From an optimization exercise on the open Yosys and OpenROAD flow, aimed at small area, a short achievable clock period and few clock cycles; shortcuts taken in it are not production practice.
The RTL was checked by simulation tests, not by an equivalence proof against the original design.
Not every run is shown, and edits may drop behaviour that the tests do not exercise.
Power is estimated from default activity; no workload was simulated.

Figure 1. Pin placement (run 1).
Bar = 200 um. Pins as bars across the die edge, other pins in gray.
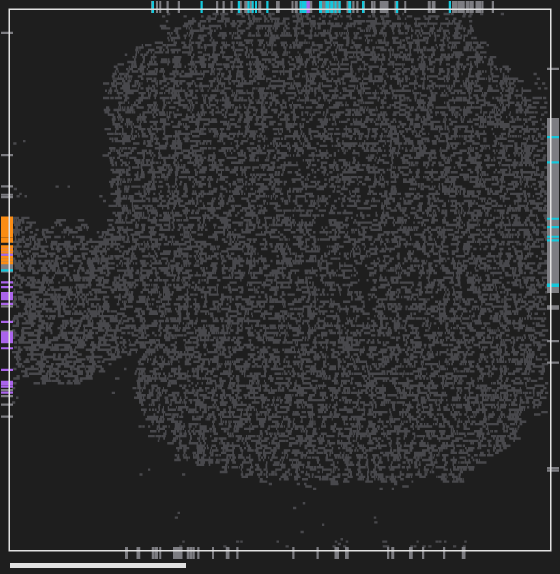
Figure 2. Register map, names as in the netlist (run 1).
Other sequential cells in the stronger gray, the rest of the logic in the fainter gray.
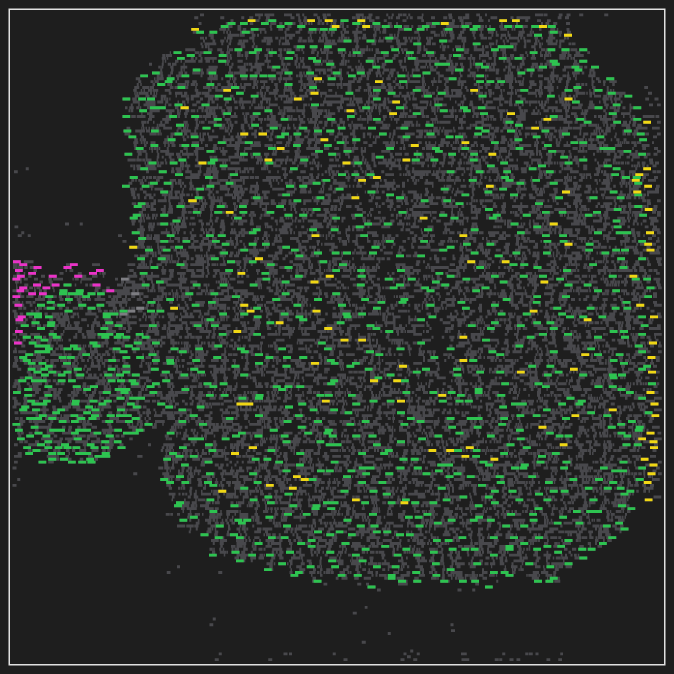
Figure 3. The clock tree on the layout (run 1).
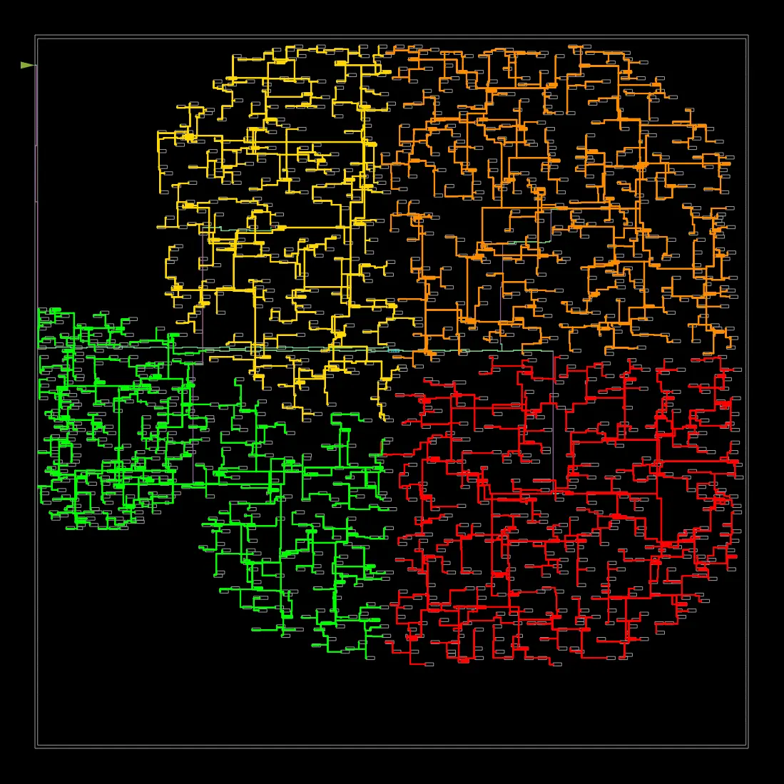
**config.mk**
```make
export PLATFORM = sky130hd
export DESIGN_NAME = cache
export DESIGN_NICKNAME = cache
export VERILOG_FILES = /design/flow/design.v
export SDC_FILE = /design/flow/constraint.sdc
export NUM_CORES = 8
export LEC_CHECK = 0
export CAP_MARGIN = 40
export CORE_MARGIN = 2
export CORE_UTILIZATION = 30
export PLACE_DENSITY = 0.5
export SLEW_MARGIN = 40
```
**run.sh**
```bash
#!/bin/bash
# synth_recipe.tcl (not shown) runs the flow's synth.tcl, then flattens the netlist and writes it again
# the make line also repeats each setting of config.mk as NAME=value (left out here)
make -C /OpenROAD-flow-scripts/flow DESIGN_CONFIG=/design/flow/config.mk WORK_HOME=/design/flow/orfs CLKGATE_MAP_FILE= SYNTH_SCRIPT=/design/flow/synth_recipe.tcl finish
```
**design.v**
```verilog
module cache(
    clk,
    proc_reset,
    proc_read,
    proc_write,
    proc_addr,
    proc_rdata,
    proc_wdata,
    proc_stall,
    mem_read,
    mem_write,
    mem_addr,
    mem_rdata,
    mem_wdata,
    mem_ready
);
    input          clk;
    input          proc_reset;
    input          proc_read, proc_write;
    input   [29:0] proc_addr;
    input   [31:0] proc_wdata;
    output         proc_stall;
    output  [31:0] proc_rdata;
    input  [127:0] mem_rdata;
    input          mem_ready;
    output         mem_read, mem_write;
    output  [27:0] mem_addr;
    output [127:0] mem_wdata;
    localparam IDLE = 2'd0;
    localparam READ_STALL = 2'd1;
    localparam WRITE_STALL_READ = 2'd2;
    localparam WRITE_STALL_WRITE = 2'd3;
    reg [1:0] state_r, state_w;
    reg [311:0] cache_r[0:3] ,cache_w[0:3];  
    reg proc_stall_r, proc_stall_w;
    reg [31:0] proc_rdata; 
    reg mem_read_r, mem_read_w;
    reg mem_write_r, mem_write_w;
    reg [27:0] mem_addr_r, mem_addr_w;
    reg [127:0] mem_wdata_r, mem_wdata_w;
    wire [1:0] index;  
    wire [25:0] tag, tag_in_cache_1, tag_in_cache_2;  
    wire valid_in_cache_1, valid_in_cache_2;
    wire LRU_1, LRU_2;  
    wire hit_1, hit_2;  
    assign index            = proc_addr[3:2];
    assign tag              = proc_addr[29:4];
    assign tag_in_cache_1   = cache_r[index][309:284];
    assign tag_in_cache_2   = cache_r[index][153:128];
    assign valid_in_cache_1 = cache_r[index][311];
    assign valid_in_cache_2 = cache_r[index][155];
    assign LRU_1            = cache_r[index][310];
    assign LRU_2            = cache_r[index][154];
    assign hit_1            = (tag == tag_in_cache_1) && valid_in_cache_1;
    assign hit_2            = (tag == tag_in_cache_2) && valid_in_cache_2;
    assign proc_stall   = proc_stall_w;
    assign mem_read     = mem_read_r;
    assign mem_write    = mem_write_r;
    assign mem_addr     = mem_addr_r;
    assign mem_wdata    = mem_wdata_r;
    integer idx;  
    always@(*) begin 
        state_w         = state_r;
        proc_stall_w    = proc_stall_r;
        mem_read_w      = mem_read_r;
        mem_write_w     = mem_write_r;
        mem_addr_w      = mem_addr_r;
        mem_wdata_w     = mem_wdata_r;
        proc_rdata      = 32'd0;
        for(idx = 0; idx <= 3; idx = idx+1) begin
             cache_w[idx] = cache_r[idx];
        end
        case(state_r)
        IDLE:
        begin
            if(proc_read) begin  
                if(hit_1) begin  
                    case(proc_addr[1:0])
                        2'd3: proc_rdata = cache_r[index][283:252];  
                        2'd2: proc_rdata = cache_r[index][251:220];   
                        2'd1: proc_rdata = cache_r[index][219:188];   
                        2'd0: proc_rdata = cache_r[index][187:156];    
                        default: proc_rdata = 32'd0;
                    endcase
                end
                else if(hit_2) begin  
                    case(proc_addr[1:0])
                        2'd3: proc_rdata = cache_r[index][127:96];  
                        2'd2: proc_rdata = cache_r[index][95:64];   
                        2'd1: proc_rdata = cache_r[index][63:32];   
                        2'd0: proc_rdata = cache_r[index][31:0];    
                        default: proc_rdata = 32'd0;
                    endcase
                end
                else begin  
                    state_w         = READ_STALL;
                    proc_stall_w    = 1'd1;
                    mem_read_w      = 1'd1;
                    mem_addr_w      = proc_addr[29:2];
                end
            end
            if(proc_write) begin  
                if(hit_1) begin  
                    state_w = WRITE_STALL_WRITE;
                    case(proc_addr[1:0])
                        2'd3: cache_w[index][283:252]= proc_wdata;
                        2'd2: cache_w[index][251:220] = proc_wdata; 
                        2'd1: cache_w[index][219:188] = proc_wdata;
                        2'd0: cache_w[index][187:156]  = proc_wdata;
                        default: cache_w[index]     = cache_r[index];
                    endcase
                    proc_stall_w        = 1'd1;
                    mem_write_w         = 1'd1;
                    mem_addr_w          = proc_addr[29:2];
                    mem_wdata_w         = cache_w[index][283:156];
                    cache_w[index][310] = 1'd1;
                    cache_w[index][154] = 1'd0;
                end
                else if (hit_2) begin  
                    state_w = WRITE_STALL_WRITE;
                    case(proc_addr[1:0])
                        2'd3: cache_w[index][127:96]= proc_wdata;
                        2'd2: cache_w[index][95:64] = proc_wdata; 
                        2'd1: cache_w[index][63:32] = proc_wdata;
                        2'd0: cache_w[index][31:0]  = proc_wdata;
                        default: cache_w[index]     = cache_r[index];
                    endcase
                    proc_stall_w    = 1'd1;
                    mem_write_w     = 1'd1;
                    mem_addr_w      = proc_addr[29:2];
                    mem_wdata_w     = cache_w[index][127:0];
                    cache_w[index][310] = 1'd0;
                    cache_w[index][154] = 1'd1;
                end
                else begin  
                    state_w = WRITE_STALL_READ;
                    proc_stall_w    = 1'd1;
                    mem_read_w      = 1'd1;
                    mem_addr_w      = proc_addr[29:2];
                end 
            end
        end
        READ_STALL:
        begin
            if(mem_ready) begin
                state_w                 = IDLE;
                proc_stall_w            = 1'd0;
                mem_read_w              = 1'd0;
                mem_addr_w              = 28'd0;
                if(valid_in_cache_1) begin 
                    if(~(valid_in_cache_2)) begin                
                        cache_w[index][155]     = 1'd1;          
                        cache_w[index][153:128] = tag;           
                        cache_w[index][127:0]   = mem_rdata;     
                        cache_w[index][154]     = 1'd1;          
                        cache_w[index][310]     = 1'd0;          
                    end
                    else begin  
                        if(cache_r[index][310]) begin  
                            cache_w[index][153:128] = tag;
                            cache_w[index][127:0]   = mem_rdata;
                            cache_w[index][154]     = 1'd1;
                            cache_w[index][310]     = 1'd0;
                        end
                        else begin  
                            cache_w[index][309:284] = tag;
                            cache_w[index][283:156] = mem_rdata;
                            cache_w[index][310]     = 1'd1;
                            cache_w[index][154]     = 1'd0;
                        end
                    end
                end
                else begin  
                    cache_w[index][311]     = 1'd1;      
                    cache_w[index][309:284] = tag;
                    cache_w[index][283:156] = mem_rdata;
                    cache_w[index][310]     = 1'd1;      
                    cache_w[index][154]     = 1'd0;      
                end
                case(proc_addr[1:0])
                    2'd3: proc_rdata = mem_rdata[127:96];  
                    2'd2: proc_rdata = mem_rdata[95:64];   
                    2'd1: proc_rdata = mem_rdata[63:32];   
                    2'd0: proc_rdata = mem_rdata[31:0];    
                    default: proc_rdata = 32'd0;
                endcase
            end
        end
        WRITE_STALL_READ:  
        begin
            if(mem_ready) begin
                state_w = WRITE_STALL_WRITE;
                if(valid_in_cache_1) begin
                    if(~(valid_in_cache_2)) begin  
                        cache_w[index][155]     = 1'd1;
                        cache_w[index][153:128] = tag;
                        cache_w[index][127:0]   = mem_rdata;
                        cache_w[index][154]     = 1'd1;
                        cache_w[index][310]     = 1'd0;
                    end
                    else begin  
                        if(cache_r[index][310]) begin  
                            cache_w[index][153:128] = tag;
                            cache_w[index][127:0]   = mem_rdata;
                            cache_w[index][154]     = 1'd1;
                            cache_w[index][310]     = 1'd0;
                        end
                        else begin  
                            cache_w[index][309:284] = tag;
                            cache_w[index][283:156] = mem_rdata;
                            cache_w[index][154]     = 1'd0;
                            cache_w[index][310]     = 1'd1;
                        end 
                    end
                end
                else begin  
                    cache_w[index][311]     = 1'd1;
                    cache_w[index][309:284] = tag;
                    cache_w[index][283:156] = mem_rdata;
                    cache_w[index][154]     = 1'd0;
                    cache_w[index][310]     = 1'd1;
                end
                case(proc_addr[1:0])
                    2'd3: 
                    begin
                        if(valid_in_cache_1) begin
                            if(~(valid_in_cache_2)) begin  
                                cache_w[index][127:96]= proc_wdata;
                                mem_wdata_w = cache_w[index][127:0];     
                            end
                            else begin  
                                if(cache_r[index][310]) begin
                                    cache_w[index][127:96] = proc_wdata;
                                    mem_wdata_w = cache_w[index][127:0];
                                end
                                else begin  
                                    cache_w[index][283:252] = proc_wdata;
                                    mem_wdata_w = cache_w[index][283:156];
                                end               
                            end
                        end 
                        else begin   
                            cache_w[index][283:252] = proc_wdata; 
                            mem_wdata_w = cache_w[index][283:156];  
                        end                      
                    end
                    2'd2: 
                    begin
                        if(valid_in_cache_1) begin
                            if(~(valid_in_cache_2)) begin  
                                cache_w[index][95:64]= proc_wdata;
                                mem_wdata_w = cache_w[index][127:0];          
                            end
                            else begin
                                if(cache_r[index][310]) begin  
                                    cache_w[index][95:64] = proc_wdata;
                                    mem_wdata_w = cache_w[index][127:0];     
                                end
                                else begin  
                                    cache_w[index][251:220] = proc_wdata; 
                                    mem_wdata_w = cache_w[index][283:156];                 
                                end
                            end
                        end 
                        else begin   
                            cache_w[index][251:220] = proc_wdata;
                            mem_wdata_w = cache_w[index][283:156];    
                        end                     
                    end 
                    2'd1: 
                    begin
                        if(valid_in_cache_1) begin  
                            if(~(valid_in_cache_2)) begin 
                                cache_w[index][63:32]= proc_wdata;
                                mem_wdata_w = cache_w[index][127:0];     
                            end
                            else begin
                                if(cache_r[index][310]) begin  
                                    cache_w[index][63:32] = proc_wdata;
                                    mem_wdata_w = cache_w[index][127:0];
                                end
                                else begin  
                                    cache_w[index][219:188] = proc_wdata;
                                    mem_wdata_w = cache_w[index][283:156];                 
                                end
                            end
                        end
                        else begin  
                            cache_w[index][219:188] = proc_wdata;
                            mem_wdata_w = cache_w[index][283:156];
                        end                         
                    end
                    2'd0:
                    begin
                        if(valid_in_cache_1) begin
                            if(~(valid_in_cache_2)) begin  
                                cache_w[index][31:0]= proc_wdata; 
                                mem_wdata_w = cache_w[index][127:0];    
                            end
                            else begin
                                if(cache_r[index][310]) begin  
                                    cache_w[index][31:0] = proc_wdata;
                                    mem_wdata_w = cache_w[index][127:0];
                                end
                                else begin  
                                    cache_w[index][187:156] = proc_wdata; 
                                    mem_wdata_w = cache_w[index][283:156];                 
                                end
                            end
                        end
                        else begin  
                            cache_w[index][187:156] = proc_wdata;
                            mem_wdata_w = cache_w[index][283:156]; 
                        end                         
                    end
                    default: cache_w[index] = cache_r[index];
                endcase
                proc_stall_w = 1'd1;
                mem_read_w = 1'd0;
                mem_write_w = 1'd1;
                mem_addr_w = proc_addr[29:2];
            end
        end
        WRITE_STALL_WRITE: 
        begin
            if(mem_ready) begin
                state_w         = IDLE;
                proc_stall_w    = 1'd0;
                mem_write_w     = 1'd0;
                mem_addr_w      = 28'd0;
            end
        end
        default:
        begin
            state_w         = state_r;
            proc_stall_w    = proc_stall_r;
            mem_read_w      = mem_read_r;
            mem_write_w     = mem_write_r;
            mem_addr_w      = mem_addr_r;
            mem_wdata_w     = mem_wdata_r;
            for(idx = 0; idx <= 3; idx = idx+1) begin
                 cache_w[idx] = cache_r[idx];
            end
        end
        endcase
    end
integer i;
always@( posedge clk ) begin
    if( proc_reset ) begin
        for(i = 0; i<=3; i = i+1) begin
            cache_r[i]  <= 154'd0;
        end
        state_r         <= 2'd0;
        proc_stall_r    <= 1'd0;
        mem_read_r      <= 1'd0;
        mem_write_r     <= 1'd0;
        mem_addr_r      <= 28'd0;
        mem_wdata_r     <= 128'd0;
    end
    else begin
        for(i = 0; i<=3; i = i+1) begin
            cache_r[i]  <= cache_w[i];
        end
        state_r         <= state_w;
        proc_stall_r    <= proc_stall_w;
        mem_read_r      <= mem_read_w;
        mem_write_r     <= mem_write_w;
        mem_addr_r      <= mem_addr_w;
        mem_wdata_r     <= mem_wdata_w;
    end
end
endmodule
```
**constraint.sdc**
```tcl
create_clock -name core_clock -period 12.0 [get_ports {clk}]
set_input_delay 2.4000 -clock core_clock [delete_from_list [all_inputs] [get_ports {clk}]]
set_output_delay 2.4000 -clock core_clock [all_outputs]
set_load 0.01 [all_outputs]
```
==> results.ini, run 1 <==
[status]
status=timing/DRC/antenna clean

[global_route]
global_route.usage.met2=0.549
grt_use_total=0.440
grtUsageMet3=0.274

[sta]
post-route-worst-setup-slack_ns=1.96
rsz0062_at_grt=no
slew_viol_final=0
timing_hold_violations_final=0
hold_ws_ns=0.451
min_period_ns=10.04

[route]
vias_per_cell=7.48
detail_route.wirelength.met1_um=297000

[pwr]
powerDensity_mw_per_mm2=270

[logic_synthesis]
yosysTopAreaCell=sky130_fd_sc_hd__dfxtp_1
synth.yosys.warnings=3
postSynthRegisterBits=1405

[clocking]
clk-insertion-delay-late_ns=1.00

[finish]
finish.instance_area_mm2=0.127
drive_above_1_share=0.128

[die]
die_height_um=612
horizontal_die_dimension_um=612

[placed_design]
preCtsSetupSlack_ns=2.28

[hold_path]
hold_start=mem_addr_r[3]

[worst_setup_path]
worstPathCellList=buf_8 -> buf_12 -> mux2_2 -> or4_4 -> or4_1 -> nor2_4 -> buf_12 -> a21oi_1 -> o21ai_1 -> clkdlybuf4s50_1
r2r_start=state_r[0]

Testbench counts for the RTL of run 1, summed over its fixed seeds: cycles 118,196.
About Figure 1:
| port | color | pins | direction | edge |
|---|---|---|---|---|
| proc_addr | purple | 30 | input | 28 left, 2 top |
| proc_wdata | cyan | 32 | input | 23 top, 8 right, 1 left |
| mem_addr | orange | 28 | output | left |
all pins by edge: 153 right, 109 top, 78 left, 46 bottom

About Figure 2:
| signal | color | placed flops |
|---|---|---|
| cache_r | green | 1244 |
| mem_wdata_r | yellow | 128 |
| mem_addr_r | magenta | 28 |
not colored: 5

About Figure 3:
CTS root buf: sky130_fd_sc_hd__clkbuf_16
depth of the CTS H-tree: 4
total number of sequential cells: 1405
Num Clock Sinks: 1405
number of buffers created by CTS: 181

run 1: cells by family (layout without fill, tap and decap cells):
logic type	after synthesis	count (layout)	synth area share
compound gates	6538	6538	0.398
simple gates	4318	4318	0.166
buf+inv	2206	1604	0.0786
flops	1405	1405	0.253
mux	655	655	0.100
xor+xnor	40	40	0.00315
fa+ha+maj	4	4	0.000451
other cells	0	256	0
run 1: power breakdown:
part / switching [uW] / leakage [uW] / internal, uW
Sequential: 2460 / 0.0114 / 6040
Clock: 2670 / 0.00288 / 3220
Combinational: 14200 / 0.0252 / 5740
Total: 19300 / 0.0395 / 15000
run 1: cell type report:
cell class              count  area, um^2  area share
diodes                    256         641     0.00505
clock buffers             276        5350      0.0421
clock inverters            42         517     0.00407
inverters                 283        1090     0.00862
multi-input cells       11555       75600       0.596
flip-flops and latches   1405       28100       0.222
well taps                4950        6190      0.0488
repair buffers           1003        9390      0.0740
run 1: worst min-delay path: stages, from the launching register on:
cell                      delay (ns)
sky130_fd_sc_hd__dfxtp_1        0.31
sky130_fd_sc_hd__nand2_1        0.05
sky130_fd_sc_hd__a21oi_1        0.05
==> run 2: a larger rewrite; changed files in full <==
==> design.v <==
module cache(
    clk,
    proc_reset,
    proc_read,
    proc_write,
    proc_addr,
    proc_rdata,
    proc_wdata,
    proc_stall,
    mem_read,
    mem_write,
    mem_addr,
    mem_rdata,
    mem_wdata,
    mem_ready
);
    input          clk;
    input          proc_reset;
    input          proc_read, proc_write;
    input   [29:0] proc_addr;
    input   [31:0] proc_wdata;
    output         proc_stall;
    output  [31:0] proc_rdata;
    input  [127:0] mem_rdata;
    input          mem_ready;
    output         mem_read, mem_write;
    output  [27:0] mem_addr;
    output [127:0] mem_wdata;
    localparam IDLE  = 2'd0;    
    localparam RWAIT = 2'd1;    
    localparam WWAIT = 2'd2;    
    localparam DONE  = 2'd3;    
    reg [127:0] data0 [0:3];
    reg [127:0] data1 [0:3];
    reg  [25:0] tag0  [0:3];
    reg  [25:0] tag1  [0:3];
    reg   [3:0] v0, v1;
    reg   [3:0] mru0;           
    reg   [1:0] state;
    reg         done_r;
    reg         mem_read_r, mem_write_r;
    reg  [29:0] addr_r;         
    reg         wr_r;
    reg         way_r;          
    reg  [31:0] rdata_r;
    reg [127:0] wdata_r;
    assign proc_stall = ~done_r;
    assign proc_rdata = rdata_r;
    assign mem_read   = mem_read_r;
    assign mem_write  = mem_write_r;
    assign mem_addr   = addr_r[29:2];
    assign mem_wdata  = wdata_r;
    wire  [1:0] idx = proc_addr[3:2];
    wire  [1:0] off = proc_addr[1:0];
    wire [25:0] tg  = proc_addr[29:4];
    wire [3:0] eq0, eq1;
    genvar s;
    generate
        for (s = 0; s < 4; s = s + 1) begin : g_cmp
            assign eq0[s] = v0[s] & (tag0[s] == tg);
            assign eq1[s] = v1[s] & (tag1[s] == tg);
        end
    endgenerate
    wire h0 = eq0[idx];
    wire h1 = eq1[idx];
    wire hit = h0 | h1;
    wire [127:0] blk0 = data0[idx];
    wire [127:0] blk1 = data1[idx];
    wire  [31:0] w0 = blk0[32*off +: 32];
    wire  [31:0] w1 = blk1[32*off +: 32];
    wire [127:0] hblk = ({128{h0}} & blk0) | ({128{h1}} & blk1);
    wire  [1:0] idx_r = addr_r[3:2];
    wire  [1:0] off_r = addr_r[1:0];
    wire vic = ~v0[idx_r] ? 1'b0 : (~v1[idx_r] ? 1'b1 : mru0[idx_r]);
    reg [127:0] refill;         
    reg [127:0] hmerge;         
    integer k;
    always @(*) begin
        refill = mem_rdata;
        hmerge = hblk;
        for (k = 0; k < 4; k = k + 1) begin
            if (wr_r && off_r == k) refill[32*k +: 32] = proc_wdata;
            if (off == k)           hmerge[32*k +: 32] = proc_wdata;
        end
    end
    wire req = proc_read | proc_write;
    wire refill_en = (state == RWAIT) & mem_ready;
    always @(posedge clk) begin
        addr_r  <= proc_addr;
        wr_r    <= proc_write;
        rdata_r <= (state == IDLE) ? (({32{h0}} & w0) | ({32{h1}} & w1))
                                   : mem_rdata[32*off_r +: 32];
        wdata_r <= (state == RWAIT) ? refill : hmerge;
    end
    always @(posedge clk) begin
        if (proc_reset) begin
            state       <= IDLE;
            done_r      <= 1'b0;
            mem_read_r  <= 1'b0;
            mem_write_r <= 1'b0;
        end else begin
            case (state)
            IDLE: if (req) begin
                if (hit & proc_read) begin
                    state  <= DONE;
                    done_r <= 1'b1;
                end else if (hit) begin
                    state       <= WWAIT;
                    mem_write_r <= 1'b1;
                end else begin
                    state      <= RWAIT;
                    mem_read_r <= 1'b1;
                end
            end
            RWAIT: if (mem_ready) begin
                mem_read_r <= 1'b0;
                if (wr_r) begin
                    state       <= WWAIT;
                    mem_write_r <= 1'b1;
                end else begin
                    state  <= DONE;
                    done_r <= 1'b1;
                end
            end
            WWAIT: if (mem_ready) begin
                mem_write_r <= 1'b0;
                state       <= DONE;
                done_r      <= 1'b1;
            end
            default: begin
                state  <= IDLE;
                done_r <= 1'b0;
            end
            endcase
        end
    end
    always @(posedge clk) begin
        if (state == IDLE) way_r <= h1;
        else if (refill_en) way_r <= vic;
    end
    integer i;
    always @(posedge clk) begin
        if (proc_reset) begin
            v0 <= 4'd0;
            v1 <= 4'd0;
        end else begin
            for (i = 0; i < 4; i = i + 1) begin
                if (refill_en && idx_r == i) begin
                    if (vic) v1[i] <= 1'b1;
                    else     v0[i] <= 1'b1;
                end
            end
        end
    end
    always @(posedge clk) begin
        for (i = 0; i < 4; i = i + 1) begin
            if (refill_en && idx_r == i) begin
                mru0[i] <= ~vic;
                if (vic) begin
                    tag1[i]  <= addr_r[29:4];
                    data1[i] <= refill;
                end else begin
                    tag0[i]  <= addr_r[29:4];
                    data0[i] <= refill;
                end
            end
            if (state == WWAIT && idx_r == i) begin
                mru0[i] <= ~way_r;
                if (way_r) data1[i][32*off_r +: 32] <= proc_wdata;
                else       data0[i][32*off_r +: 32] <= proc_wdata;
            end
        end
    end
endmodule
Figure 4. The clock tree on the layout (run 2).
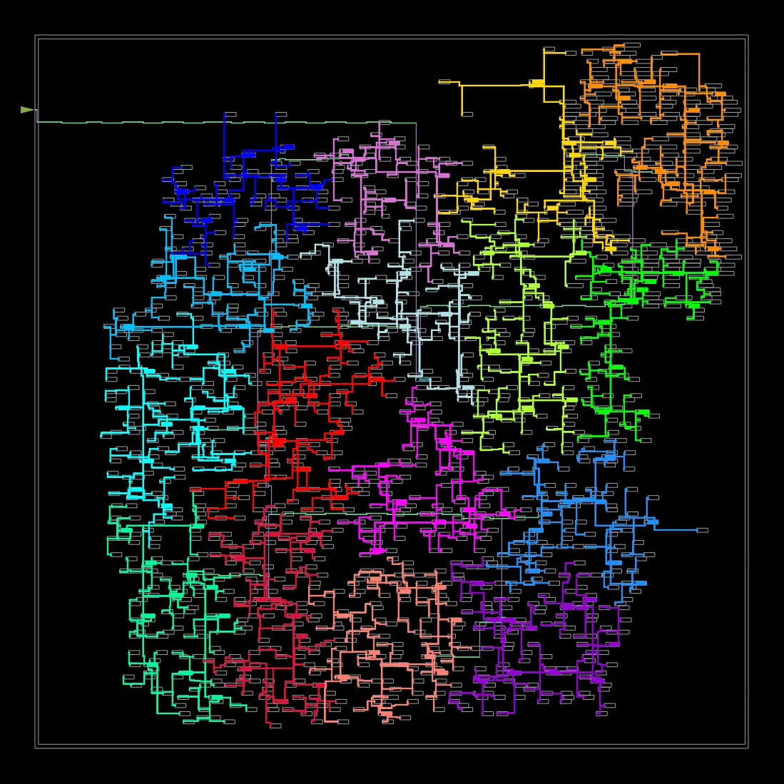
number of buffers created by CTS: 164
Num Clock Sinks: 1441

Figure 5. Pin placement (run 2).
Bar = 100 um. Pins as bars across the die edge, other pins in gray.
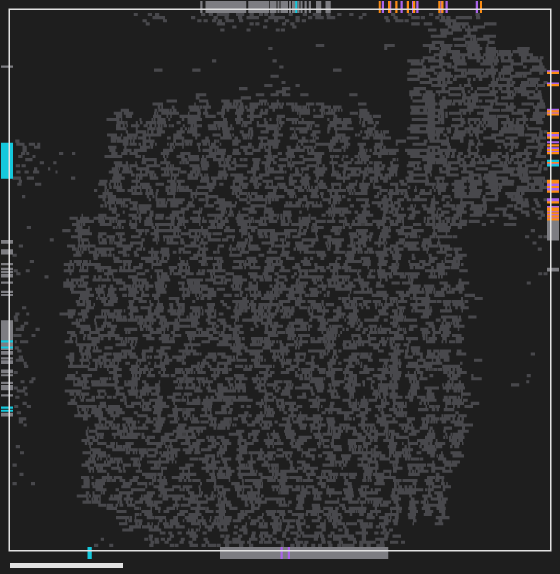
| port | color | pins | direction | edge |
|---|---|---|---|---|
| proc_addr | purple | 30 | input | 20 right, 8 top, 2 bottom |
| mem_addr | orange | 28 | output | 20 right, 8 top |
| proc_wdata | cyan | 32 | input | 27 left, 2 bottom, 2 right, 1 top |
all pins by edge: 162 bottom, 94 top, 73 left, 57 right

==> run 2 against run 1 <==
  * Still clean
  * Core utilization up 1.0 points
  * Combinational power shrank 73%
  * Clock-buffer cell count shrank 31
  * Synthesized cell count decreased by 54%
  * Global-route usage is 12 points lower
  * Final cell count shrank 49%
  * Non-clock buffer count down 444
  * Design area down 38%
  * Clock skew down 0.025 ns
  * First-iteration DRC count fell by 64%
  * Sequential share of layout area rose by 17 points
  * Critical path type is now in -> reg
  * Highest routed layer unchanged
==> results.ini, run 2 <==
[pwr]
power.switching_uw=6630  ; was 19300 uW
combinationalPowerShare=0.290  ; was 0.580
powerDensity_mw_per_mm2=236  ; was 270 mW/mm^2
clkPwrFrac=0.270  ; was 0.172
combinationalPower_uw=5370  ; was 19900 uW
power_report.internal_total_uw=11900  ; was 15000 uW
sw_frac_of_total=0.358  ; was 0.563
clockNetworkPower_uw=5010  ; was 5890 uW
power.sequential.total_uw=8160  ; was 8510 uW

[sta]
rsz0062_at_grt=no  ; unchanged
post-route-worst-setup-slack_ns=5.96  ; was 1.96 ns
slew_viol_final=0  ; unchanged
hold_ws_ns=0.494  ; was 0.451 ns

[global_route]
grtUsageMet3=0.0962  ; was 0.274
grt_use_total=0.320  ; was 0.440

[logic_synthesis]
post_synth_and_or_nand_nor_area_fraction=0.0982  ; was 0.166
synth.yosys.warnings=5  ; was 3
post_synth_xor_area_fraction=0.0273  ; was 0.00315
main_combinational_cell_family_by_area_after_synthesis=compound AO/OA/AOI/OAI gates  ; unchanged
yosys-mux-area-fraction=0.139  ; was 0.100
yosysTopAreaCell=sky130_fd_sc_hd__dfxtp_1  ; unchanged

[route]
vias_per_cell=6.46  ; was 7.48

[clocking]
cts_root_buffer=sky130_fd_sc_hd__clkbuf_16  ; unchanged
clock_tree.htree_level_count=4  ; unchanged
clk-insertion-delay-late_ns=0.88  ; was 1.00 ns

[finish]
drive_above_1_share=0.129  ; was 0.128
finish.instance_area_mm2=0.0786  ; was 0.127 mm^2

[status]
status=timing/DRC/antenna clean  ; unchanged

[die]
die_height_um=476  ; was 612 um

Testbench counts for the RTL of run 2, summed over its fixed seeds: cycles 142,196.
Figure 6. Wiring by layer (run 2).
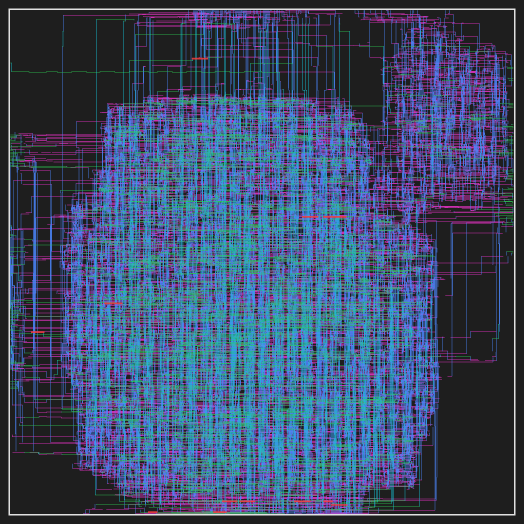
| layer | color | wire length |
|---|---|---|
| met5 | red | 154 um |
| met1 | magenta | 135 mm |
| met4 | cyan | 38.2 mm |
| met2 | blue | 155 mm |
| met3 | green | 48.4 mm |

==> run 2: cell type report <==
| type | count | area, um^2 | area share |
|---|---|---|---|
| multi-input cells | 4782 | 32800 | 0.418 |
| flip-flops and latches | 1441 | 31000 | 0.394 |
| repair buffers | 559 | 5730 | 0.0730 |
| clock buffers | 245 | 4770 | 0.0607 |
| well taps | 2975 | 3720 | 0.0474 |
| clock inverters | 52 | 454 | 0.00578 |
| inverters | 14 | 61.3 | 0.000780 |
| diodes | 12 | 30.0 | 0.000382 |
==> run 2: logic make-up (layout without fill, tap and decap cells) <==
| kind of cell | Yosys count | after routing |
|---|---|---|
| compound gates | 2488 | 2488 |
| fa+ha+maj | 10 | 10 |
| xor+xnor | 208 | 208 |
| flops | 1441 | 1441 |
| simple gates | 1588 | 1588 |
| buf+inv | 822 | 870 |
| other cells | 0 | 12 |
| mux | 488 | 488 |
==> run 2: path summary, 6_finish.rpt <==
kind / from / endpoint / slack, ns
max reg2reg: addr_r[1] / data0[1][0] / 7.37
max: proc_addr[24] / wdata_r[36] / 5.96
min reg2reg: v1[1] / v1[1] / 0.49
min: v1[1] / v1[1] / 0.49
## Run 3: what changed since run 2
--- a/design.v
+++ b/design.v
@@ -44,6 +44,7 @@
     reg         way_r;          
     reg  [31:0] rdata_r;
     reg [127:0] wdata_r;
+    reg         fill_r;         
     assign proc_stall = ~done_r;
     assign proc_rdata = rdata_r;
     assign mem_read   = mem_read_r;
@@ -90,7 +91,8 @@
         wr_r    <= proc_write;
         rdata_r <= (state == IDLE) ? (({32{h0}} & w0) | ({32{h1}} & w1))
                                    : mem_rdata[32*off_r +: 32];
-        wdata_r <= (state == RWAIT) ? refill : hmerge;
+        if (state != WWAIT) wdata_r <= (state == RWAIT) ? refill : hmerge;
+        fill_r  <= refill_en;
     end
     always @(posedge clk) begin
         if (proc_reset) begin
@@ -152,22 +154,18 @@
             end
         end
     end
+    wire store = fill_r | (state == WWAIT);
     always @(posedge clk) begin
         for (i = 0; i < 4; i = i + 1) begin
             if (refill_en && idx_r == i) begin
                 mru0[i] <= ~vic;
-                if (vic) begin
-                    tag1[i]  <= addr_r[29:4];
-                    data1[i] <= refill;
-                end else begin
-                    tag0[i]  <= addr_r[29:4];
-                    data0[i] <= refill;
-                end
+                if (vic) tag1[i] <= addr_r[29:4];
+                else     tag0[i] <= addr_r[29:4];
             end
-            if (state == WWAIT && idx_r == i) begin
-                mru0[i] <= ~way_r;
-                if (way_r) data1[i][32*off_r +: 32] <= proc_wdata;
-                else       data0[i][32*off_r +: 32] <= proc_wdata;
+            if (state == WWAIT && idx_r == i) mru0[i] <= ~way_r;
+            if (store && idx_r == i) begin
+                if (way_r) data1[i] <= wdata_r;
+                else       data0[i] <= wdata_r;
             end
         end
     end
==> flow/run.sh (new file) <==
#!/bin/bash
set -euo pipefail
SETUP_MARGIN=8.2
bash standard.sh synth > synth.log 2>&1
bash standard.sh SETUP_SLACK_MARGIN=$SETUP_MARGIN finish > layout.log 2>&1
==> standard.sh (new file) <==
#!/bin/bash
# synth_recipe.tcl (not shown) runs the flow's synth.tcl, then flattens the netlist and writes it again
# the make line also repeats each setting of config.mk as NAME=value (left out here)
make -C /OpenROAD-flow-scripts/flow DESIGN_CONFIG=/design/flow/config.mk WORK_HOME=/design/flow/orfs CLKGATE_MAP_FILE= SYNTH_SCRIPT=/design/flow/synth_recipe.tcl "${@:-finish}"
removed: run.sh
==> run 3 against run 2 <==
  * Global-route usage is 11 points lower
  * Wire length is 43% lower
  * Core utilization is 5.3 points higher
  * Non-clock buffer count is 331 higher
  * Final cell count is 34% lower
  * Via count is 46% lower
==> results.ini, run 3 <==
[finish]
multi_input_logic_portion_of_the_cell_area=0.230  ; was 0.418
drive_above_1_share=0.413  ; was 0.129
top_area_cell_class=registers  ; was multi-input gates
multi_input_area_mm2=0.0183  ; was 0.0328 mm^2
total_number_of_sequential_cells=1442  ; was 1441
signal_buffers=890  ; was 559
area.sequential_mm2=0.0427  ; was 0.0310 mm^2
finish.instance_area_mm2=0.0796  ; was 0.0786 mm^2
antennaDiodeCount=3  ; was 12
clock_buffer_count=206  ; was 245
comb.multi_input.count=1369  ; was 4782
buf_share=0.127  ; was 0.0730
final-clk-cell-share=0.0657  ; was 0.0665

[sta]
timing_hold_violations_final=0  ; unchanged
post-route-worst-setup-slack_ns=7.90  ; was 5.96 ns
min_period_ns=4.10  ; was 6.04 ns
rsz0062_at_grt=yes  ; was no

[pwr]
sw_frac_of_total=0.290  ; was 0.358
combinationalPower_uw=3290  ; was 5370 uW
power_report.internal_total_uw=10700  ; was 11900 uW
power.group.top=sequential cells  ; unchanged
combinationalPowerShare=0.217  ; was 0.290
powerDensity_mw_per_mm2=190  ; was 236 mW/mm^2
clkPwrFrac=0.324  ; was 0.270
clockNetworkPower_uw=4900  ; was 5010 uW
sequentialPowerShare=0.459  ; was 0.440

[global_route]
grt_use_total=0.212  ; was 0.320

[logic_synthesis]
synth_compound_gate_area_share=0.0521  ; was 0.217
synth.yosys.warnings=5  ; unchanged
main_combinational_cell_family_by_area_after_synthesis=multiplexers  ; was compound AO/OA/AOI/OAI gates
postSynthRegisterBits=1442  ; was 1441
synth_fa_ha_area_frac=0.00106  ; was 0.00187
post_synth_xor_area_fraction=0.0308  ; was 0.0273
post_synth_and_or_nand_nor_area_fraction=0.0179  ; was 0.0982
yosys-mux-area-fraction=0.157  ; was 0.139
yosysTopAreaCell=sky130_fd_sc_hd__edfxtp_1  ; was sky130_fd_sc_hd__dfxtp_1

[die]
die_height_um=448  ; was 476 um
tapCellCount=2624  ; was 2975

[route]
route.vias.total=35265  ; was 65077
vias_per_cell=5.31  ; was 6.46
detail_route.first_pass.iterations=5  ; was 9

[clocking]
clk-insertion-delay-late_ns=0.83  ; was 0.88 ns
clock_tree.htree_level_count=4  ; unchanged
cts_made_buffers=163  ; was 164
cts_root_buffer=sky130_fd_sc_hd__clkbuf_16  ; unchanged

[worst_setup_path]
r2r_slack_ns=8.50  ; was 7.37 ns

[status]
status=timing/DRC/antenna clean  ; unchanged

[placed_design]
preCtsSetupSlack_ns=5.03  ; was 5.02 ns

Testbench counts for the RTL of run 3, summed over its fixed seeds: cycles 142,196.
==> run 3: cell types whose count changed after synthesis, moves of 384 or more <==
cell,change
sky130_fd_sc_hd__edfxtp_1,+1152
sky130_fd_sc_hd__dfxtp_1,-1151
sky130_fd_sc_hd__nand2_1,-1019
sky130_fd_sc_hd__o22ai_1,-983
sky130_fd_sc_hd__o21ai_0,-926
sky130_fd_sc_hd__clkbuf_1,-384
==> run 3: final timing paths <==
kind	from	to	depth (start not counted)
min	v1[0]	v1[0]	1
max reg2reg	state[1]	wdata_r[47]	7
min reg2reg	v1[0]	v1[0]	1
max	proc_addr[19]	wdata_r[34]	14
==> run 3: cells by family (layout without fill, tap and decap cells) <==
group,Yosys count,after routing
DFF,1442,1442
muxes,486,486
AOI/OAI and AO/OA,452,452
buffers and inverters,261,1204
and+or+nand+nor,218,218
xor gates and xnor gates,208,208
adders and majority gates,5,5
other,0,3
==> run 3: layer usage <==
metal	track usage	part of all wire	vias to the layer above
li1	-	-	14478
met1	0.273	0.40	19061
met2	0.358	0.50	1393
met3	0.0392	0.064	331
met4	0.0707	0.032	2
met5	0	0.000060	-
Figure 7. Register map, names as in the netlist (run 3).
Other sequential cells in the stronger gray, the rest of the logic in the fainter gray.
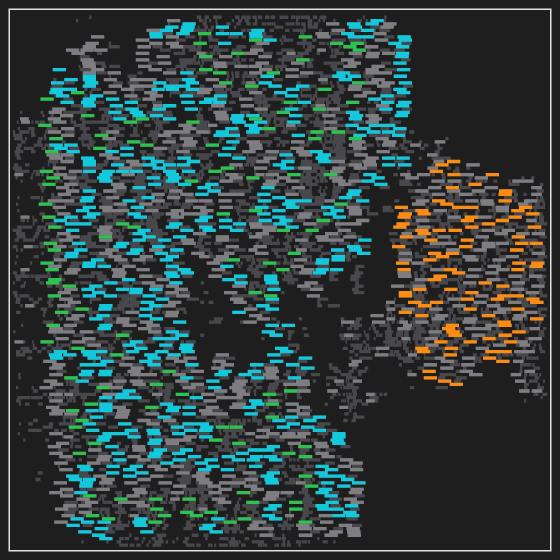
share of cell area taken by flip-flops and latches: 0.536
seq pwr: 6940 uW
utilization after layout: 0.407

Figure 8. Wiring by layer (run 3).
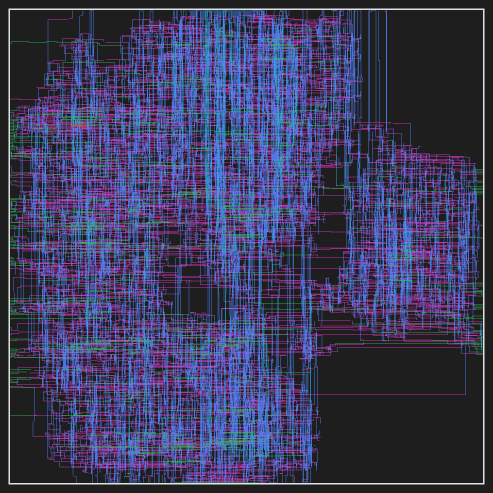
| layer | color | wire length |
|---|---|---|
| met3 | green | 13900 um |
| met1 | magenta | 87.2 mm |
| met2 | blue | 108 mm |
| met5 | red | 13.8 um |
| met4 | cyan | 6890 um |

Figure 9. Pin placement (run 3).
Bar = 100 um. Pins as bars across the die edge, other pins in gray.
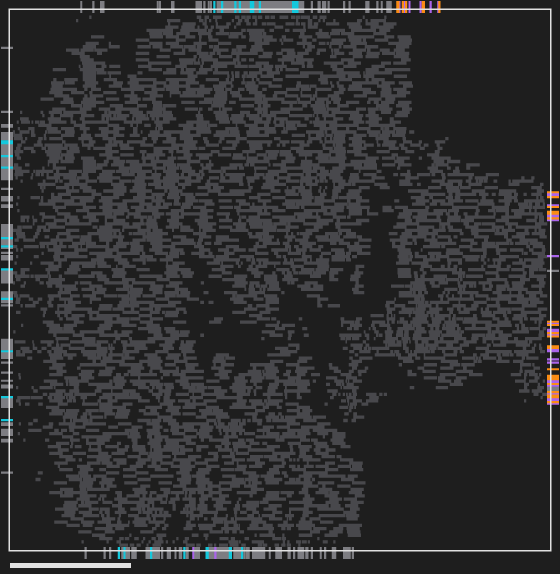
| port | color | pins | direction | edge |
|---|---|---|---|---|
| mem_addr | orange | 28 | output | 21 right, 7 top |
| proc_addr | purple | 30 | input | 22 right, 6 top, 2 bottom |
| proc_wdata | cyan | 32 | input | 12 top, 11 left, 9 bottom |
all pins by edge: 125 top, 109 left, 105 bottom, 47 right

## Run 4: what changed since run 3
==> flow/run.sh (replaced) <==
#!/bin/bash
# The standard layout with a few knobs changed:
# - ports get buf_2 buffers instead of the delay buffer the resizer picks;
# - the clock tree uses clkbuf_8 with larger sink clusters.
# Clock, constraints and all other steps are the standard ones; synthesis is
# the standard synthesis, unchanged.
set -euo pipefail
KNOBS=(
  SETUP_SLACK_MARGIN=8.0
  "BUFFER_PORTS_ARGS=-buffer_cell sky130_fd_sc_hd__buf_2"
  CTS_BUF_LIST=sky130_fd_sc_hd__clkbuf_8
  CTS_CLUSTER_SIZE=20
  CTS_CLUSTER_DIAMETER=50
)
bash standard.sh synth > synth.log 2>&1
bash standard.sh "${KNOBS[@]}" finish > layout.log 2>&1
==> run 4 against run 3 <==
  * Final cell count shrank 2.8%
  * Non-clock buffer count decreased by 200
  * Sequential power about the same
  * Critical endpoint is now wdata_r[31]
==> results.ini, run 4 <==
[hold_path]
min_delay_path_depth=1  ; unchanged
min_to=v1[0]  ; unchanged

[logic_synthesis]
yosys-mux-area-fraction=0.157  ; unchanged
synth_compound_gate_area_share=0.0521  ; unchanged
yosysTopAreaCell=sky130_fd_sc_hd__edfxtp_1  ; unchanged
synth.yosys.warnings=5  ; unchanged
post_synth_and_or_nand_nor_area_fraction=0.0179  ; unchanged
post_synth_xor_area_fraction=0.0308  ; unchanged
synth_fa_ha_area_frac=0.00106  ; unchanged

[route]
met3_wirelength_um=12800  ; was 13900 um
detail_route.first_pass.iterations=5  ; unchanged
routed.top_layer=met5  ; unchanged
route.vias.total=34108  ; was 35265
detail_route.wirelength.met1_um=84600  ; was 87200 um
vias_per_cell=5.28  ; was 5.31
route.met2.wl_um=101000  ; was 108000 um

[pwr]
clkPwrFrac=0.279  ; was 0.324
power.switching_uw=4320  ; was 4400 uW
combinationalPower_uw=3070  ; was 3290 uW
sw_frac_of_total=0.312  ; was 0.290
clockNetworkPower_uw=3870  ; was 4900 uW
powerDensity_mw_per_mm2=191  ; was 190 mW/mm^2
power_report.internal_total_uw=9550  ; was 10700 uW
power.sequential.total_uw=6930  ; was 6940 uW
sequentialPowerShare=0.500  ; was 0.459

[die]
horizontal_die_dimension_um=448  ; unchanged
die_height_um=448  ; unchanged

[sta]
post-route-worst-setup-slack_ns=7.91  ; was 7.90 ns
hold_ws_ns=0.485  ; was 0.497 ns
timing_hold_violations_final=0  ; unchanged
slew_viol_final=0  ; unchanged
rsz0062_at_grt=yes  ; unchanged
min_period_ns=4.09  ; was 4.10 ns

[clocking]
worst_setup_hold_path_clk_slew_ns=0.10  ; was 0.06 ns
clock_tree.htree_level_count=4  ; unchanged
clk-insertion-delay-late_ns=0.97  ; was 0.83 ns

[global_route]
grt_use_total=0.199  ; was 0.212
global_route.usage.met2=0.332  ; was 0.358
global_route.overflow_total=0  ; unchanged

[worst_setup_path]
worstPathCellList=buf_6 -> buf_8 -> or2_4 -> buf_4 -> o21ai_0 -> o22ai_1  ; was buf_8 -> buf_12 -> xor2_4 -> nor4_4 -> nand4_1 -> nor4_2 -> a311o_2 -> buf_4 -> buf_6 -> buf_12 -> buf_12 -> buf_16 -> a221oi_4 -> o22ai_1
startpoint=proc_addr[1]  ; was proc_addr[19]
rr_worst_depth=6  ; was 7
r2r-end=data0[3][56]  ; was wdata_r[47]
r2r_slack_ns=8.67  ; was 8.50 ns

[finish]
drive_above_1_share=0.423  ; was 0.413
finish.instance_area_mm2=0.0727  ; was 0.0796 mm^2

[status]
status=timing/DRC/antenna clean  ; unchanged

[placed_design]
preCtsSetupSlack_ns=5.66  ; was 5.03 ns

[run 4: cell counts after synthesis]
Identical to the previous run, type by type.
[run 4: final cells by class]
| type | instances | area [um^2] |
|---|---|---|
| clock buffers | 169 | 2330 |
| clock inverters | 136 | 1510 |
| well taps | 2624 | 3280 |
| multi-input cells | 1369 | 16800 |
| flip-flops and latches | 1442 | 42700 |
| diodes | 17 | 42.5 |
| inverters | 11 | 63.8 |
| fillers | 18259 | 123000 |
| repair buffers | 690 | 5940 |
[run 4: cell families (layout without fill, tap and decap cells)]
group | after synthesis | in the layout
other | 0 | 17
adders and majority gates | 5 | 5
and+or+nand+nor | 218 | 218
muxes | 486 | 486
buffers and inverters | 261 | 1006
DFF | 1442 | 1442
xor gates and xnor gates | 208 | 208
AOI/OAI and AO/OA | 452 | 452
[run 4: worst max-delay path by stage]
stage	endpoint	slack, ns	depth (start not counted)
6_report	wdata_r[31]	7.91	6
5_1_grt	mem_wdata[59]	7.85	1
4_1_cts	mem_wdata[59]	7.81	1
3_5_place_dp	rdata_r[26]	5.66	8
3_3_place_gp	rdata_r[24]	5.62	7
2_1_floorplan	data0[3][0]	7.14	3
Figure 10. Pin placement (run 4).
Bar = 100 um. Pins as bars across the die edge, other pins in gray.
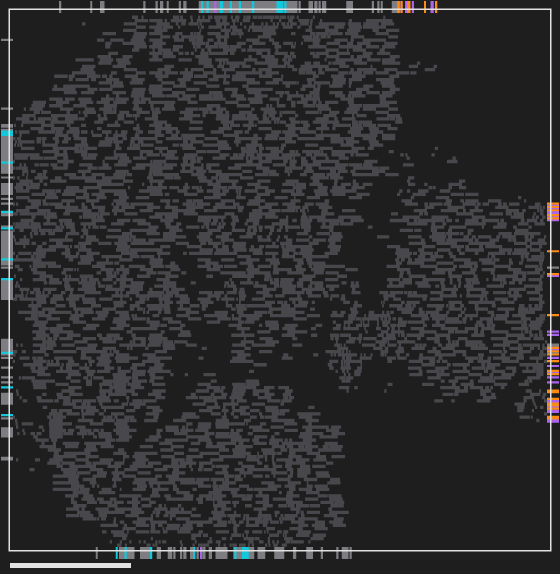
| port | color | pins | direction | edge |
|---|---|---|---|---|
| mem_addr | orange | 28 | output | 22 right, 6 top |
| proc_addr | purple | 30 | input | 22 right, 7 top, 1 bottom |
| proc_wdata | cyan | 32 | input | 13 top, 11 left, 8 bottom |

Figure 11. Wiring by layer (run 4).
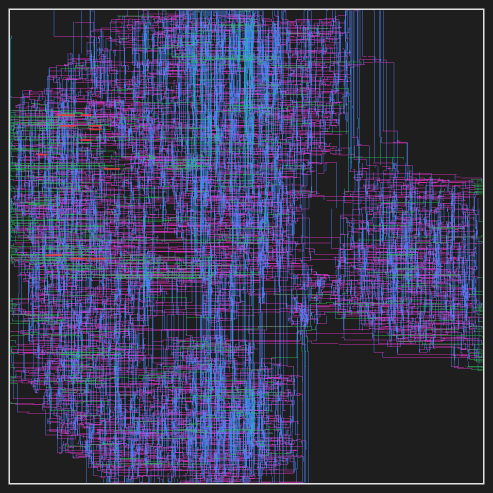
| layer | color | wire length |
|---|---|---|
| met3 | green | 12800 um |
| met5 | red | 128 um |
| met2 | blue | 101 mm |
| met4 | cyan | 7360 um |
| met1 | magenta | 84.6 mm |

Figure 12. The clock tree on the layout (run 4).
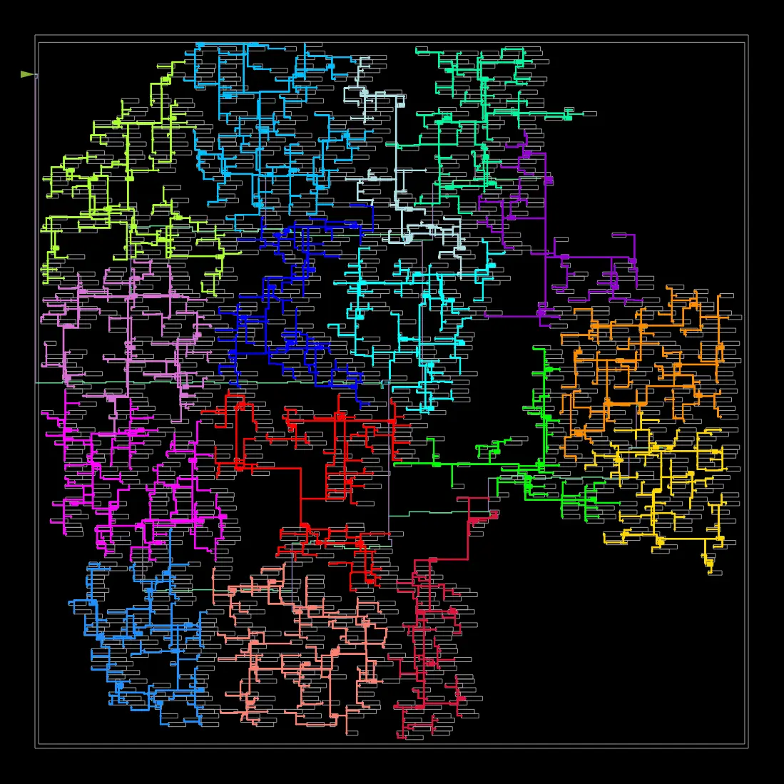
total number of sequential cells: 1442
number of buffers created by CTS: 162
Num Clock Sinks: 1442
CTS root buf: sky130_fd_sc_hd__clkbuf_8

## Run 5: what changed since run 4
==> flow/run.sh (replaced) <==
#!/bin/bash
# The standard layout with a few knobs changed:
# - ports get buf_2 buffers instead of the delay buffer the resizer picks;
# - the clock tree uses clkbuf_8;
# - the core is smaller (65% utilisation), for shorter wires.
# Clock, constraints and all other steps are the standard ones; synthesis is
# the standard synthesis, unchanged.
set -euo pipefail
KNOBS=(
  SETUP_SLACK_MARGIN=8.0
  "BUFFER_PORTS_ARGS=-buffer_cell sky130_fd_sc_hd__buf_2"
  CTS_BUF_LIST=sky130_fd_sc_hd__clkbuf_8
  CTS_CLUSTER_SIZE=20
  CTS_CLUSTER_DIAMETER=50
  CORE_UTILIZATION=65
  PLACE_DENSITY=0.75
)
bash standard.sh synth > synth.log 2>&1
bash standard.sh "${KNOBS[@]}" finish > layout.log 2>&1
Figure 13. Wiring by layer (run 5).
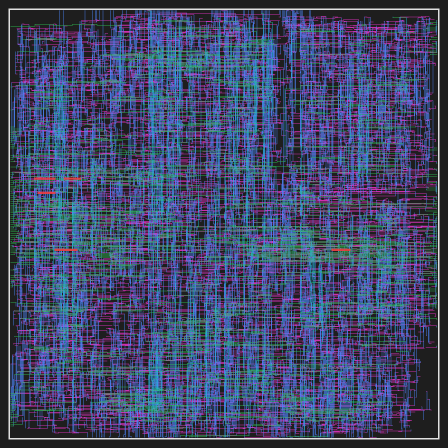
| layer | color | wire length |
|---|---|---|
| met4 | cyan | 8270 um |
| met2 | blue | 82.4 mm |
| met3 | green | 23.7 mm |
| met5 | red | 62.6 um |
| met1 | magenta | 60.0 mm |

Figure 14. Register map, names as in the netlist (run 5).
Other sequential cells in the stronger gray, the rest of the logic in the fainter gray.
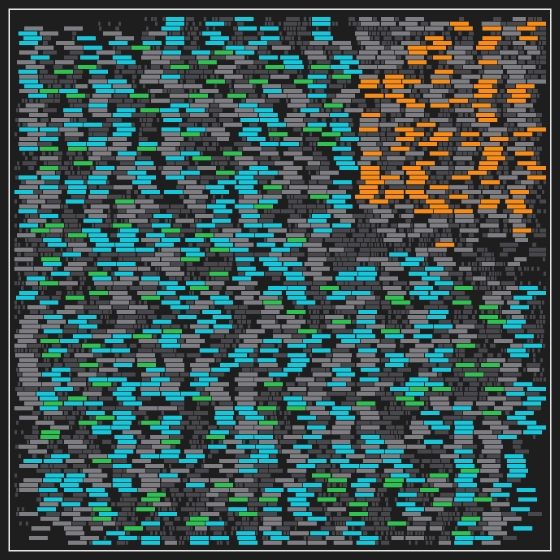
seq pwr: 6920 uW
share of cell area taken by flip-flops and latches: 0.614
Sequential Area: 0.0426 mm^2

Figure 15. Gate families picked out (run 5).
Bar = 100 um.
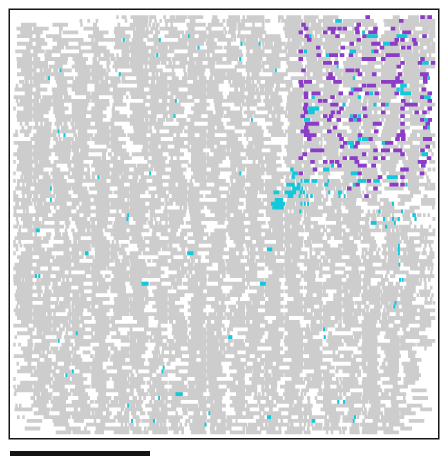
| family | color | cells | most used | where |
|---|---|---|---|---|
| XOR/XNOR gates | purple | 208 | xor2_1 | upper right |
| NOR gates | cyan | 163 | nor2_1 | all over the die |

==> run 5 against run 4 <==
  * Register-to-register slack improved by 0.20 ns
  * Fmax rose by 2.2%
  * Combinational power decreased by 11%
  * Design area shrank 4.5%
  * Critical path type unchanged
==> results.ini, run 5 <==
[pwr]
power.switching_uw=3910  ; was 4320 uW
power.group.top=sequential cells  ; unchanged
clockNetworkPower_uw=3310  ; was 3870 uW
powerDensity_mw_per_mm2=187  ; was 191 mW/mm^2
sw_frac_of_total=0.301  ; was 0.312
clkPwrFrac=0.255  ; was 0.279

[sta]
post-route-worst-setup-slack_ns=7.99  ; was 7.91 ns
hold_ws_ns=0.512  ; was 0.485 ns
min_period_ns=4.01  ; was 4.09 ns
rsz0062_at_grt=yes  ; unchanged
timing_hold_violations_final=0  ; unchanged
slew_viol_final=0  ; unchanged

[global_route]
grt.busiest_layer=met2  ; unchanged
global_route.overflow_total=0  ; unchanged

[route]
detail_route.wirelength.met1_um=60000  ; was 84600 um
detail_route.first_pass.iterations=7  ; was 5
routed.top_layer=met5  ; unchanged

[clocking]
clock_tree.htree_level_count=4  ; unchanged
clkSinkCount=1442  ; unchanged
worst_setup_hold_path_clk_slew_ns=0.11  ; was 0.10 ns
clk-insertion-delay-late_ns=0.87  ; was 0.97 ns

[die]
die_height_um=306  ; was 448 um

[worst_setup_path]
worstPathCellList=buf_4 -> buf_8 -> nor2b_4 -> buf_6 -> a221oi_2 -> o22ai_1  ; was buf_6 -> buf_8 -> or2_4 -> buf_4 -> o21ai_0 -> o22ai_1
crit_end=wdata_r[61]  ; was wdata_r[31]
r2r_start=addr_r[2]  ; was addr_r[3]
r2r-end=data1[2][108]  ; was data0[3][56]

[status]
status=timing/DRC/antenna clean  ; unchanged

[logic_synthesis]
synth.yosys.warnings=5  ; unchanged

[hold_path]
min_to=v0[0]  ; was v1[0]

[finish]
fillers=4861  ; was 18259

==> run 5: changes by cell type in the layout (fill, tap and decap cells not counted), sizes merged <==
cell	delta
diode	-12
clkinv	-25
clkinvlp	+2
buf	-40
clkbuf	-32
inv	-16
bufbuf	+1
==> run 5: area by class of cell <==
| class | instances | area (um^2) | area share |
|---|---|---|---|
| diodes | 5 | 12.5 | 0.000180 |
| clock buffers | 142 | 1950 | 0.0282 |
| clock inverters | 97 | 1090 | 0.0158 |
| inverters | 11 | 58.8 | 0.000848 |
| multi-input cells | 1369 | 16900 | 0.244 |
| flip-flops and latches | 1442 | 42600 | 0.614 |
| well taps | 1176 | 1470 | 0.0212 |
| repair buffers | 646 | 5280 | 0.0761 |
==> run 5: kinds of logic after synthesis <==
| kind of cell | after synthesis | share of synthesized area |
|---|---|---|
| flip-flops | 1442 | 0.719 |
| AO/OA/AOI/OAI | 452 | 0.0521 |
| AND/OR/NAND/NOR | 218 | 0.0179 |
| buffers and inverters | 261 | 0.0223 |
| adder cells (fa/ha/maj) | 5 | 0.00106 |
| multiplexers | 486 | 0.157 |
| XOR/XNOR | 208 | 0.0308 |
## Run 6: what changed since run 5
--- a/design.v
+++ b/design.v
@@ -26,25 +26,26 @@
     output         mem_read, mem_write;
     output  [27:0] mem_addr;
     output [127:0] mem_wdata;
-    localparam IDLE  = 2'd0;    
-    localparam RWAIT = 2'd1;    
-    localparam WWAIT = 2'd2;    
-    localparam DONE  = 2'd3;    
+    localparam IDLE  = 3'd0;    
+    localparam RWAIT = 3'd1;    
+    localparam WWAIT = 3'd2;    
+    localparam DONE  = 3'd3;    
+    localparam FIX   = 3'd4;    
+    localparam PK    = 4;       
     reg [127:0] data0 [0:3];
     reg [127:0] data1 [0:3];
     reg  [25:0] tag0  [0:3];
     reg  [25:0] tag1  [0:3];
     reg   [3:0] v0, v1;
     reg   [3:0] mru0;           
-    reg   [1:0] state;
+    reg   [2:0] state;
     reg         done_r;
     reg         mem_read_r, mem_write_r;
     reg  [29:0] addr_r;         
     reg         wr_r;
     reg         way_r;          
     reg  [31:0] rdata_r;
-    reg [127:0] wdata_r;
-    reg         fill_r;         
+    reg [127:0] wdata_r;        
     assign proc_stall = ~done_r;
     assign proc_rdata = rdata_r;
     assign mem_read   = mem_read_r;
@@ -65,11 +66,20 @@
     wire h0 = eq0[idx];
     wire h1 = eq1[idx];
     wire hit = h0 | h1;
+    wire [3:0] pm0, pm1;
+    generate
+        for (s = 0; s < 4; s = s + 1) begin : g_pred
+            assign pm0[s] = v0[s] & (tag0[s][PK-1:0] == tg[PK-1:0]);
+            assign pm1[s] = v1[s] & (tag1[s][PK-1:0] == tg[PK-1:0]);
+        end
+    endgenerate
+    wire p1 = pm1[idx] & ~pm0[idx];
+    wire sel = (state == IDLE) ? p1 : way_r;
+    wire right = sel ? h1 : h0;        
     wire [127:0] blk0 = data0[idx];
     wire [127:0] blk1 = data1[idx];
-    wire  [31:0] w0 = blk0[32*off +: 32];
-    wire  [31:0] w1 = blk1[32*off +: 32];
-    wire [127:0] hblk = ({128{h0}} & blk0) | ({128{h1}} & blk1);
+    wire [127:0] hblk = sel ? blk1 : blk0;
+    wire  [31:0] w    = hblk[32*off +: 32];
     wire  [1:0] idx_r = addr_r[3:2];
     wire  [1:0] off_r = addr_r[1:0];
     wire vic = ~v0[idx_r] ? 1'b0 : (~v1[idx_r] ? 1'b1 : mru0[idx_r]);
@@ -89,10 +99,8 @@
     always @(posedge clk) begin
         addr_r  <= proc_addr;
         wr_r    <= proc_write;
-        rdata_r <= (state == IDLE) ? (({32{h0}} & w0) | ({32{h1}} & w1))
-                                   : mem_rdata[32*off_r +: 32];
-        if (state != WWAIT) wdata_r <= (state == RWAIT) ? refill : hmerge;
-        fill_r  <= refill_en;
+        rdata_r <= (state == RWAIT) ? mem_rdata[32*off_r +: 32] : w;
+        wdata_r <= (state == RWAIT) ? refill : hmerge;
     end
     always @(posedge clk) begin
         if (proc_reset) begin
@@ -103,7 +111,9 @@
         end else begin
             case (state)
             IDLE: if (req) begin
-                if (hit & proc_read) begin
+                if (hit & ~right) begin
+                    state <= FIX;
+                end else if (hit & proc_read) begin
                     state  <= DONE;
                     done_r <= 1'b1;
                 end else if (hit) begin
@@ -128,6 +138,13 @@
                 mem_write_r <= 1'b0;
                 state       <= DONE;
                 done_r      <= 1'b1;
+            end
+            FIX: if (proc_read) begin
+                state  <= DONE;
+                done_r <= 1'b1;
+            end else begin
+                state       <= WWAIT;
+                mem_write_r <= 1'b1;
             end
             default: begin
                 state  <= IDLE;
@@ -154,18 +171,23 @@
             end
         end
     end
-    wire store = fill_r | (state == WWAIT);
+    wire [127:0] col = (state == RWAIT) ? refill : wdata_r;
     always @(posedge clk) begin
         for (i = 0; i < 4; i = i + 1) begin
             if (refill_en && idx_r == i) begin
                 mru0[i] <= ~vic;
-                if (vic) tag1[i] <= addr_r[29:4];
-                else     tag0[i] <= addr_r[29:4];
+                if (vic) begin
+                    tag1[i]  <= tg;
+                    data1[i] <= col;
+                end else begin
+                    tag0[i]  <= tg;
+                    data0[i] <= col;
+                end
             end
-            if (state == WWAIT && idx_r == i) mru0[i] <= ~way_r;
-            if (store && idx_r == i) begin
-                if (way_r) data1[i] <= wdata_r;
-                else       data0[i] <= wdata_r;
+            if (state == WWAIT && idx_r == i) begin
+                mru0[i] <= ~way_r;
+                if (way_r) data1[i] <= col;
+                else       data0[i] <= col;
             end
         end
     end
Figure 16. Pin placement (run 6).
Bar = 100 um. Pins as bars across the die edge, other pins in gray.
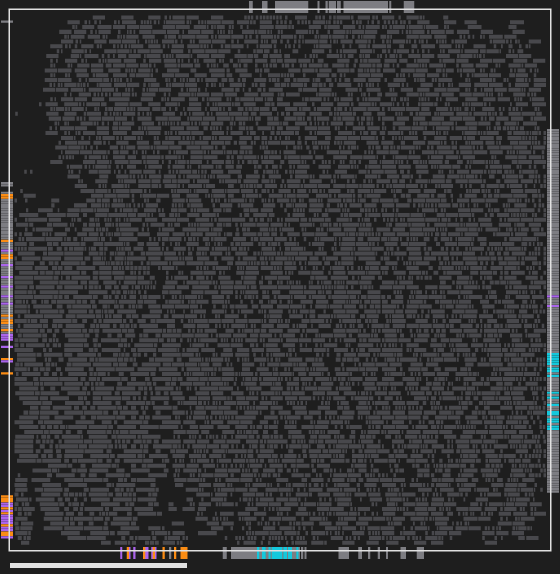
| port | color | pins | direction | edge |
|---|---|---|---|---|
| proc_addr | purple | 30 | input | 21 left, 7 bottom, 2 right |
| proc_wdata | cyan | 32 | input | 17 right, 15 bottom |
| mem_addr | orange | 28 | output | 19 left, 9 bottom |

Figure 17. Register map, names as in the netlist (run 6).
Other sequential cells in the stronger gray, the rest of the logic in the fainter gray.
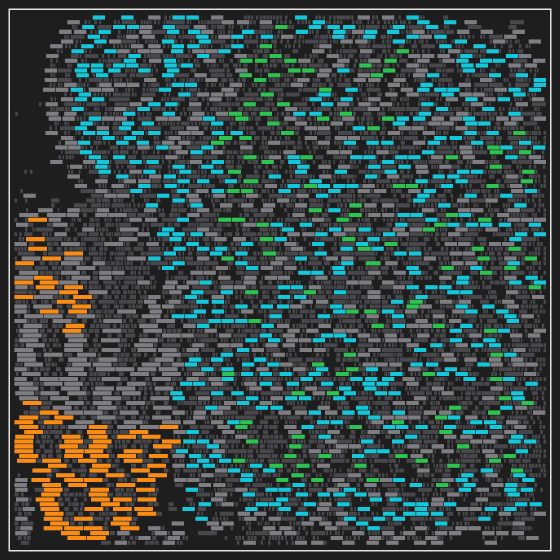
| signal | color | placed flops |
|---|---|---|
| wdata_r | green | 128 |
| data0 | cyan | 512 |
| tag0 | orange | 104 |
not colored: 698

Figure 18. Gate families picked out (run 6).
Bar = 100 um.
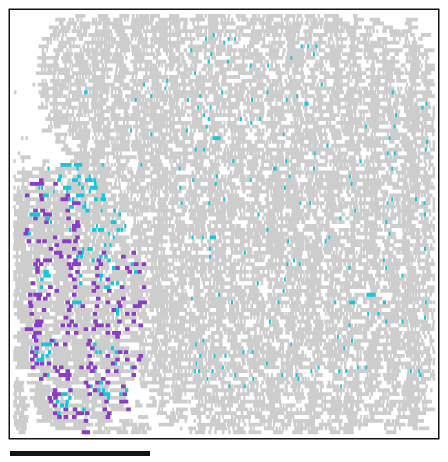
| family | color | cells | most used |
|---|---|---|---|
| NOR gates | cyan | 294 | nor2_1 |
| XOR/XNOR gates | purple | 208 | xor2_1 |

==> run 6 against run 5 <==
  * Global-route usage grew 6.5 points
  * Flip-flop and latch count is the same
  * Highest routed layer unchanged
  * Register-to-register slack lost 0.68 ns
  * Non-clock buffer count shrank 149
  * Setup slack lost 0.10 ns
  * Area after synthesis shrank 0.60%
  * Wire length grew 18%
  * Clock skew grew 0.0060 ns
  * Clock power is essentially flat
  * Synthesized cell count grew 88%
  * First-iteration DRC count grew 38%
  * Clock-buffer cell count grew 11
==> results.ini, run 6 <==
[sta]
post-route-worst-setup-slack_ns=7.89  ; was 7.99 ns
timing_hold_violations_final=0  ; unchanged
slew_viol_final=0  ; unchanged

[pwr]
power.switching_uw=6540  ; was 3910 uW
clkPwrFrac=0.196  ; was 0.255
power.group.top=sequential cells  ; unchanged
power_report.internal_total_uw=10300  ; was 9060 uW
clockNetworkPower_uw=3310  ; about the same
powerDensity_mw_per_mm2=256  ; was 187 mW/mm^2
sw_frac_of_total=0.388  ; was 0.301
power.sequential.total_uw=7800  ; was 6920 uW

[die]
tapCellCount=1176  ; unchanged
horizontal_die_dimension_um=305  ; was 306 um

[finish]
buf_share=0.0580  ; was 0.0761
fillers=6542  ; was 4861
inverters=39  ; was 11
antennaDiodeCount=31  ; was 5
area.sequential_mm2=0.0311  ; was 0.0426 mm^2
final-clk-cell-share=0.0460  ; was 0.0440
share_of_cell_area_taken_by_flip_flops_and_latches=0.472  ; was 0.614
top_area_cell_class=registers  ; unchanged
comb.multi_input.count=3791  ; was 1369
clock_buffer_count=153  ; was 142

[worst_setup_path]
crit_end=wdata_r[127]  ; was wdata_r[61]
r2r_start=state[1]  ; was addr_r[2]
rr_worst_depth=8  ; was 6
r2r_slack_ns=8.19  ; was 8.87 ns

[logic_synthesis]
yosys-mux-area-fraction=0.150  ; was 0.157
yosysTopAreaCell=sky130_fd_sc_hd__dfxtp_1  ; was sky130_fd_sc_hd__edfxtp_1
post_synth_and_or_nand_nor_area_fraction=0.110  ; was 0.0179
post_synth_xor_area_fraction=0.0310  ; was 0.0308
postSynthRegisterBits=1442  ; unchanged

[hold_path]
min_delay_path_depth=2  ; unchanged
min_to=data1[3][120]  ; was v0[0]

[status]
status=timing/DRC/antenna clean  ; unchanged

[clocking]
clkSinkCount=1442  ; unchanged

[route]
detail_route.first_pass.iterations=7  ; unchanged

Testbench counts for the RTL of run 6, summed over its fixed seeds: cycles 143,066.
run 6: cell count changes after synthesis, moves of 160 or more:
cell and change:
sky130_fd_sc_hd__dfxtp_1 +1152, sky130_fd_sc_hd__edfxtp_1 -1152, sky130_fd_sc_hd__nand2_1 +1046, sky130_fd_sc_hd__o21ai_0 +998
sky130_fd_sc_hd__clkbuf_1 +222, sky130_fd_sc_hd__a221oi_1 -160
run 6: metal layers:
layer,part of all wire,up-vias,wire (um)
met4,0.074,46,15300
met3,0.16,820,32000
li1,-,20758,-
met5,0.0017,-,352
met1,0.36,22378,74200
met2,0.41,3452,84500
run 6: worst min-delay path: cells and delay by family, from the launching register on:
family | cells | cell delay, ns
flip-flops | 1 | 0.32
AO/OA/AOI/OAI | 1 | 0.05
AND/OR/NAND/NOR | 1 | 0.04
run 6: what timing repair did:
action,CTS,global route
hold buffers,0,0
cloned,15,7
setup endpoints to repair,791,509
gates resized for setup,132,79
pin swaps,9,14
setup buffers,9,11
hold endpoints to repair,0,0
run 6: through the flow:
stage,utilization,cell area (um^2),power (uW)
after floorplan,-,59500,11000
after detailed placement,0.681,61200,13000
after CTS,0.725,65100,16500
final,0.732,65800,16900
after global placement,0.679,61000,12800
after global routing,0.732,65700,17600
## Run 7: what changed since run 6
--- a/design.v
+++ b/design.v
@@ -31,7 +31,8 @@
     localparam WWAIT = 3'd2;    
     localparam DONE  = 3'd3;    
     localparam FIX   = 3'd4;    
-    localparam PK    = 4;       
+    localparam WPREP = 3'd5;    
+    localparam PK    = 6;       
     reg [127:0] data0 [0:3];
     reg [127:0] data1 [0:3];
     reg  [25:0] tag0  [0:3];
@@ -78,11 +79,12 @@
     wire right = sel ? h1 : h0;        
     wire [127:0] blk0 = data0[idx];
     wire [127:0] blk1 = data1[idx];
-    wire [127:0] hblk = sel ? blk1 : blk0;
-    wire  [31:0] w    = hblk[32*off +: 32];
-    wire  [1:0] idx_r = addr_r[3:2];
+    wire  [31:0] w0 = blk0[32*off +: 32];
+    wire  [31:0] w1 = blk1[32*off +: 32];
+    wire [127:0] hblk = way_r ? blk1 : blk0;
+    wire wright = way_r ? h1 : h0;
     wire  [1:0] off_r = addr_r[1:0];
-    wire vic = ~v0[idx_r] ? 1'b0 : (~v1[idx_r] ? 1'b1 : mru0[idx_r]);
+    wire vic = ~v0[idx] ? 1'b0 : (~v1[idx] ? 1'b1 : mru0[idx]);
     reg [127:0] refill;         
     reg [127:0] hmerge;         
     integer k;
@@ -99,7 +101,7 @@
     always @(posedge clk) begin
         addr_r  <= proc_addr;
         wr_r    <= proc_write;
-        rdata_r <= (state == RWAIT) ? mem_rdata[32*off_r +: 32] : w;
+        rdata_r <= (state == RWAIT) ? mem_rdata[32*off_r +: 32] : (sel ? w1 : w0);
         wdata_r <= (state == RWAIT) ? refill : hmerge;
     end
     always @(posedge clk) begin
@@ -111,14 +113,16 @@
         end else begin
             case (state)
             IDLE: if (req) begin
-                if (hit & ~right) begin
+                if (hit & proc_write & wright) begin
+                    state       <= WWAIT;
+                    mem_write_r <= 1'b1;
+                end else if (hit & proc_write) begin
+                    state <= WPREP;
+                end else if (hit & ~right) begin
                     state <= FIX;
-                end else if (hit & proc_read) begin
+                end else if (hit) begin
                     state  <= DONE;
                     done_r <= 1'b1;
-                end else if (hit) begin
-                    state       <= WWAIT;
-                    mem_write_r <= 1'b1;
                 end else begin
                     state      <= RWAIT;
                     mem_read_r <= 1'b1;
@@ -139,10 +143,11 @@
                 state       <= DONE;
                 done_r      <= 1'b1;
             end
-            FIX: if (proc_read) begin
+            FIX: begin
                 state  <= DONE;
                 done_r <= 1'b1;
-            end else begin
+            end
+            WPREP: begin
                 state       <= WWAIT;
                 mem_write_r <= 1'b1;
             end
@@ -164,30 +169,28 @@
             v1 <= 4'd0;
         end else begin
             for (i = 0; i < 4; i = i + 1) begin
-                if (refill_en && idx_r == i) begin
+                if (refill_en && idx == i) begin
                     if (vic) v1[i] <= 1'b1;
                     else     v0[i] <= 1'b1;
                 end
             end
         end
     end
-    wire [127:0] col = (state == RWAIT) ? refill : wdata_r;
+    wire [127:0] col = (state == RWAIT) ? refill : {4{proc_wdata}};
+    integer j;
     always @(posedge clk) begin
         for (i = 0; i < 4; i = i + 1) begin
-            if (refill_en && idx_r == i) begin
+            if (refill_en && idx == i) begin
                 mru0[i] <= ~vic;
-                if (vic) begin
-                    tag1[i]  <= tg;
-                    data1[i] <= col;
-                end else begin
-                    tag0[i]  <= tg;
-                    data0[i] <= col;
-                end
+                if (vic) tag1[i] <= tg;
+                else     tag0[i] <= tg;
             end
-            if (state == WWAIT && idx_r == i) begin
-                mru0[i] <= ~way_r;
-                if (way_r) data1[i] <= col;
-                else       data0[i] <= col;
+            if (state == WWAIT && idx == i) mru0[i] <= ~way_r;
+            for (j = 0; j < 4; j = j + 1) begin
+                if (idx == i && (refill_en && vic || state == WWAIT && way_r && off == j))
+                    data1[i][32*j +: 32] <= col[32*j +: 32];
+                if (idx == i && (refill_en && !vic || state == WWAIT && !way_r && off == j))
+                    data0[i][32*j +: 32] <= col[32*j +: 32];
             end
         end
     end
==> flow/run.sh (replaced) <==
#!/bin/bash
# The standard layout with a few knobs changed:
# - ports get buf_2 buffers instead of the delay buffer the resizer picks;
# - the clock tree uses clkbuf_8 with smaller sink clusters;
# - the core is smaller (55% utilisation), for shorter wires.
# Clock, constraints and all other steps are the standard ones; synthesis is
# the standard synthesis, unchanged.
set -euo pipefail
KNOBS=(
  SETUP_SLACK_MARGIN=8.2
  "BUFFER_PORTS_ARGS=-buffer_cell sky130_fd_sc_hd__buf_2"
  CTS_BUF_LIST=sky130_fd_sc_hd__clkbuf_8
  CTS_CLUSTER_SIZE=16
  CTS_CLUSTER_DIAMETER=40
  CORE_UTILIZATION=55
  PLACE_DENSITY=0.7
)
bash standard.sh synth > synth.log 2>&1
bash standard.sh "${KNOBS[@]}" finish > layout.log 2>&1
Figure 19. Register map, names as in the netlist (run 7).
Other sequential cells in the stronger gray, the rest of the logic in the fainter gray.
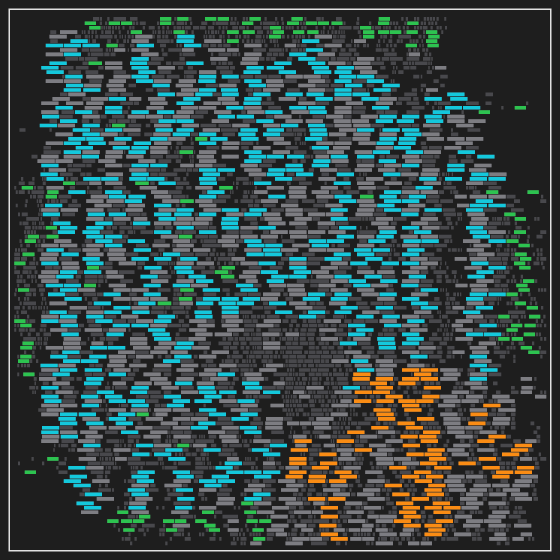
| signal | color | placed flops |
|---|---|---|
| data0 | cyan | 512 |
| wdata_r | green | 128 |
| tag0 | orange | 104 |
not colored: 698

Figure 20. Wiring by layer (run 7).
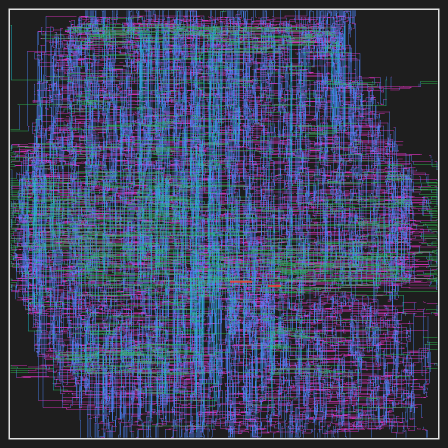
wire length reported by the detailed router: 178000 um
total via count in the routed design: 34578
overall fraction of global-route tracks in use: 0.326
detail-routed net length per standard cell: 34.0 um

==> run 7 against run 6 <==
  * Sequential share of layout area rose by 13 points
  * Flip-flop and latch count is the same
  * Critical endpoint is now wdata_r[95]
  * Register-to-register slack gained 0.17 ns
  * Critical path type unchanged
  * Power fell by 20%
  * Fmax increased by 4.1%
  * Setup slack improved by 0.16 ns
  * Still clean
==> results.ini, run 7 <==
[logic_synthesis]
post_synth_and_or_nand_nor_area_fraction=0.0325  ; was 0.110
synth_compound_gate_area_share=0.0340  ; was 0.142
synth.yosys.warnings=5  ; unchanged
synth_fa_ha_area_frac=0  ; was 0.000170
main_combinational_cell_family_by_area_after_synthesis=multiplexers  ; unchanged
yosys-mux-area-fraction=0.177  ; was 0.150
ys_seq_area_frac=0.704  ; was 0.527
syn-num-nets=3446  ; was 5964
post_synth_xor_area_fraction=0.0311  ; was 0.0310
yosysTopAreaCell=sky130_fd_sc_hd__edfxtp_1  ; was sky130_fd_sc_hd__dfxtp_1
postSynthRegisterBits=1442  ; unchanged

[status]
status=timing/DRC/antenna clean  ; unchanged

[hold_path]
min_to=done_r  ; was data1[3][120]
min_delay_path_depth=2  ; unchanged

[pwr]
clkPwrFrac=0.274  ; was 0.196
sequentialPowerShare=0.480  ; was 0.463
combinationalPowerShare=0.246  ; was 0.341
sw_frac_of_total=0.325  ; was 0.388
power_report.internal_total_uw=9130  ; was 10300 uW
power.switching_uw=4390  ; was 6540 uW
design_power_total_uw=13500  ; was 16900 uW

[sta]
clock-skew-final_ns=0.0730  ; was 0.0543 ns
post-route-worst-setup-slack_ns=8.05  ; was 7.89 ns
rsz0062_at_grt=yes  ; unchanged
slew_viol_final=0  ; unchanged
hold_ws_ns=0.474  ; was 0.452 ns
min_period_ns=3.95  ; was 4.11 ns

[route]
detail_route.first_pass.iterations=6  ; was 7
vias_per_cell=6.59  ; was 6.57

[clocking]
clock_tree.htree_level_count=4  ; unchanged
cts_hold_buf=0  ; unchanged
worst_setup_hold_path_clk_slew_ns=0.08  ; was 0.10 ns
clk-insertion-delay-late_ns=0.93  ; was 0.90 ns
cts_setup_buffers=46  ; was 9
clkSinkCount=1442  ; unchanged
cts_root_buffer=sky130_fd_sc_hd__clkbuf_8  ; unchanged

[worst_setup_path]
rr_worst_depth=8  ; unchanged
r2r_slack_ns=8.36  ; was 8.19 ns
critical_path.top_delay_family=compound AO/OA/AOI/OAI gates  ; unchanged
worstPathCellList=buf_6 -> nor2b_2 -> nand2_1 -> o21a_2 -> buf_4 -> o22ai_1 -> a21oi_2  ; was buf_16 -> buf_16 -> nand2_1 -> nor2_1 -> nand3_2 -> o2111ai_4 -> o21a_4 -> buf_12 -> mux2_2 -> nor2b_1 -> a221o_1
r2r_start=state[1]  ; unchanged
r2r-end=wdata_r[127]  ; was data0[1][15]
critical_path_stages=7  ; was 11

[finish]
area.sequential_mm2=0.0414  ; was 0.0311 mm^2
drive_above_1_share=0.366  ; was 0.203
multi_input_area_mm2=0.0169  ; was 0.0262 mm^2
fillers=7060  ; was 6542
finish.instance_area_mm2=0.0682  ; was 0.0658 mm^2

[global_route]
global_route.overflow_total=0  ; unchanged

[die]
horizontal_die_dimension_um=330  ; was 305 um
fp.coreArea_mm2=0.106  ; was 0.0899 mm^2
die_height_um=330  ; was 305 um

[placed_design]
preCtsSetupSlack_ns=6.18  ; was 5.68 ns

Testbench counts for the RTL of run 7, summed over its fixed seeds: cycles 143,402.
Figure 21. Pin placement (run 7).
Bar = 100 um. Pins as bars across the die edge, other pins in gray.
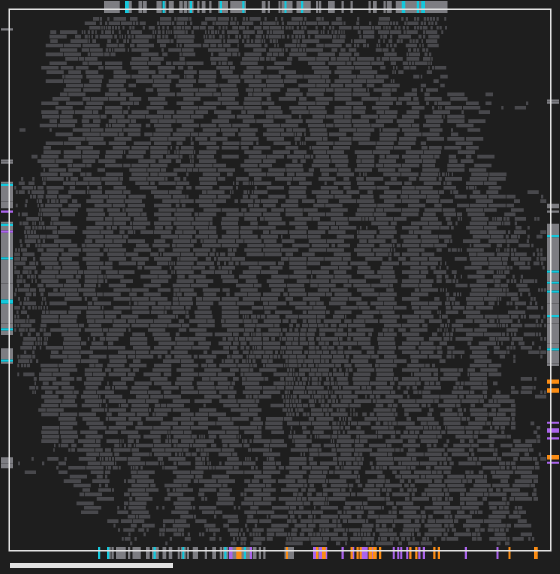
| port | color | pins | direction | edge |
|---|---|---|---|---|
| mem_addr | orange | 28 | output | 22 bottom, 6 right |
| proc_wdata | cyan | 32 | input | 13 top, 7 left, 6 right, 6 bottom |
| proc_addr | purple | 30 | input | 23 bottom, 5 right, 2 left |
all pins by edge: 122 top, 105 bottom, 80 right, 79 left

-- run 7: cell count changes after synthesis, sizes merged, moves of 110 or more --
cell,previous run,this run
o22ai,1,111
a22oi,129,16
clkbuf,346,114
nand2,1055,238
dfxtp,1229,205
edfxtp,213,1237
nor2,216,83
o21ai,1161,64
-- run 7: power by group through the flow --
stage          clock (uW)  combinational [uW]  sequential [uW]
2_1_floorplan           0                1580             6570
3_3_place_gp            0                2890             6510
3_5_place_dp            0                2970             6520
4_1_cts              3740                3180             6470
5_1_grt              3950                3440             6520
6_report             3700                3320             6490
-- run 7: layout make-up --
| type | count | share of cell area |
|---|---|---|
| diodes | 2 | 0.0000734 |
| clock buffers | 172 | 0.0347 |
| clock inverters | 133 | 0.0199 |
| inverters | 9 | 0.000605 |
| multi-input cells | 1574 | 0.248 |
| flip-flops and latches | 1442 | 0.607 |
| well taps | 1391 | 0.0255 |
| repair buffers | 525 | 0.0643 |
-- run 7: layer usage --
layer | global-route usage | share of wire | vias to the layer above
met2 | 0.503 | 0.47 | 2565
met1 | 0.431 | 0.35 | 17644
met4 | 0.148 | 0.048 | 4
met3 | 0.0985 | 0.13 | 466
li1 | - | - | 13899
met5 | 0 | 0.00013 | -
Figure 22. The clock tree on the layout (run 7).
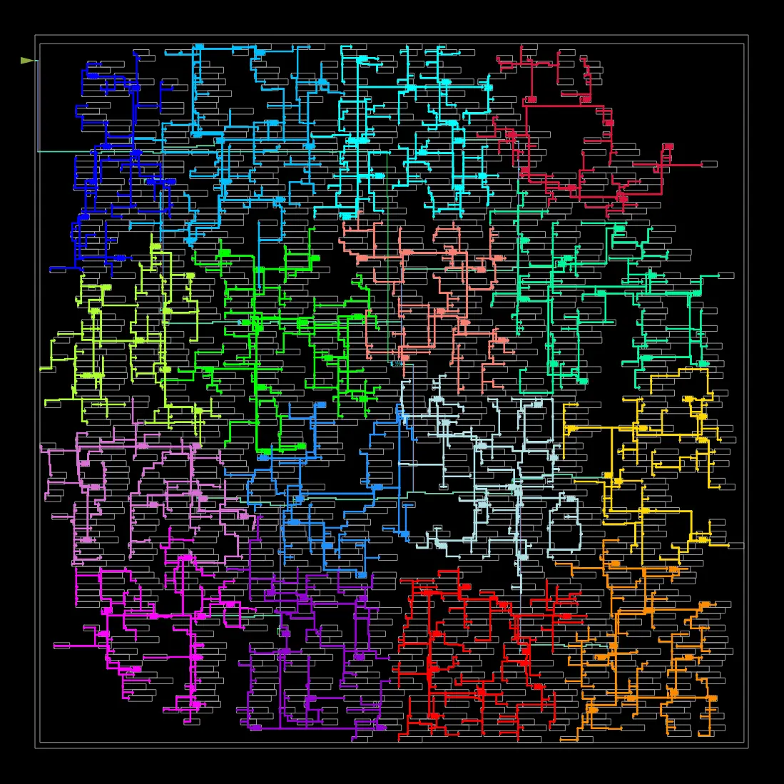

## Run 8: what changed since run 7
--- a/design.v
+++ b/design.v
@@ -85,16 +85,12 @@
     wire wright = way_r ? h1 : h0;
     wire  [1:0] off_r = addr_r[1:0];
     wire vic = ~v0[idx] ? 1'b0 : (~v1[idx] ? 1'b1 : mru0[idx]);
-    reg [127:0] refill;         
-    reg [127:0] hmerge;         
+    reg [127:0] nblk;
     integer k;
     always @(*) begin
-        refill = mem_rdata;
-        hmerge = hblk;
-        for (k = 0; k < 4; k = k + 1) begin
-            if (wr_r && off_r == k) refill[32*k +: 32] = proc_wdata;
-            if (off == k)           hmerge[32*k +: 32] = proc_wdata;
-        end
+        nblk = (state == RWAIT) ? mem_rdata : hblk;
+        for (k = 0; k < 4; k = k + 1)
+            if (off == k) nblk[32*k +: 32] = proc_wdata;
     end
     wire req = proc_read | proc_write;
     wire refill_en = (state == RWAIT) & mem_ready;
@@ -102,7 +98,7 @@
         addr_r  <= proc_addr;
         wr_r    <= proc_write;
         rdata_r <= (state == RWAIT) ? mem_rdata[32*off_r +: 32] : (sel ? w1 : w0);
-        wdata_r <= (state == RWAIT) ? refill : hmerge;
+        wdata_r <= nblk;
     end
     always @(posedge clk) begin
         if (proc_reset) begin
@@ -176,7 +172,7 @@
             end
         end
     end
-    wire [127:0] col = (state == RWAIT) ? refill : {4{proc_wdata}};
+    wire [127:0] col = (state == RWAIT) ? mem_rdata : {4{proc_wdata}};
     integer j;
     always @(posedge clk) begin
         for (i = 0; i < 4; i = i + 1) begin
--- a/flow/run.sh
+++ b/flow/run.sh
@@ -7,7 +7,7 @@
 # the standard synthesis, unchanged.
 set -euo pipefail
 KNOBS=(
-  SETUP_SLACK_MARGIN=8.2
+  SETUP_SLACK_MARGIN=8.3
   "BUFFER_PORTS_ARGS=-buffer_cell sky130_fd_sc_hd__buf_2"
   CTS_BUF_LIST=sky130_fd_sc_hd__clkbuf_8
   CTS_CLUSTER_SIZE=16
Figure 23. The clock tree on the layout (run 8).
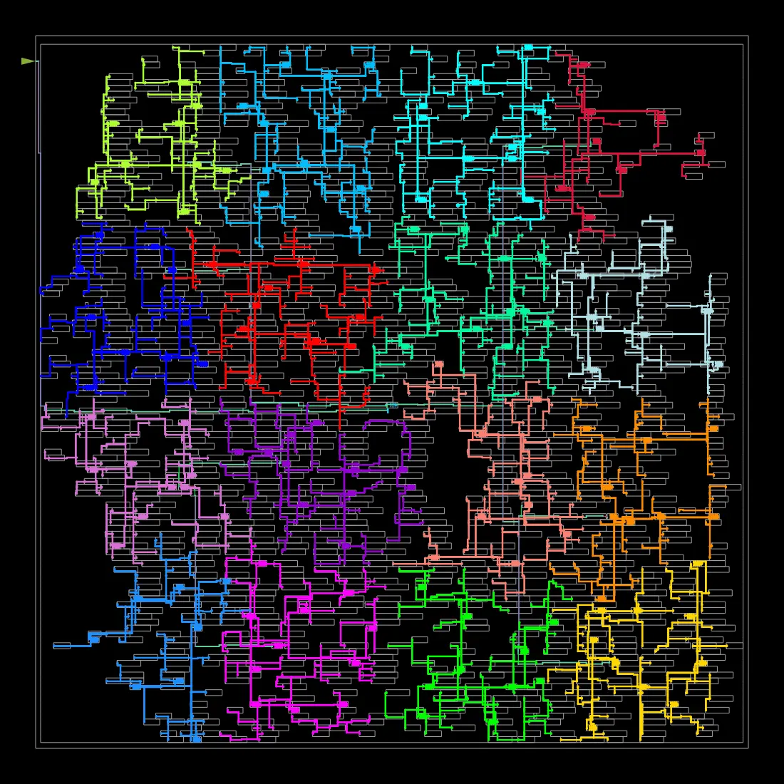
number of buffers created by CTS: 158

Figure 24. Register map, names as in the netlist (run 8).
Other sequential cells in the stronger gray, the rest of the logic in the fainter gray.
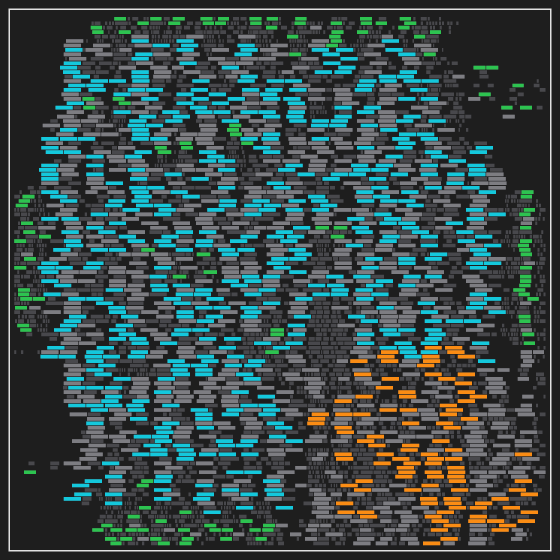
| signal | color | placed flops | where |
|---|---|---|---|
| tag0 | orange | 104 | lower right |
| wdata_r | green | 128 | all over the die |
| data0 | cyan | 512 | all over the die |
not colored: 698

==> run 8 against run 7 <==
  * Still clean
  * Non-clock buffer count is 5 higher
  * Critical path depth down 6
  * Sequential share of layout area fell by 0.60 points
  * Flip-flop and latch count unchanged
  * Fmax is 3.7% higher
  * Register-to-register slack improved by 0.18 ns
  * First-iteration DRC count down 26%
  * Worst hold slack improved by 0.036 ns
  * Design area increased by 1.0%
  * Wire length fell by 7.4%
  * Clock-buffer cell count down 3
  * Core utilization increased by 0.75 points
==> results.ini, run 8 <==
[route]
routed.top_layer=met5  ; unchanged
detail_route.first_pass.iterations=6  ; unchanged
routed_wl_um=165000  ; was 178000 um
route.vias.total=33213  ; was 34578
met3_wirelength_um=17200  ; was 23500 um
detail_route.wirelength.met1_um=59900  ; was 63000 um

[pwr]
design_power_total_uw=13400  ; was 13500 uW

[global_route]
global_route.usage.met2=0.491  ; was 0.503
grtUsageMet3=0.0768  ; was 0.0985
grt_use_total=0.301  ; was 0.326
global_route.overflow_total=0  ; unchanged

[sta]
hold_ws_ns=0.511  ; was 0.474 ns
slew_viol_final=0  ; unchanged
post-route-worst-setup-slack_ns=8.19  ; was 8.05 ns
min_period_ns=3.81  ; was 3.95 ns

[logic_synthesis]
post_synth_and_or_nand_nor_area_fraction=0.0372  ; was 0.0325
ys_seq_area_frac=0.704  ; about the same
postSynthRegisterBits=1442  ; unchanged
main_combinational_cell_family_by_area_after_synthesis=multiplexers  ; unchanged
synth.yosys.warnings=5  ; unchanged
yosys-mux-area-fraction=0.189  ; was 0.177
yosysTopAreaCell=sky130_fd_sc_hd__edfxtp_1  ; unchanged
synth_compound_gate_area_share=0.0197  ; was 0.0340

[status]
status=timing/DRC/antenna clean  ; unchanged

[finish]
drive_above_1_share=0.390  ; was 0.366
fin_util=0.654  ; was 0.646

[clocking]
cts_root_buffer=sky130_fd_sc_hd__clkbuf_8  ; unchanged
clock_tree.htree_level_count=4  ; unchanged

[hold_path]
hold_start=v1[0]  ; was done_r

[worst_setup_path]
r2r-end=wdata_r[105]  ; was wdata_r[127]
critical_path_stages=1  ; was 7
crit_end=proc_rdata[0]  ; was wdata_r[95]

[placed_design]
detailed_place.area_mm2=0.0622  ; was 0.0623 mm^2

Testbench counts for the RTL of run 8, summed over its fixed seeds: cycles 143,402.
Figure 25. Pin placement (run 8).
Bar = 100 um. Pins as bars across the die edge, other pins in gray.
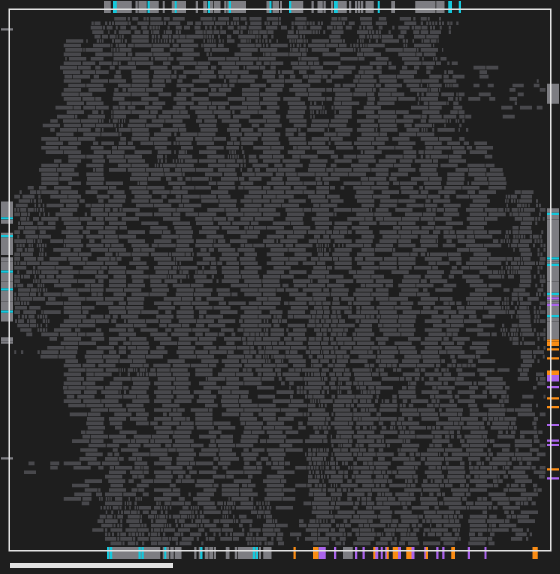
| port | color | pins | direction | edge |
|---|---|---|---|---|
| mem_addr | orange | 28 | output | 18 bottom, 10 right |
| proc_addr | purple | 30 | input | 20 bottom, 10 right |
| proc_wdata | cyan | 32 | input | 14 top, 8 bottom, 5 left, 5 right |

run 8: cell count changes after synthesis, sizes merged, moves of 5 or more:
cell    before  now
buf        116  128
mux2        66  129
a22oi       16    2
a21oi      132   14
clkbuf     114   90
nor3         8    3
xor2        27   10
nand2      238  336
xnor2      181  198
o21ai       64  169
nor2        83   75
and3         5    0
o22ai      111    2
run 8: power breakdown:
part	internal [uW]	switching [uW]	total, uW
Clock	1660	1930	3590
Sequential	6370	217	6580
Combinational	1260	1990	3250
Total	9290	4130	13400
run 8: worst reg2reg max path, delay by kind of cell (launching register included):
family / cells / cell delay (ns)
buf+inv: 2 / 1.33
simple gates: 2 / 0.83
compound gates: 1 / 0.44
flops: 1 / 0.40
mux: 1 / 0.34
run 8: timing repair:
item	4_1_cts	5_1_grt
cloned	24	5
setup buffers	50	16
hold buffers	0	0
pin swaps	47	17
gates resized for setup	308	149
endpoints found under the setup margin	1589	404
run 8: layout make-up:
type,instances,area (um^2)
Antenna cell,3,7.51
Sequential cell,1442,41400
Fill cell,6910,36500
Multi-Input combinational cell,1587,17100
Timing Repair Buffer,530,5010
Inverter,5,18.8
Tap cell,1391,1740
Clock buffer,169,2330
Clock inverter,125,1250
## Run 9: what changed since run 8
==> flow/run.sh (replaced) <==
#!/bin/bash
# The standard layout with a few knobs changed:
# - ports get buf_2 buffers instead of the delay buffer the resizer picks;
# - the clock tree uses clkbuf_8 with smaller sink clusters and no dummy loads;
# - the core is smaller (55% utilisation), for shorter wires.
# Clock, constraints and all other steps are the standard ones; synthesis is
# the standard synthesis, unchanged.
set -euo pipefail
KNOBS=(
  SETUP_SLACK_MARGIN=8.3
  "BUFFER_PORTS_ARGS=-buffer_cell sky130_fd_sc_hd__buf_2"
  "CTS_ARGS=-sink_clustering_enable -repair_clock_nets -buf_list sky130_fd_sc_hd__clkbuf_8 -sink_clustering_size 16 -sink_clustering_max_diameter 40 -dont_use_dummy_load"
  CORE_UTILIZATION=55
  PLACE_DENSITY=0.7
)
bash standard.sh synth > synth.log 2>&1
bash standard.sh "${KNOBS[@]}" finish > layout.log 2>&1
Figure 26. Wiring by layer (run 9).
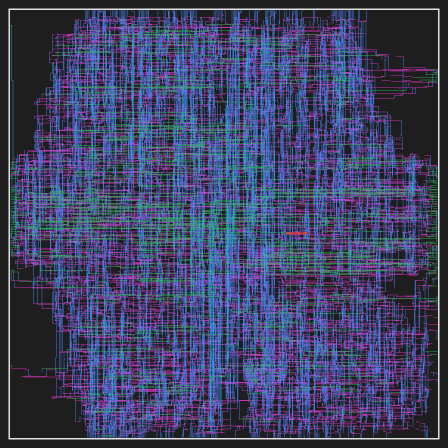
| layer | color | wire length |
|---|---|---|
| met1 | magenta | 60.4 mm |
| met4 | cyan | 6950 um |
| met2 | blue | 82.0 mm |
| met5 | red | 15.6 um |
| met3 | green | 17500 um |

Figure 27. The clock tree on the layout (run 9).
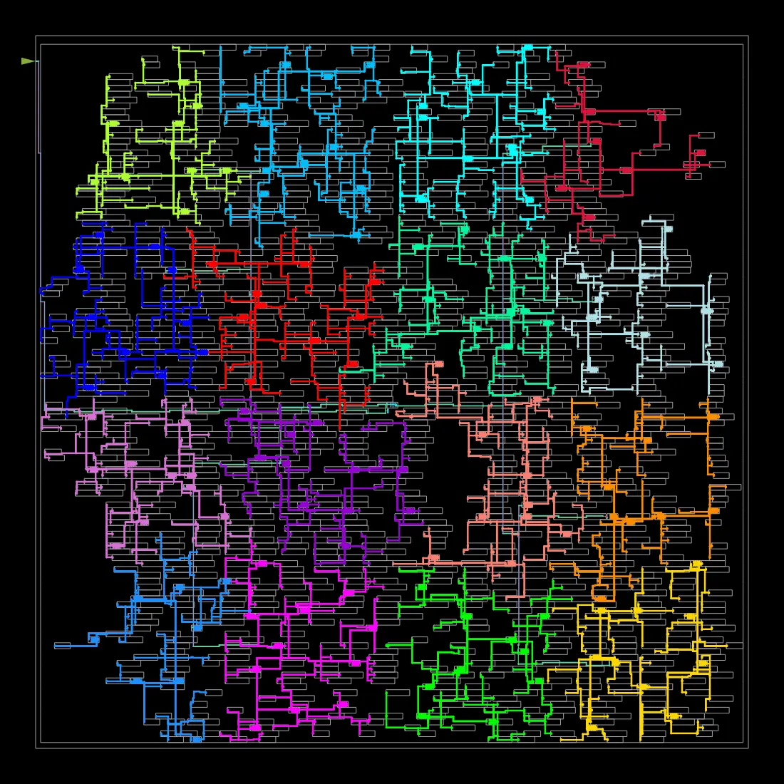

==> run 9 against run 8 <==
  * Global-route usage grew 0.19 points
  * Still clean on timing, DRC and antenna
  * Register-to-register slack lost 0.04 ns
  * Critical path depth grew 10
  * Sequential share of layout area grew 0.72 points
  * Worst hold slack gained 0.0088 ns
  * Combinational power grew 1%
  * Synthesized cell count is the same
  * Fmax grew 0.65%
  * Non-clock buffer count grew 23
  * Power shrank 6.2%
  * Clock-buffer cell count shrank 11
==> results.ini, run 9 <==
[status]
status=timing/DRC/antenna clean  ; unchanged

[global_route]
grt_use_total=0.303  ; was 0.301
grt.busiest_layer=met2  ; unchanged
global_route.overflow_total=0  ; unchanged
grtUsageMet3=0.0689  ; was 0.0768
global_route.usage.met2=0.495  ; was 0.491

[pwr]
power.group.top=sequential cells  ; unchanged
design_power_total_uw=12600  ; was 13400 uW
sw_frac_of_total=0.300  ; was 0.308
sequentialPowerShare=0.523  ; was 0.490
power.switching_uw=3780  ; was 4130 uW
combinationalPowerShare=0.262  ; was 0.242
power_report.internal_total_uw=8810  ; was 9290 uW

[logic_synthesis]
postSynthRegisterBits=1442  ; unchanged
yosysTopAreaCell=sky130_fd_sc_hd__edfxtp_1  ; unchanged

[clocking]
clk-insertion-delay-late_ns=0.86  ; was 0.87 ns
clkSinkCount=1442  ; unchanged
cts_setup_buffers=59  ; was 50
clock_tree.htree_level_count=4  ; unchanged
cts_root_buffer=sky130_fd_sc_hd__clkbuf_8  ; unchanged
worst_setup_hold_path_clk_slew_ns=0.09  ; was 0.08 ns
ctsResizeCount=328  ; was 308

[sta]
rsz0062_at_grt=yes  ; unchanged
timing_hold_violations_final=0  ; unchanged
clock-skew-final_ns=0.0703  ; was 0.0326 ns
hold_ws_ns=0.519  ; was 0.511 ns
post-route-worst-setup-slack_ns=8.22  ; was 8.19 ns

[worst_setup_path]
critical_path.top_delay_family=compound AO/OA/AOI/OAI gates  ; was flip-flops
worstPathCellList=buf_16 -> buf_4 -> xnor2_1 -> nand4_1 -> o31ai_1 -> a21oi_2 -> or2_4 -> buf_12 -> buf_16 -> mux2i_2 -> o21ai_2  ; was buf_6

[route]
routed_wl_um=167000  ; was 165000 um
detail_route.first_pass.iterations=6  ; unchanged
detail_route.wirelength.met1_um=60400  ; was 59900 um

[finish]
finish.instance_area_mm2=0.0681  ; was 0.0689 mm^2
drive_above_1_share=0.378  ; was 0.390

[placed_design]
preCtsSetupSlack_ns=6.28  ; unchanged
detailed_place.area_mm2=0.0622  ; unchanged

[die]
die_height_um=330  ; unchanged
fp.coreArea_mm2=0.105  ; unchanged

Figure 28. Register map, names as in the netlist (run 9).
Other sequential cells in the stronger gray, the rest of the logic in the fainter gray.
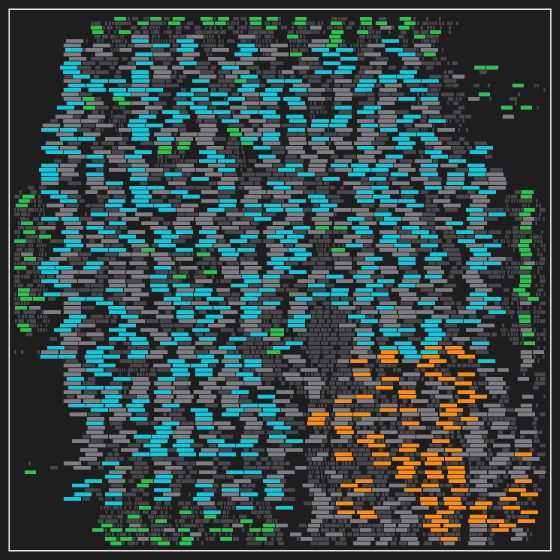
share of cell area taken by flip-flops and latches: 0.608
seq pwr: 6580 uW
Sequential Area: 0.0414 mm^2
utilization after layout: 0.646

[run 9: changes by cell type in the layout (fill, tap and decap cells not counted), sizes merged]
cell | previous run | this run
inv | 67 | 5
clkinv | 40 | 0
buf | 516 | 536
clkinvlp | 12 | 0
bufinv | 11 | 0
clkbuf | 174 | 166
[run 9: area by class of cell]
class	instances	area [um^2]	area share
clock buffer	158	2170	0.0319
antenna	3	7.51	0.000110
inverter	5	18.8	0.000276
tap	1391	1740	0.0256
sequential	1442	41400	0.608
multi-input combinational	1587	17200	0.253
timing repair buffer	553	5490	0.0807
[run 9: path summary, 6_finish.rpt]
kind | end | startpoint | cells past startpoint | slack (ns)
setup / recovery | rdata_r[2] | proc_addr[5] | 11 | 8.22
setup reg to reg | wdata_r[105] | state[1] | 6 | 8.50
hold / removal | v1[3] | v1[3] | 2 | 0.52
hold reg to reg | v1[3] | v1[3] | 2 | 0.52
[run 9: kinds of logic after synthesis]
family,count (synthesis),synth area share
multiplexers,646,0.189
flip-flops,1442,0.704
buffers and inverters,224,0.0197
AND/OR/NAND/NOR,512,0.0372
XOR/XNOR,208,0.0311
AO/OA/AOI/OAI,213,0.0197

==> screenshots <==
The clock tree on the layout.
picture 1
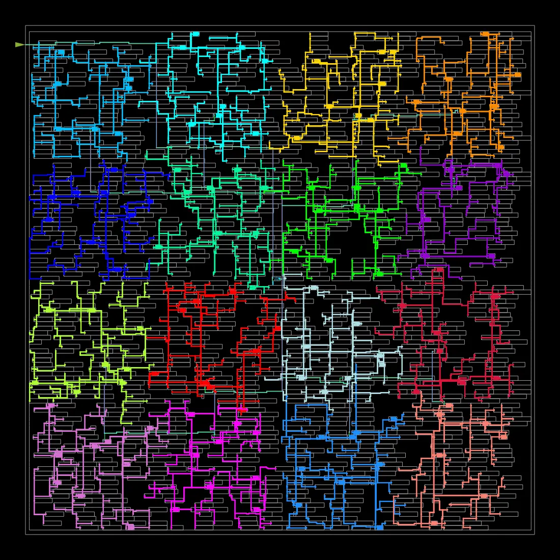
picture 2
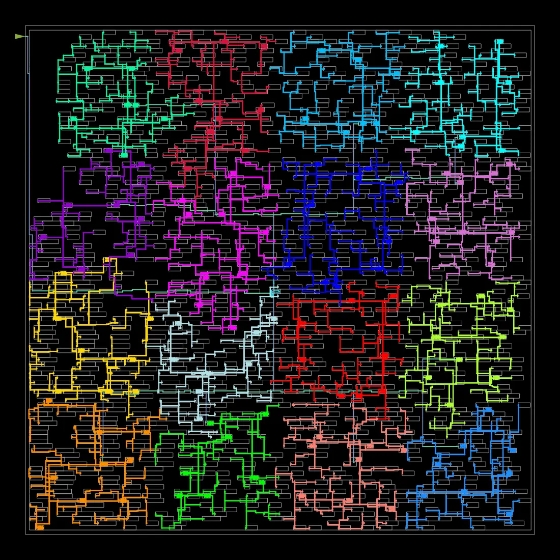
picture 3
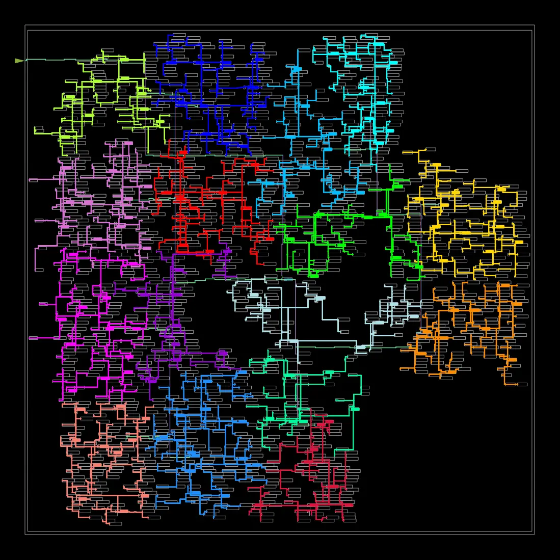
For run 6, see picture 2.
For run 5, see picture 1.
For run 3, see picture 3.


==> layout pictures side by side <==
Wiring by layer.
shot_01.png
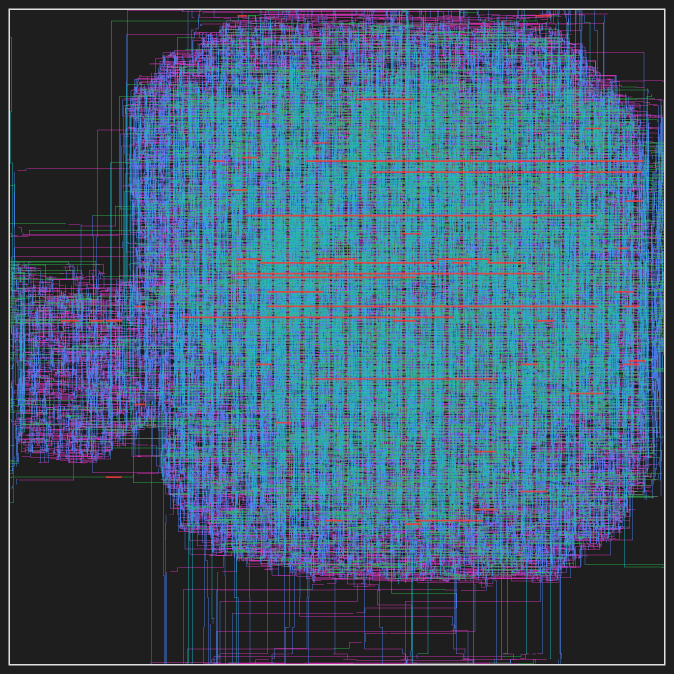
shot_02.png
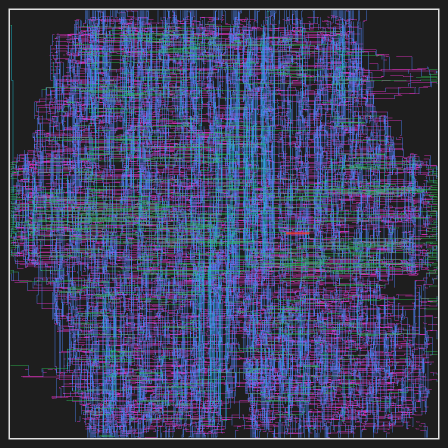
shot_03.png
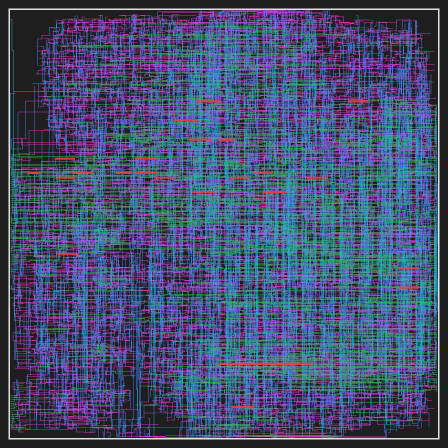
| from | picture |
|---|---|
| run 6 | shot_03.png |
| run 8 | shot_02.png |
| run 1 | shot_01.png |
The one with the most wire is shot_01.png.
The one with the least wire is shot_02.png.

Key to shot_02.png:
| layer | color | wire length |
|---|---|---|
| met5 | red | 16.6 um |
| met2 | blue | 81.3 mm |
| met4 | cyan | 6840 um |
| met3 | green | 17200 um |
| met1 | magenta | 59.9 mm |

re-timing with driven ports:
The results above use ideal ports. As a check the final layouts listed here were re-extracted and re-timed, cells and wires unchanged.
Step 1: set_driving_cell puts a clkbuf_16 on clk and a buf_2 on each other input, an assumption about the parent block.
Step 2 moves the port delays by t, midway between the first and last clock arrival at a register: inputs arrive t later, outputs are due t later. That takes back most of the time a late clock gives input paths.
Three values: ideal ports, drivers, drivers and shift; two values: the first two.
run | t, ns | setup slack, ns | worst setup path at the end | pins driven straight from the clock port
run 1 | 1.087 | 1.964 / 1.912 / 1.912 | input to output | 1
run 2 | 0.938 | 5.958 / 6.020 / 5.082 | input to register | 1
run 3 | 0.895 | 7.895 / 7.694 / 6.799 | input to register | 1
run 4 | 1.014 | 7.906 / 7.853 / 6.840 | input to register | 1
run 5 | 0.921 | 7.992 / 7.870 / 6.949 | input to register | 1
run 6 | 0.947 | 7.892 / 7.784 / 6.837 | input to register | 1
run 7 | 0.962 | 8.053 / 8.043 / 7.081 | input to register | 1
run 8 | 0.928 | 8.194 / 8.093 / 7.165 | input to register | 1
run 9 | 0.906 | 8.219 / 8.098 / 7.192 | input to register | 1
After both steps every run listed still meets setup and hold. The setup slack of run 3, which loses most, moves by -0.201 ns with the drivers and by -1.096 ns with both steps.
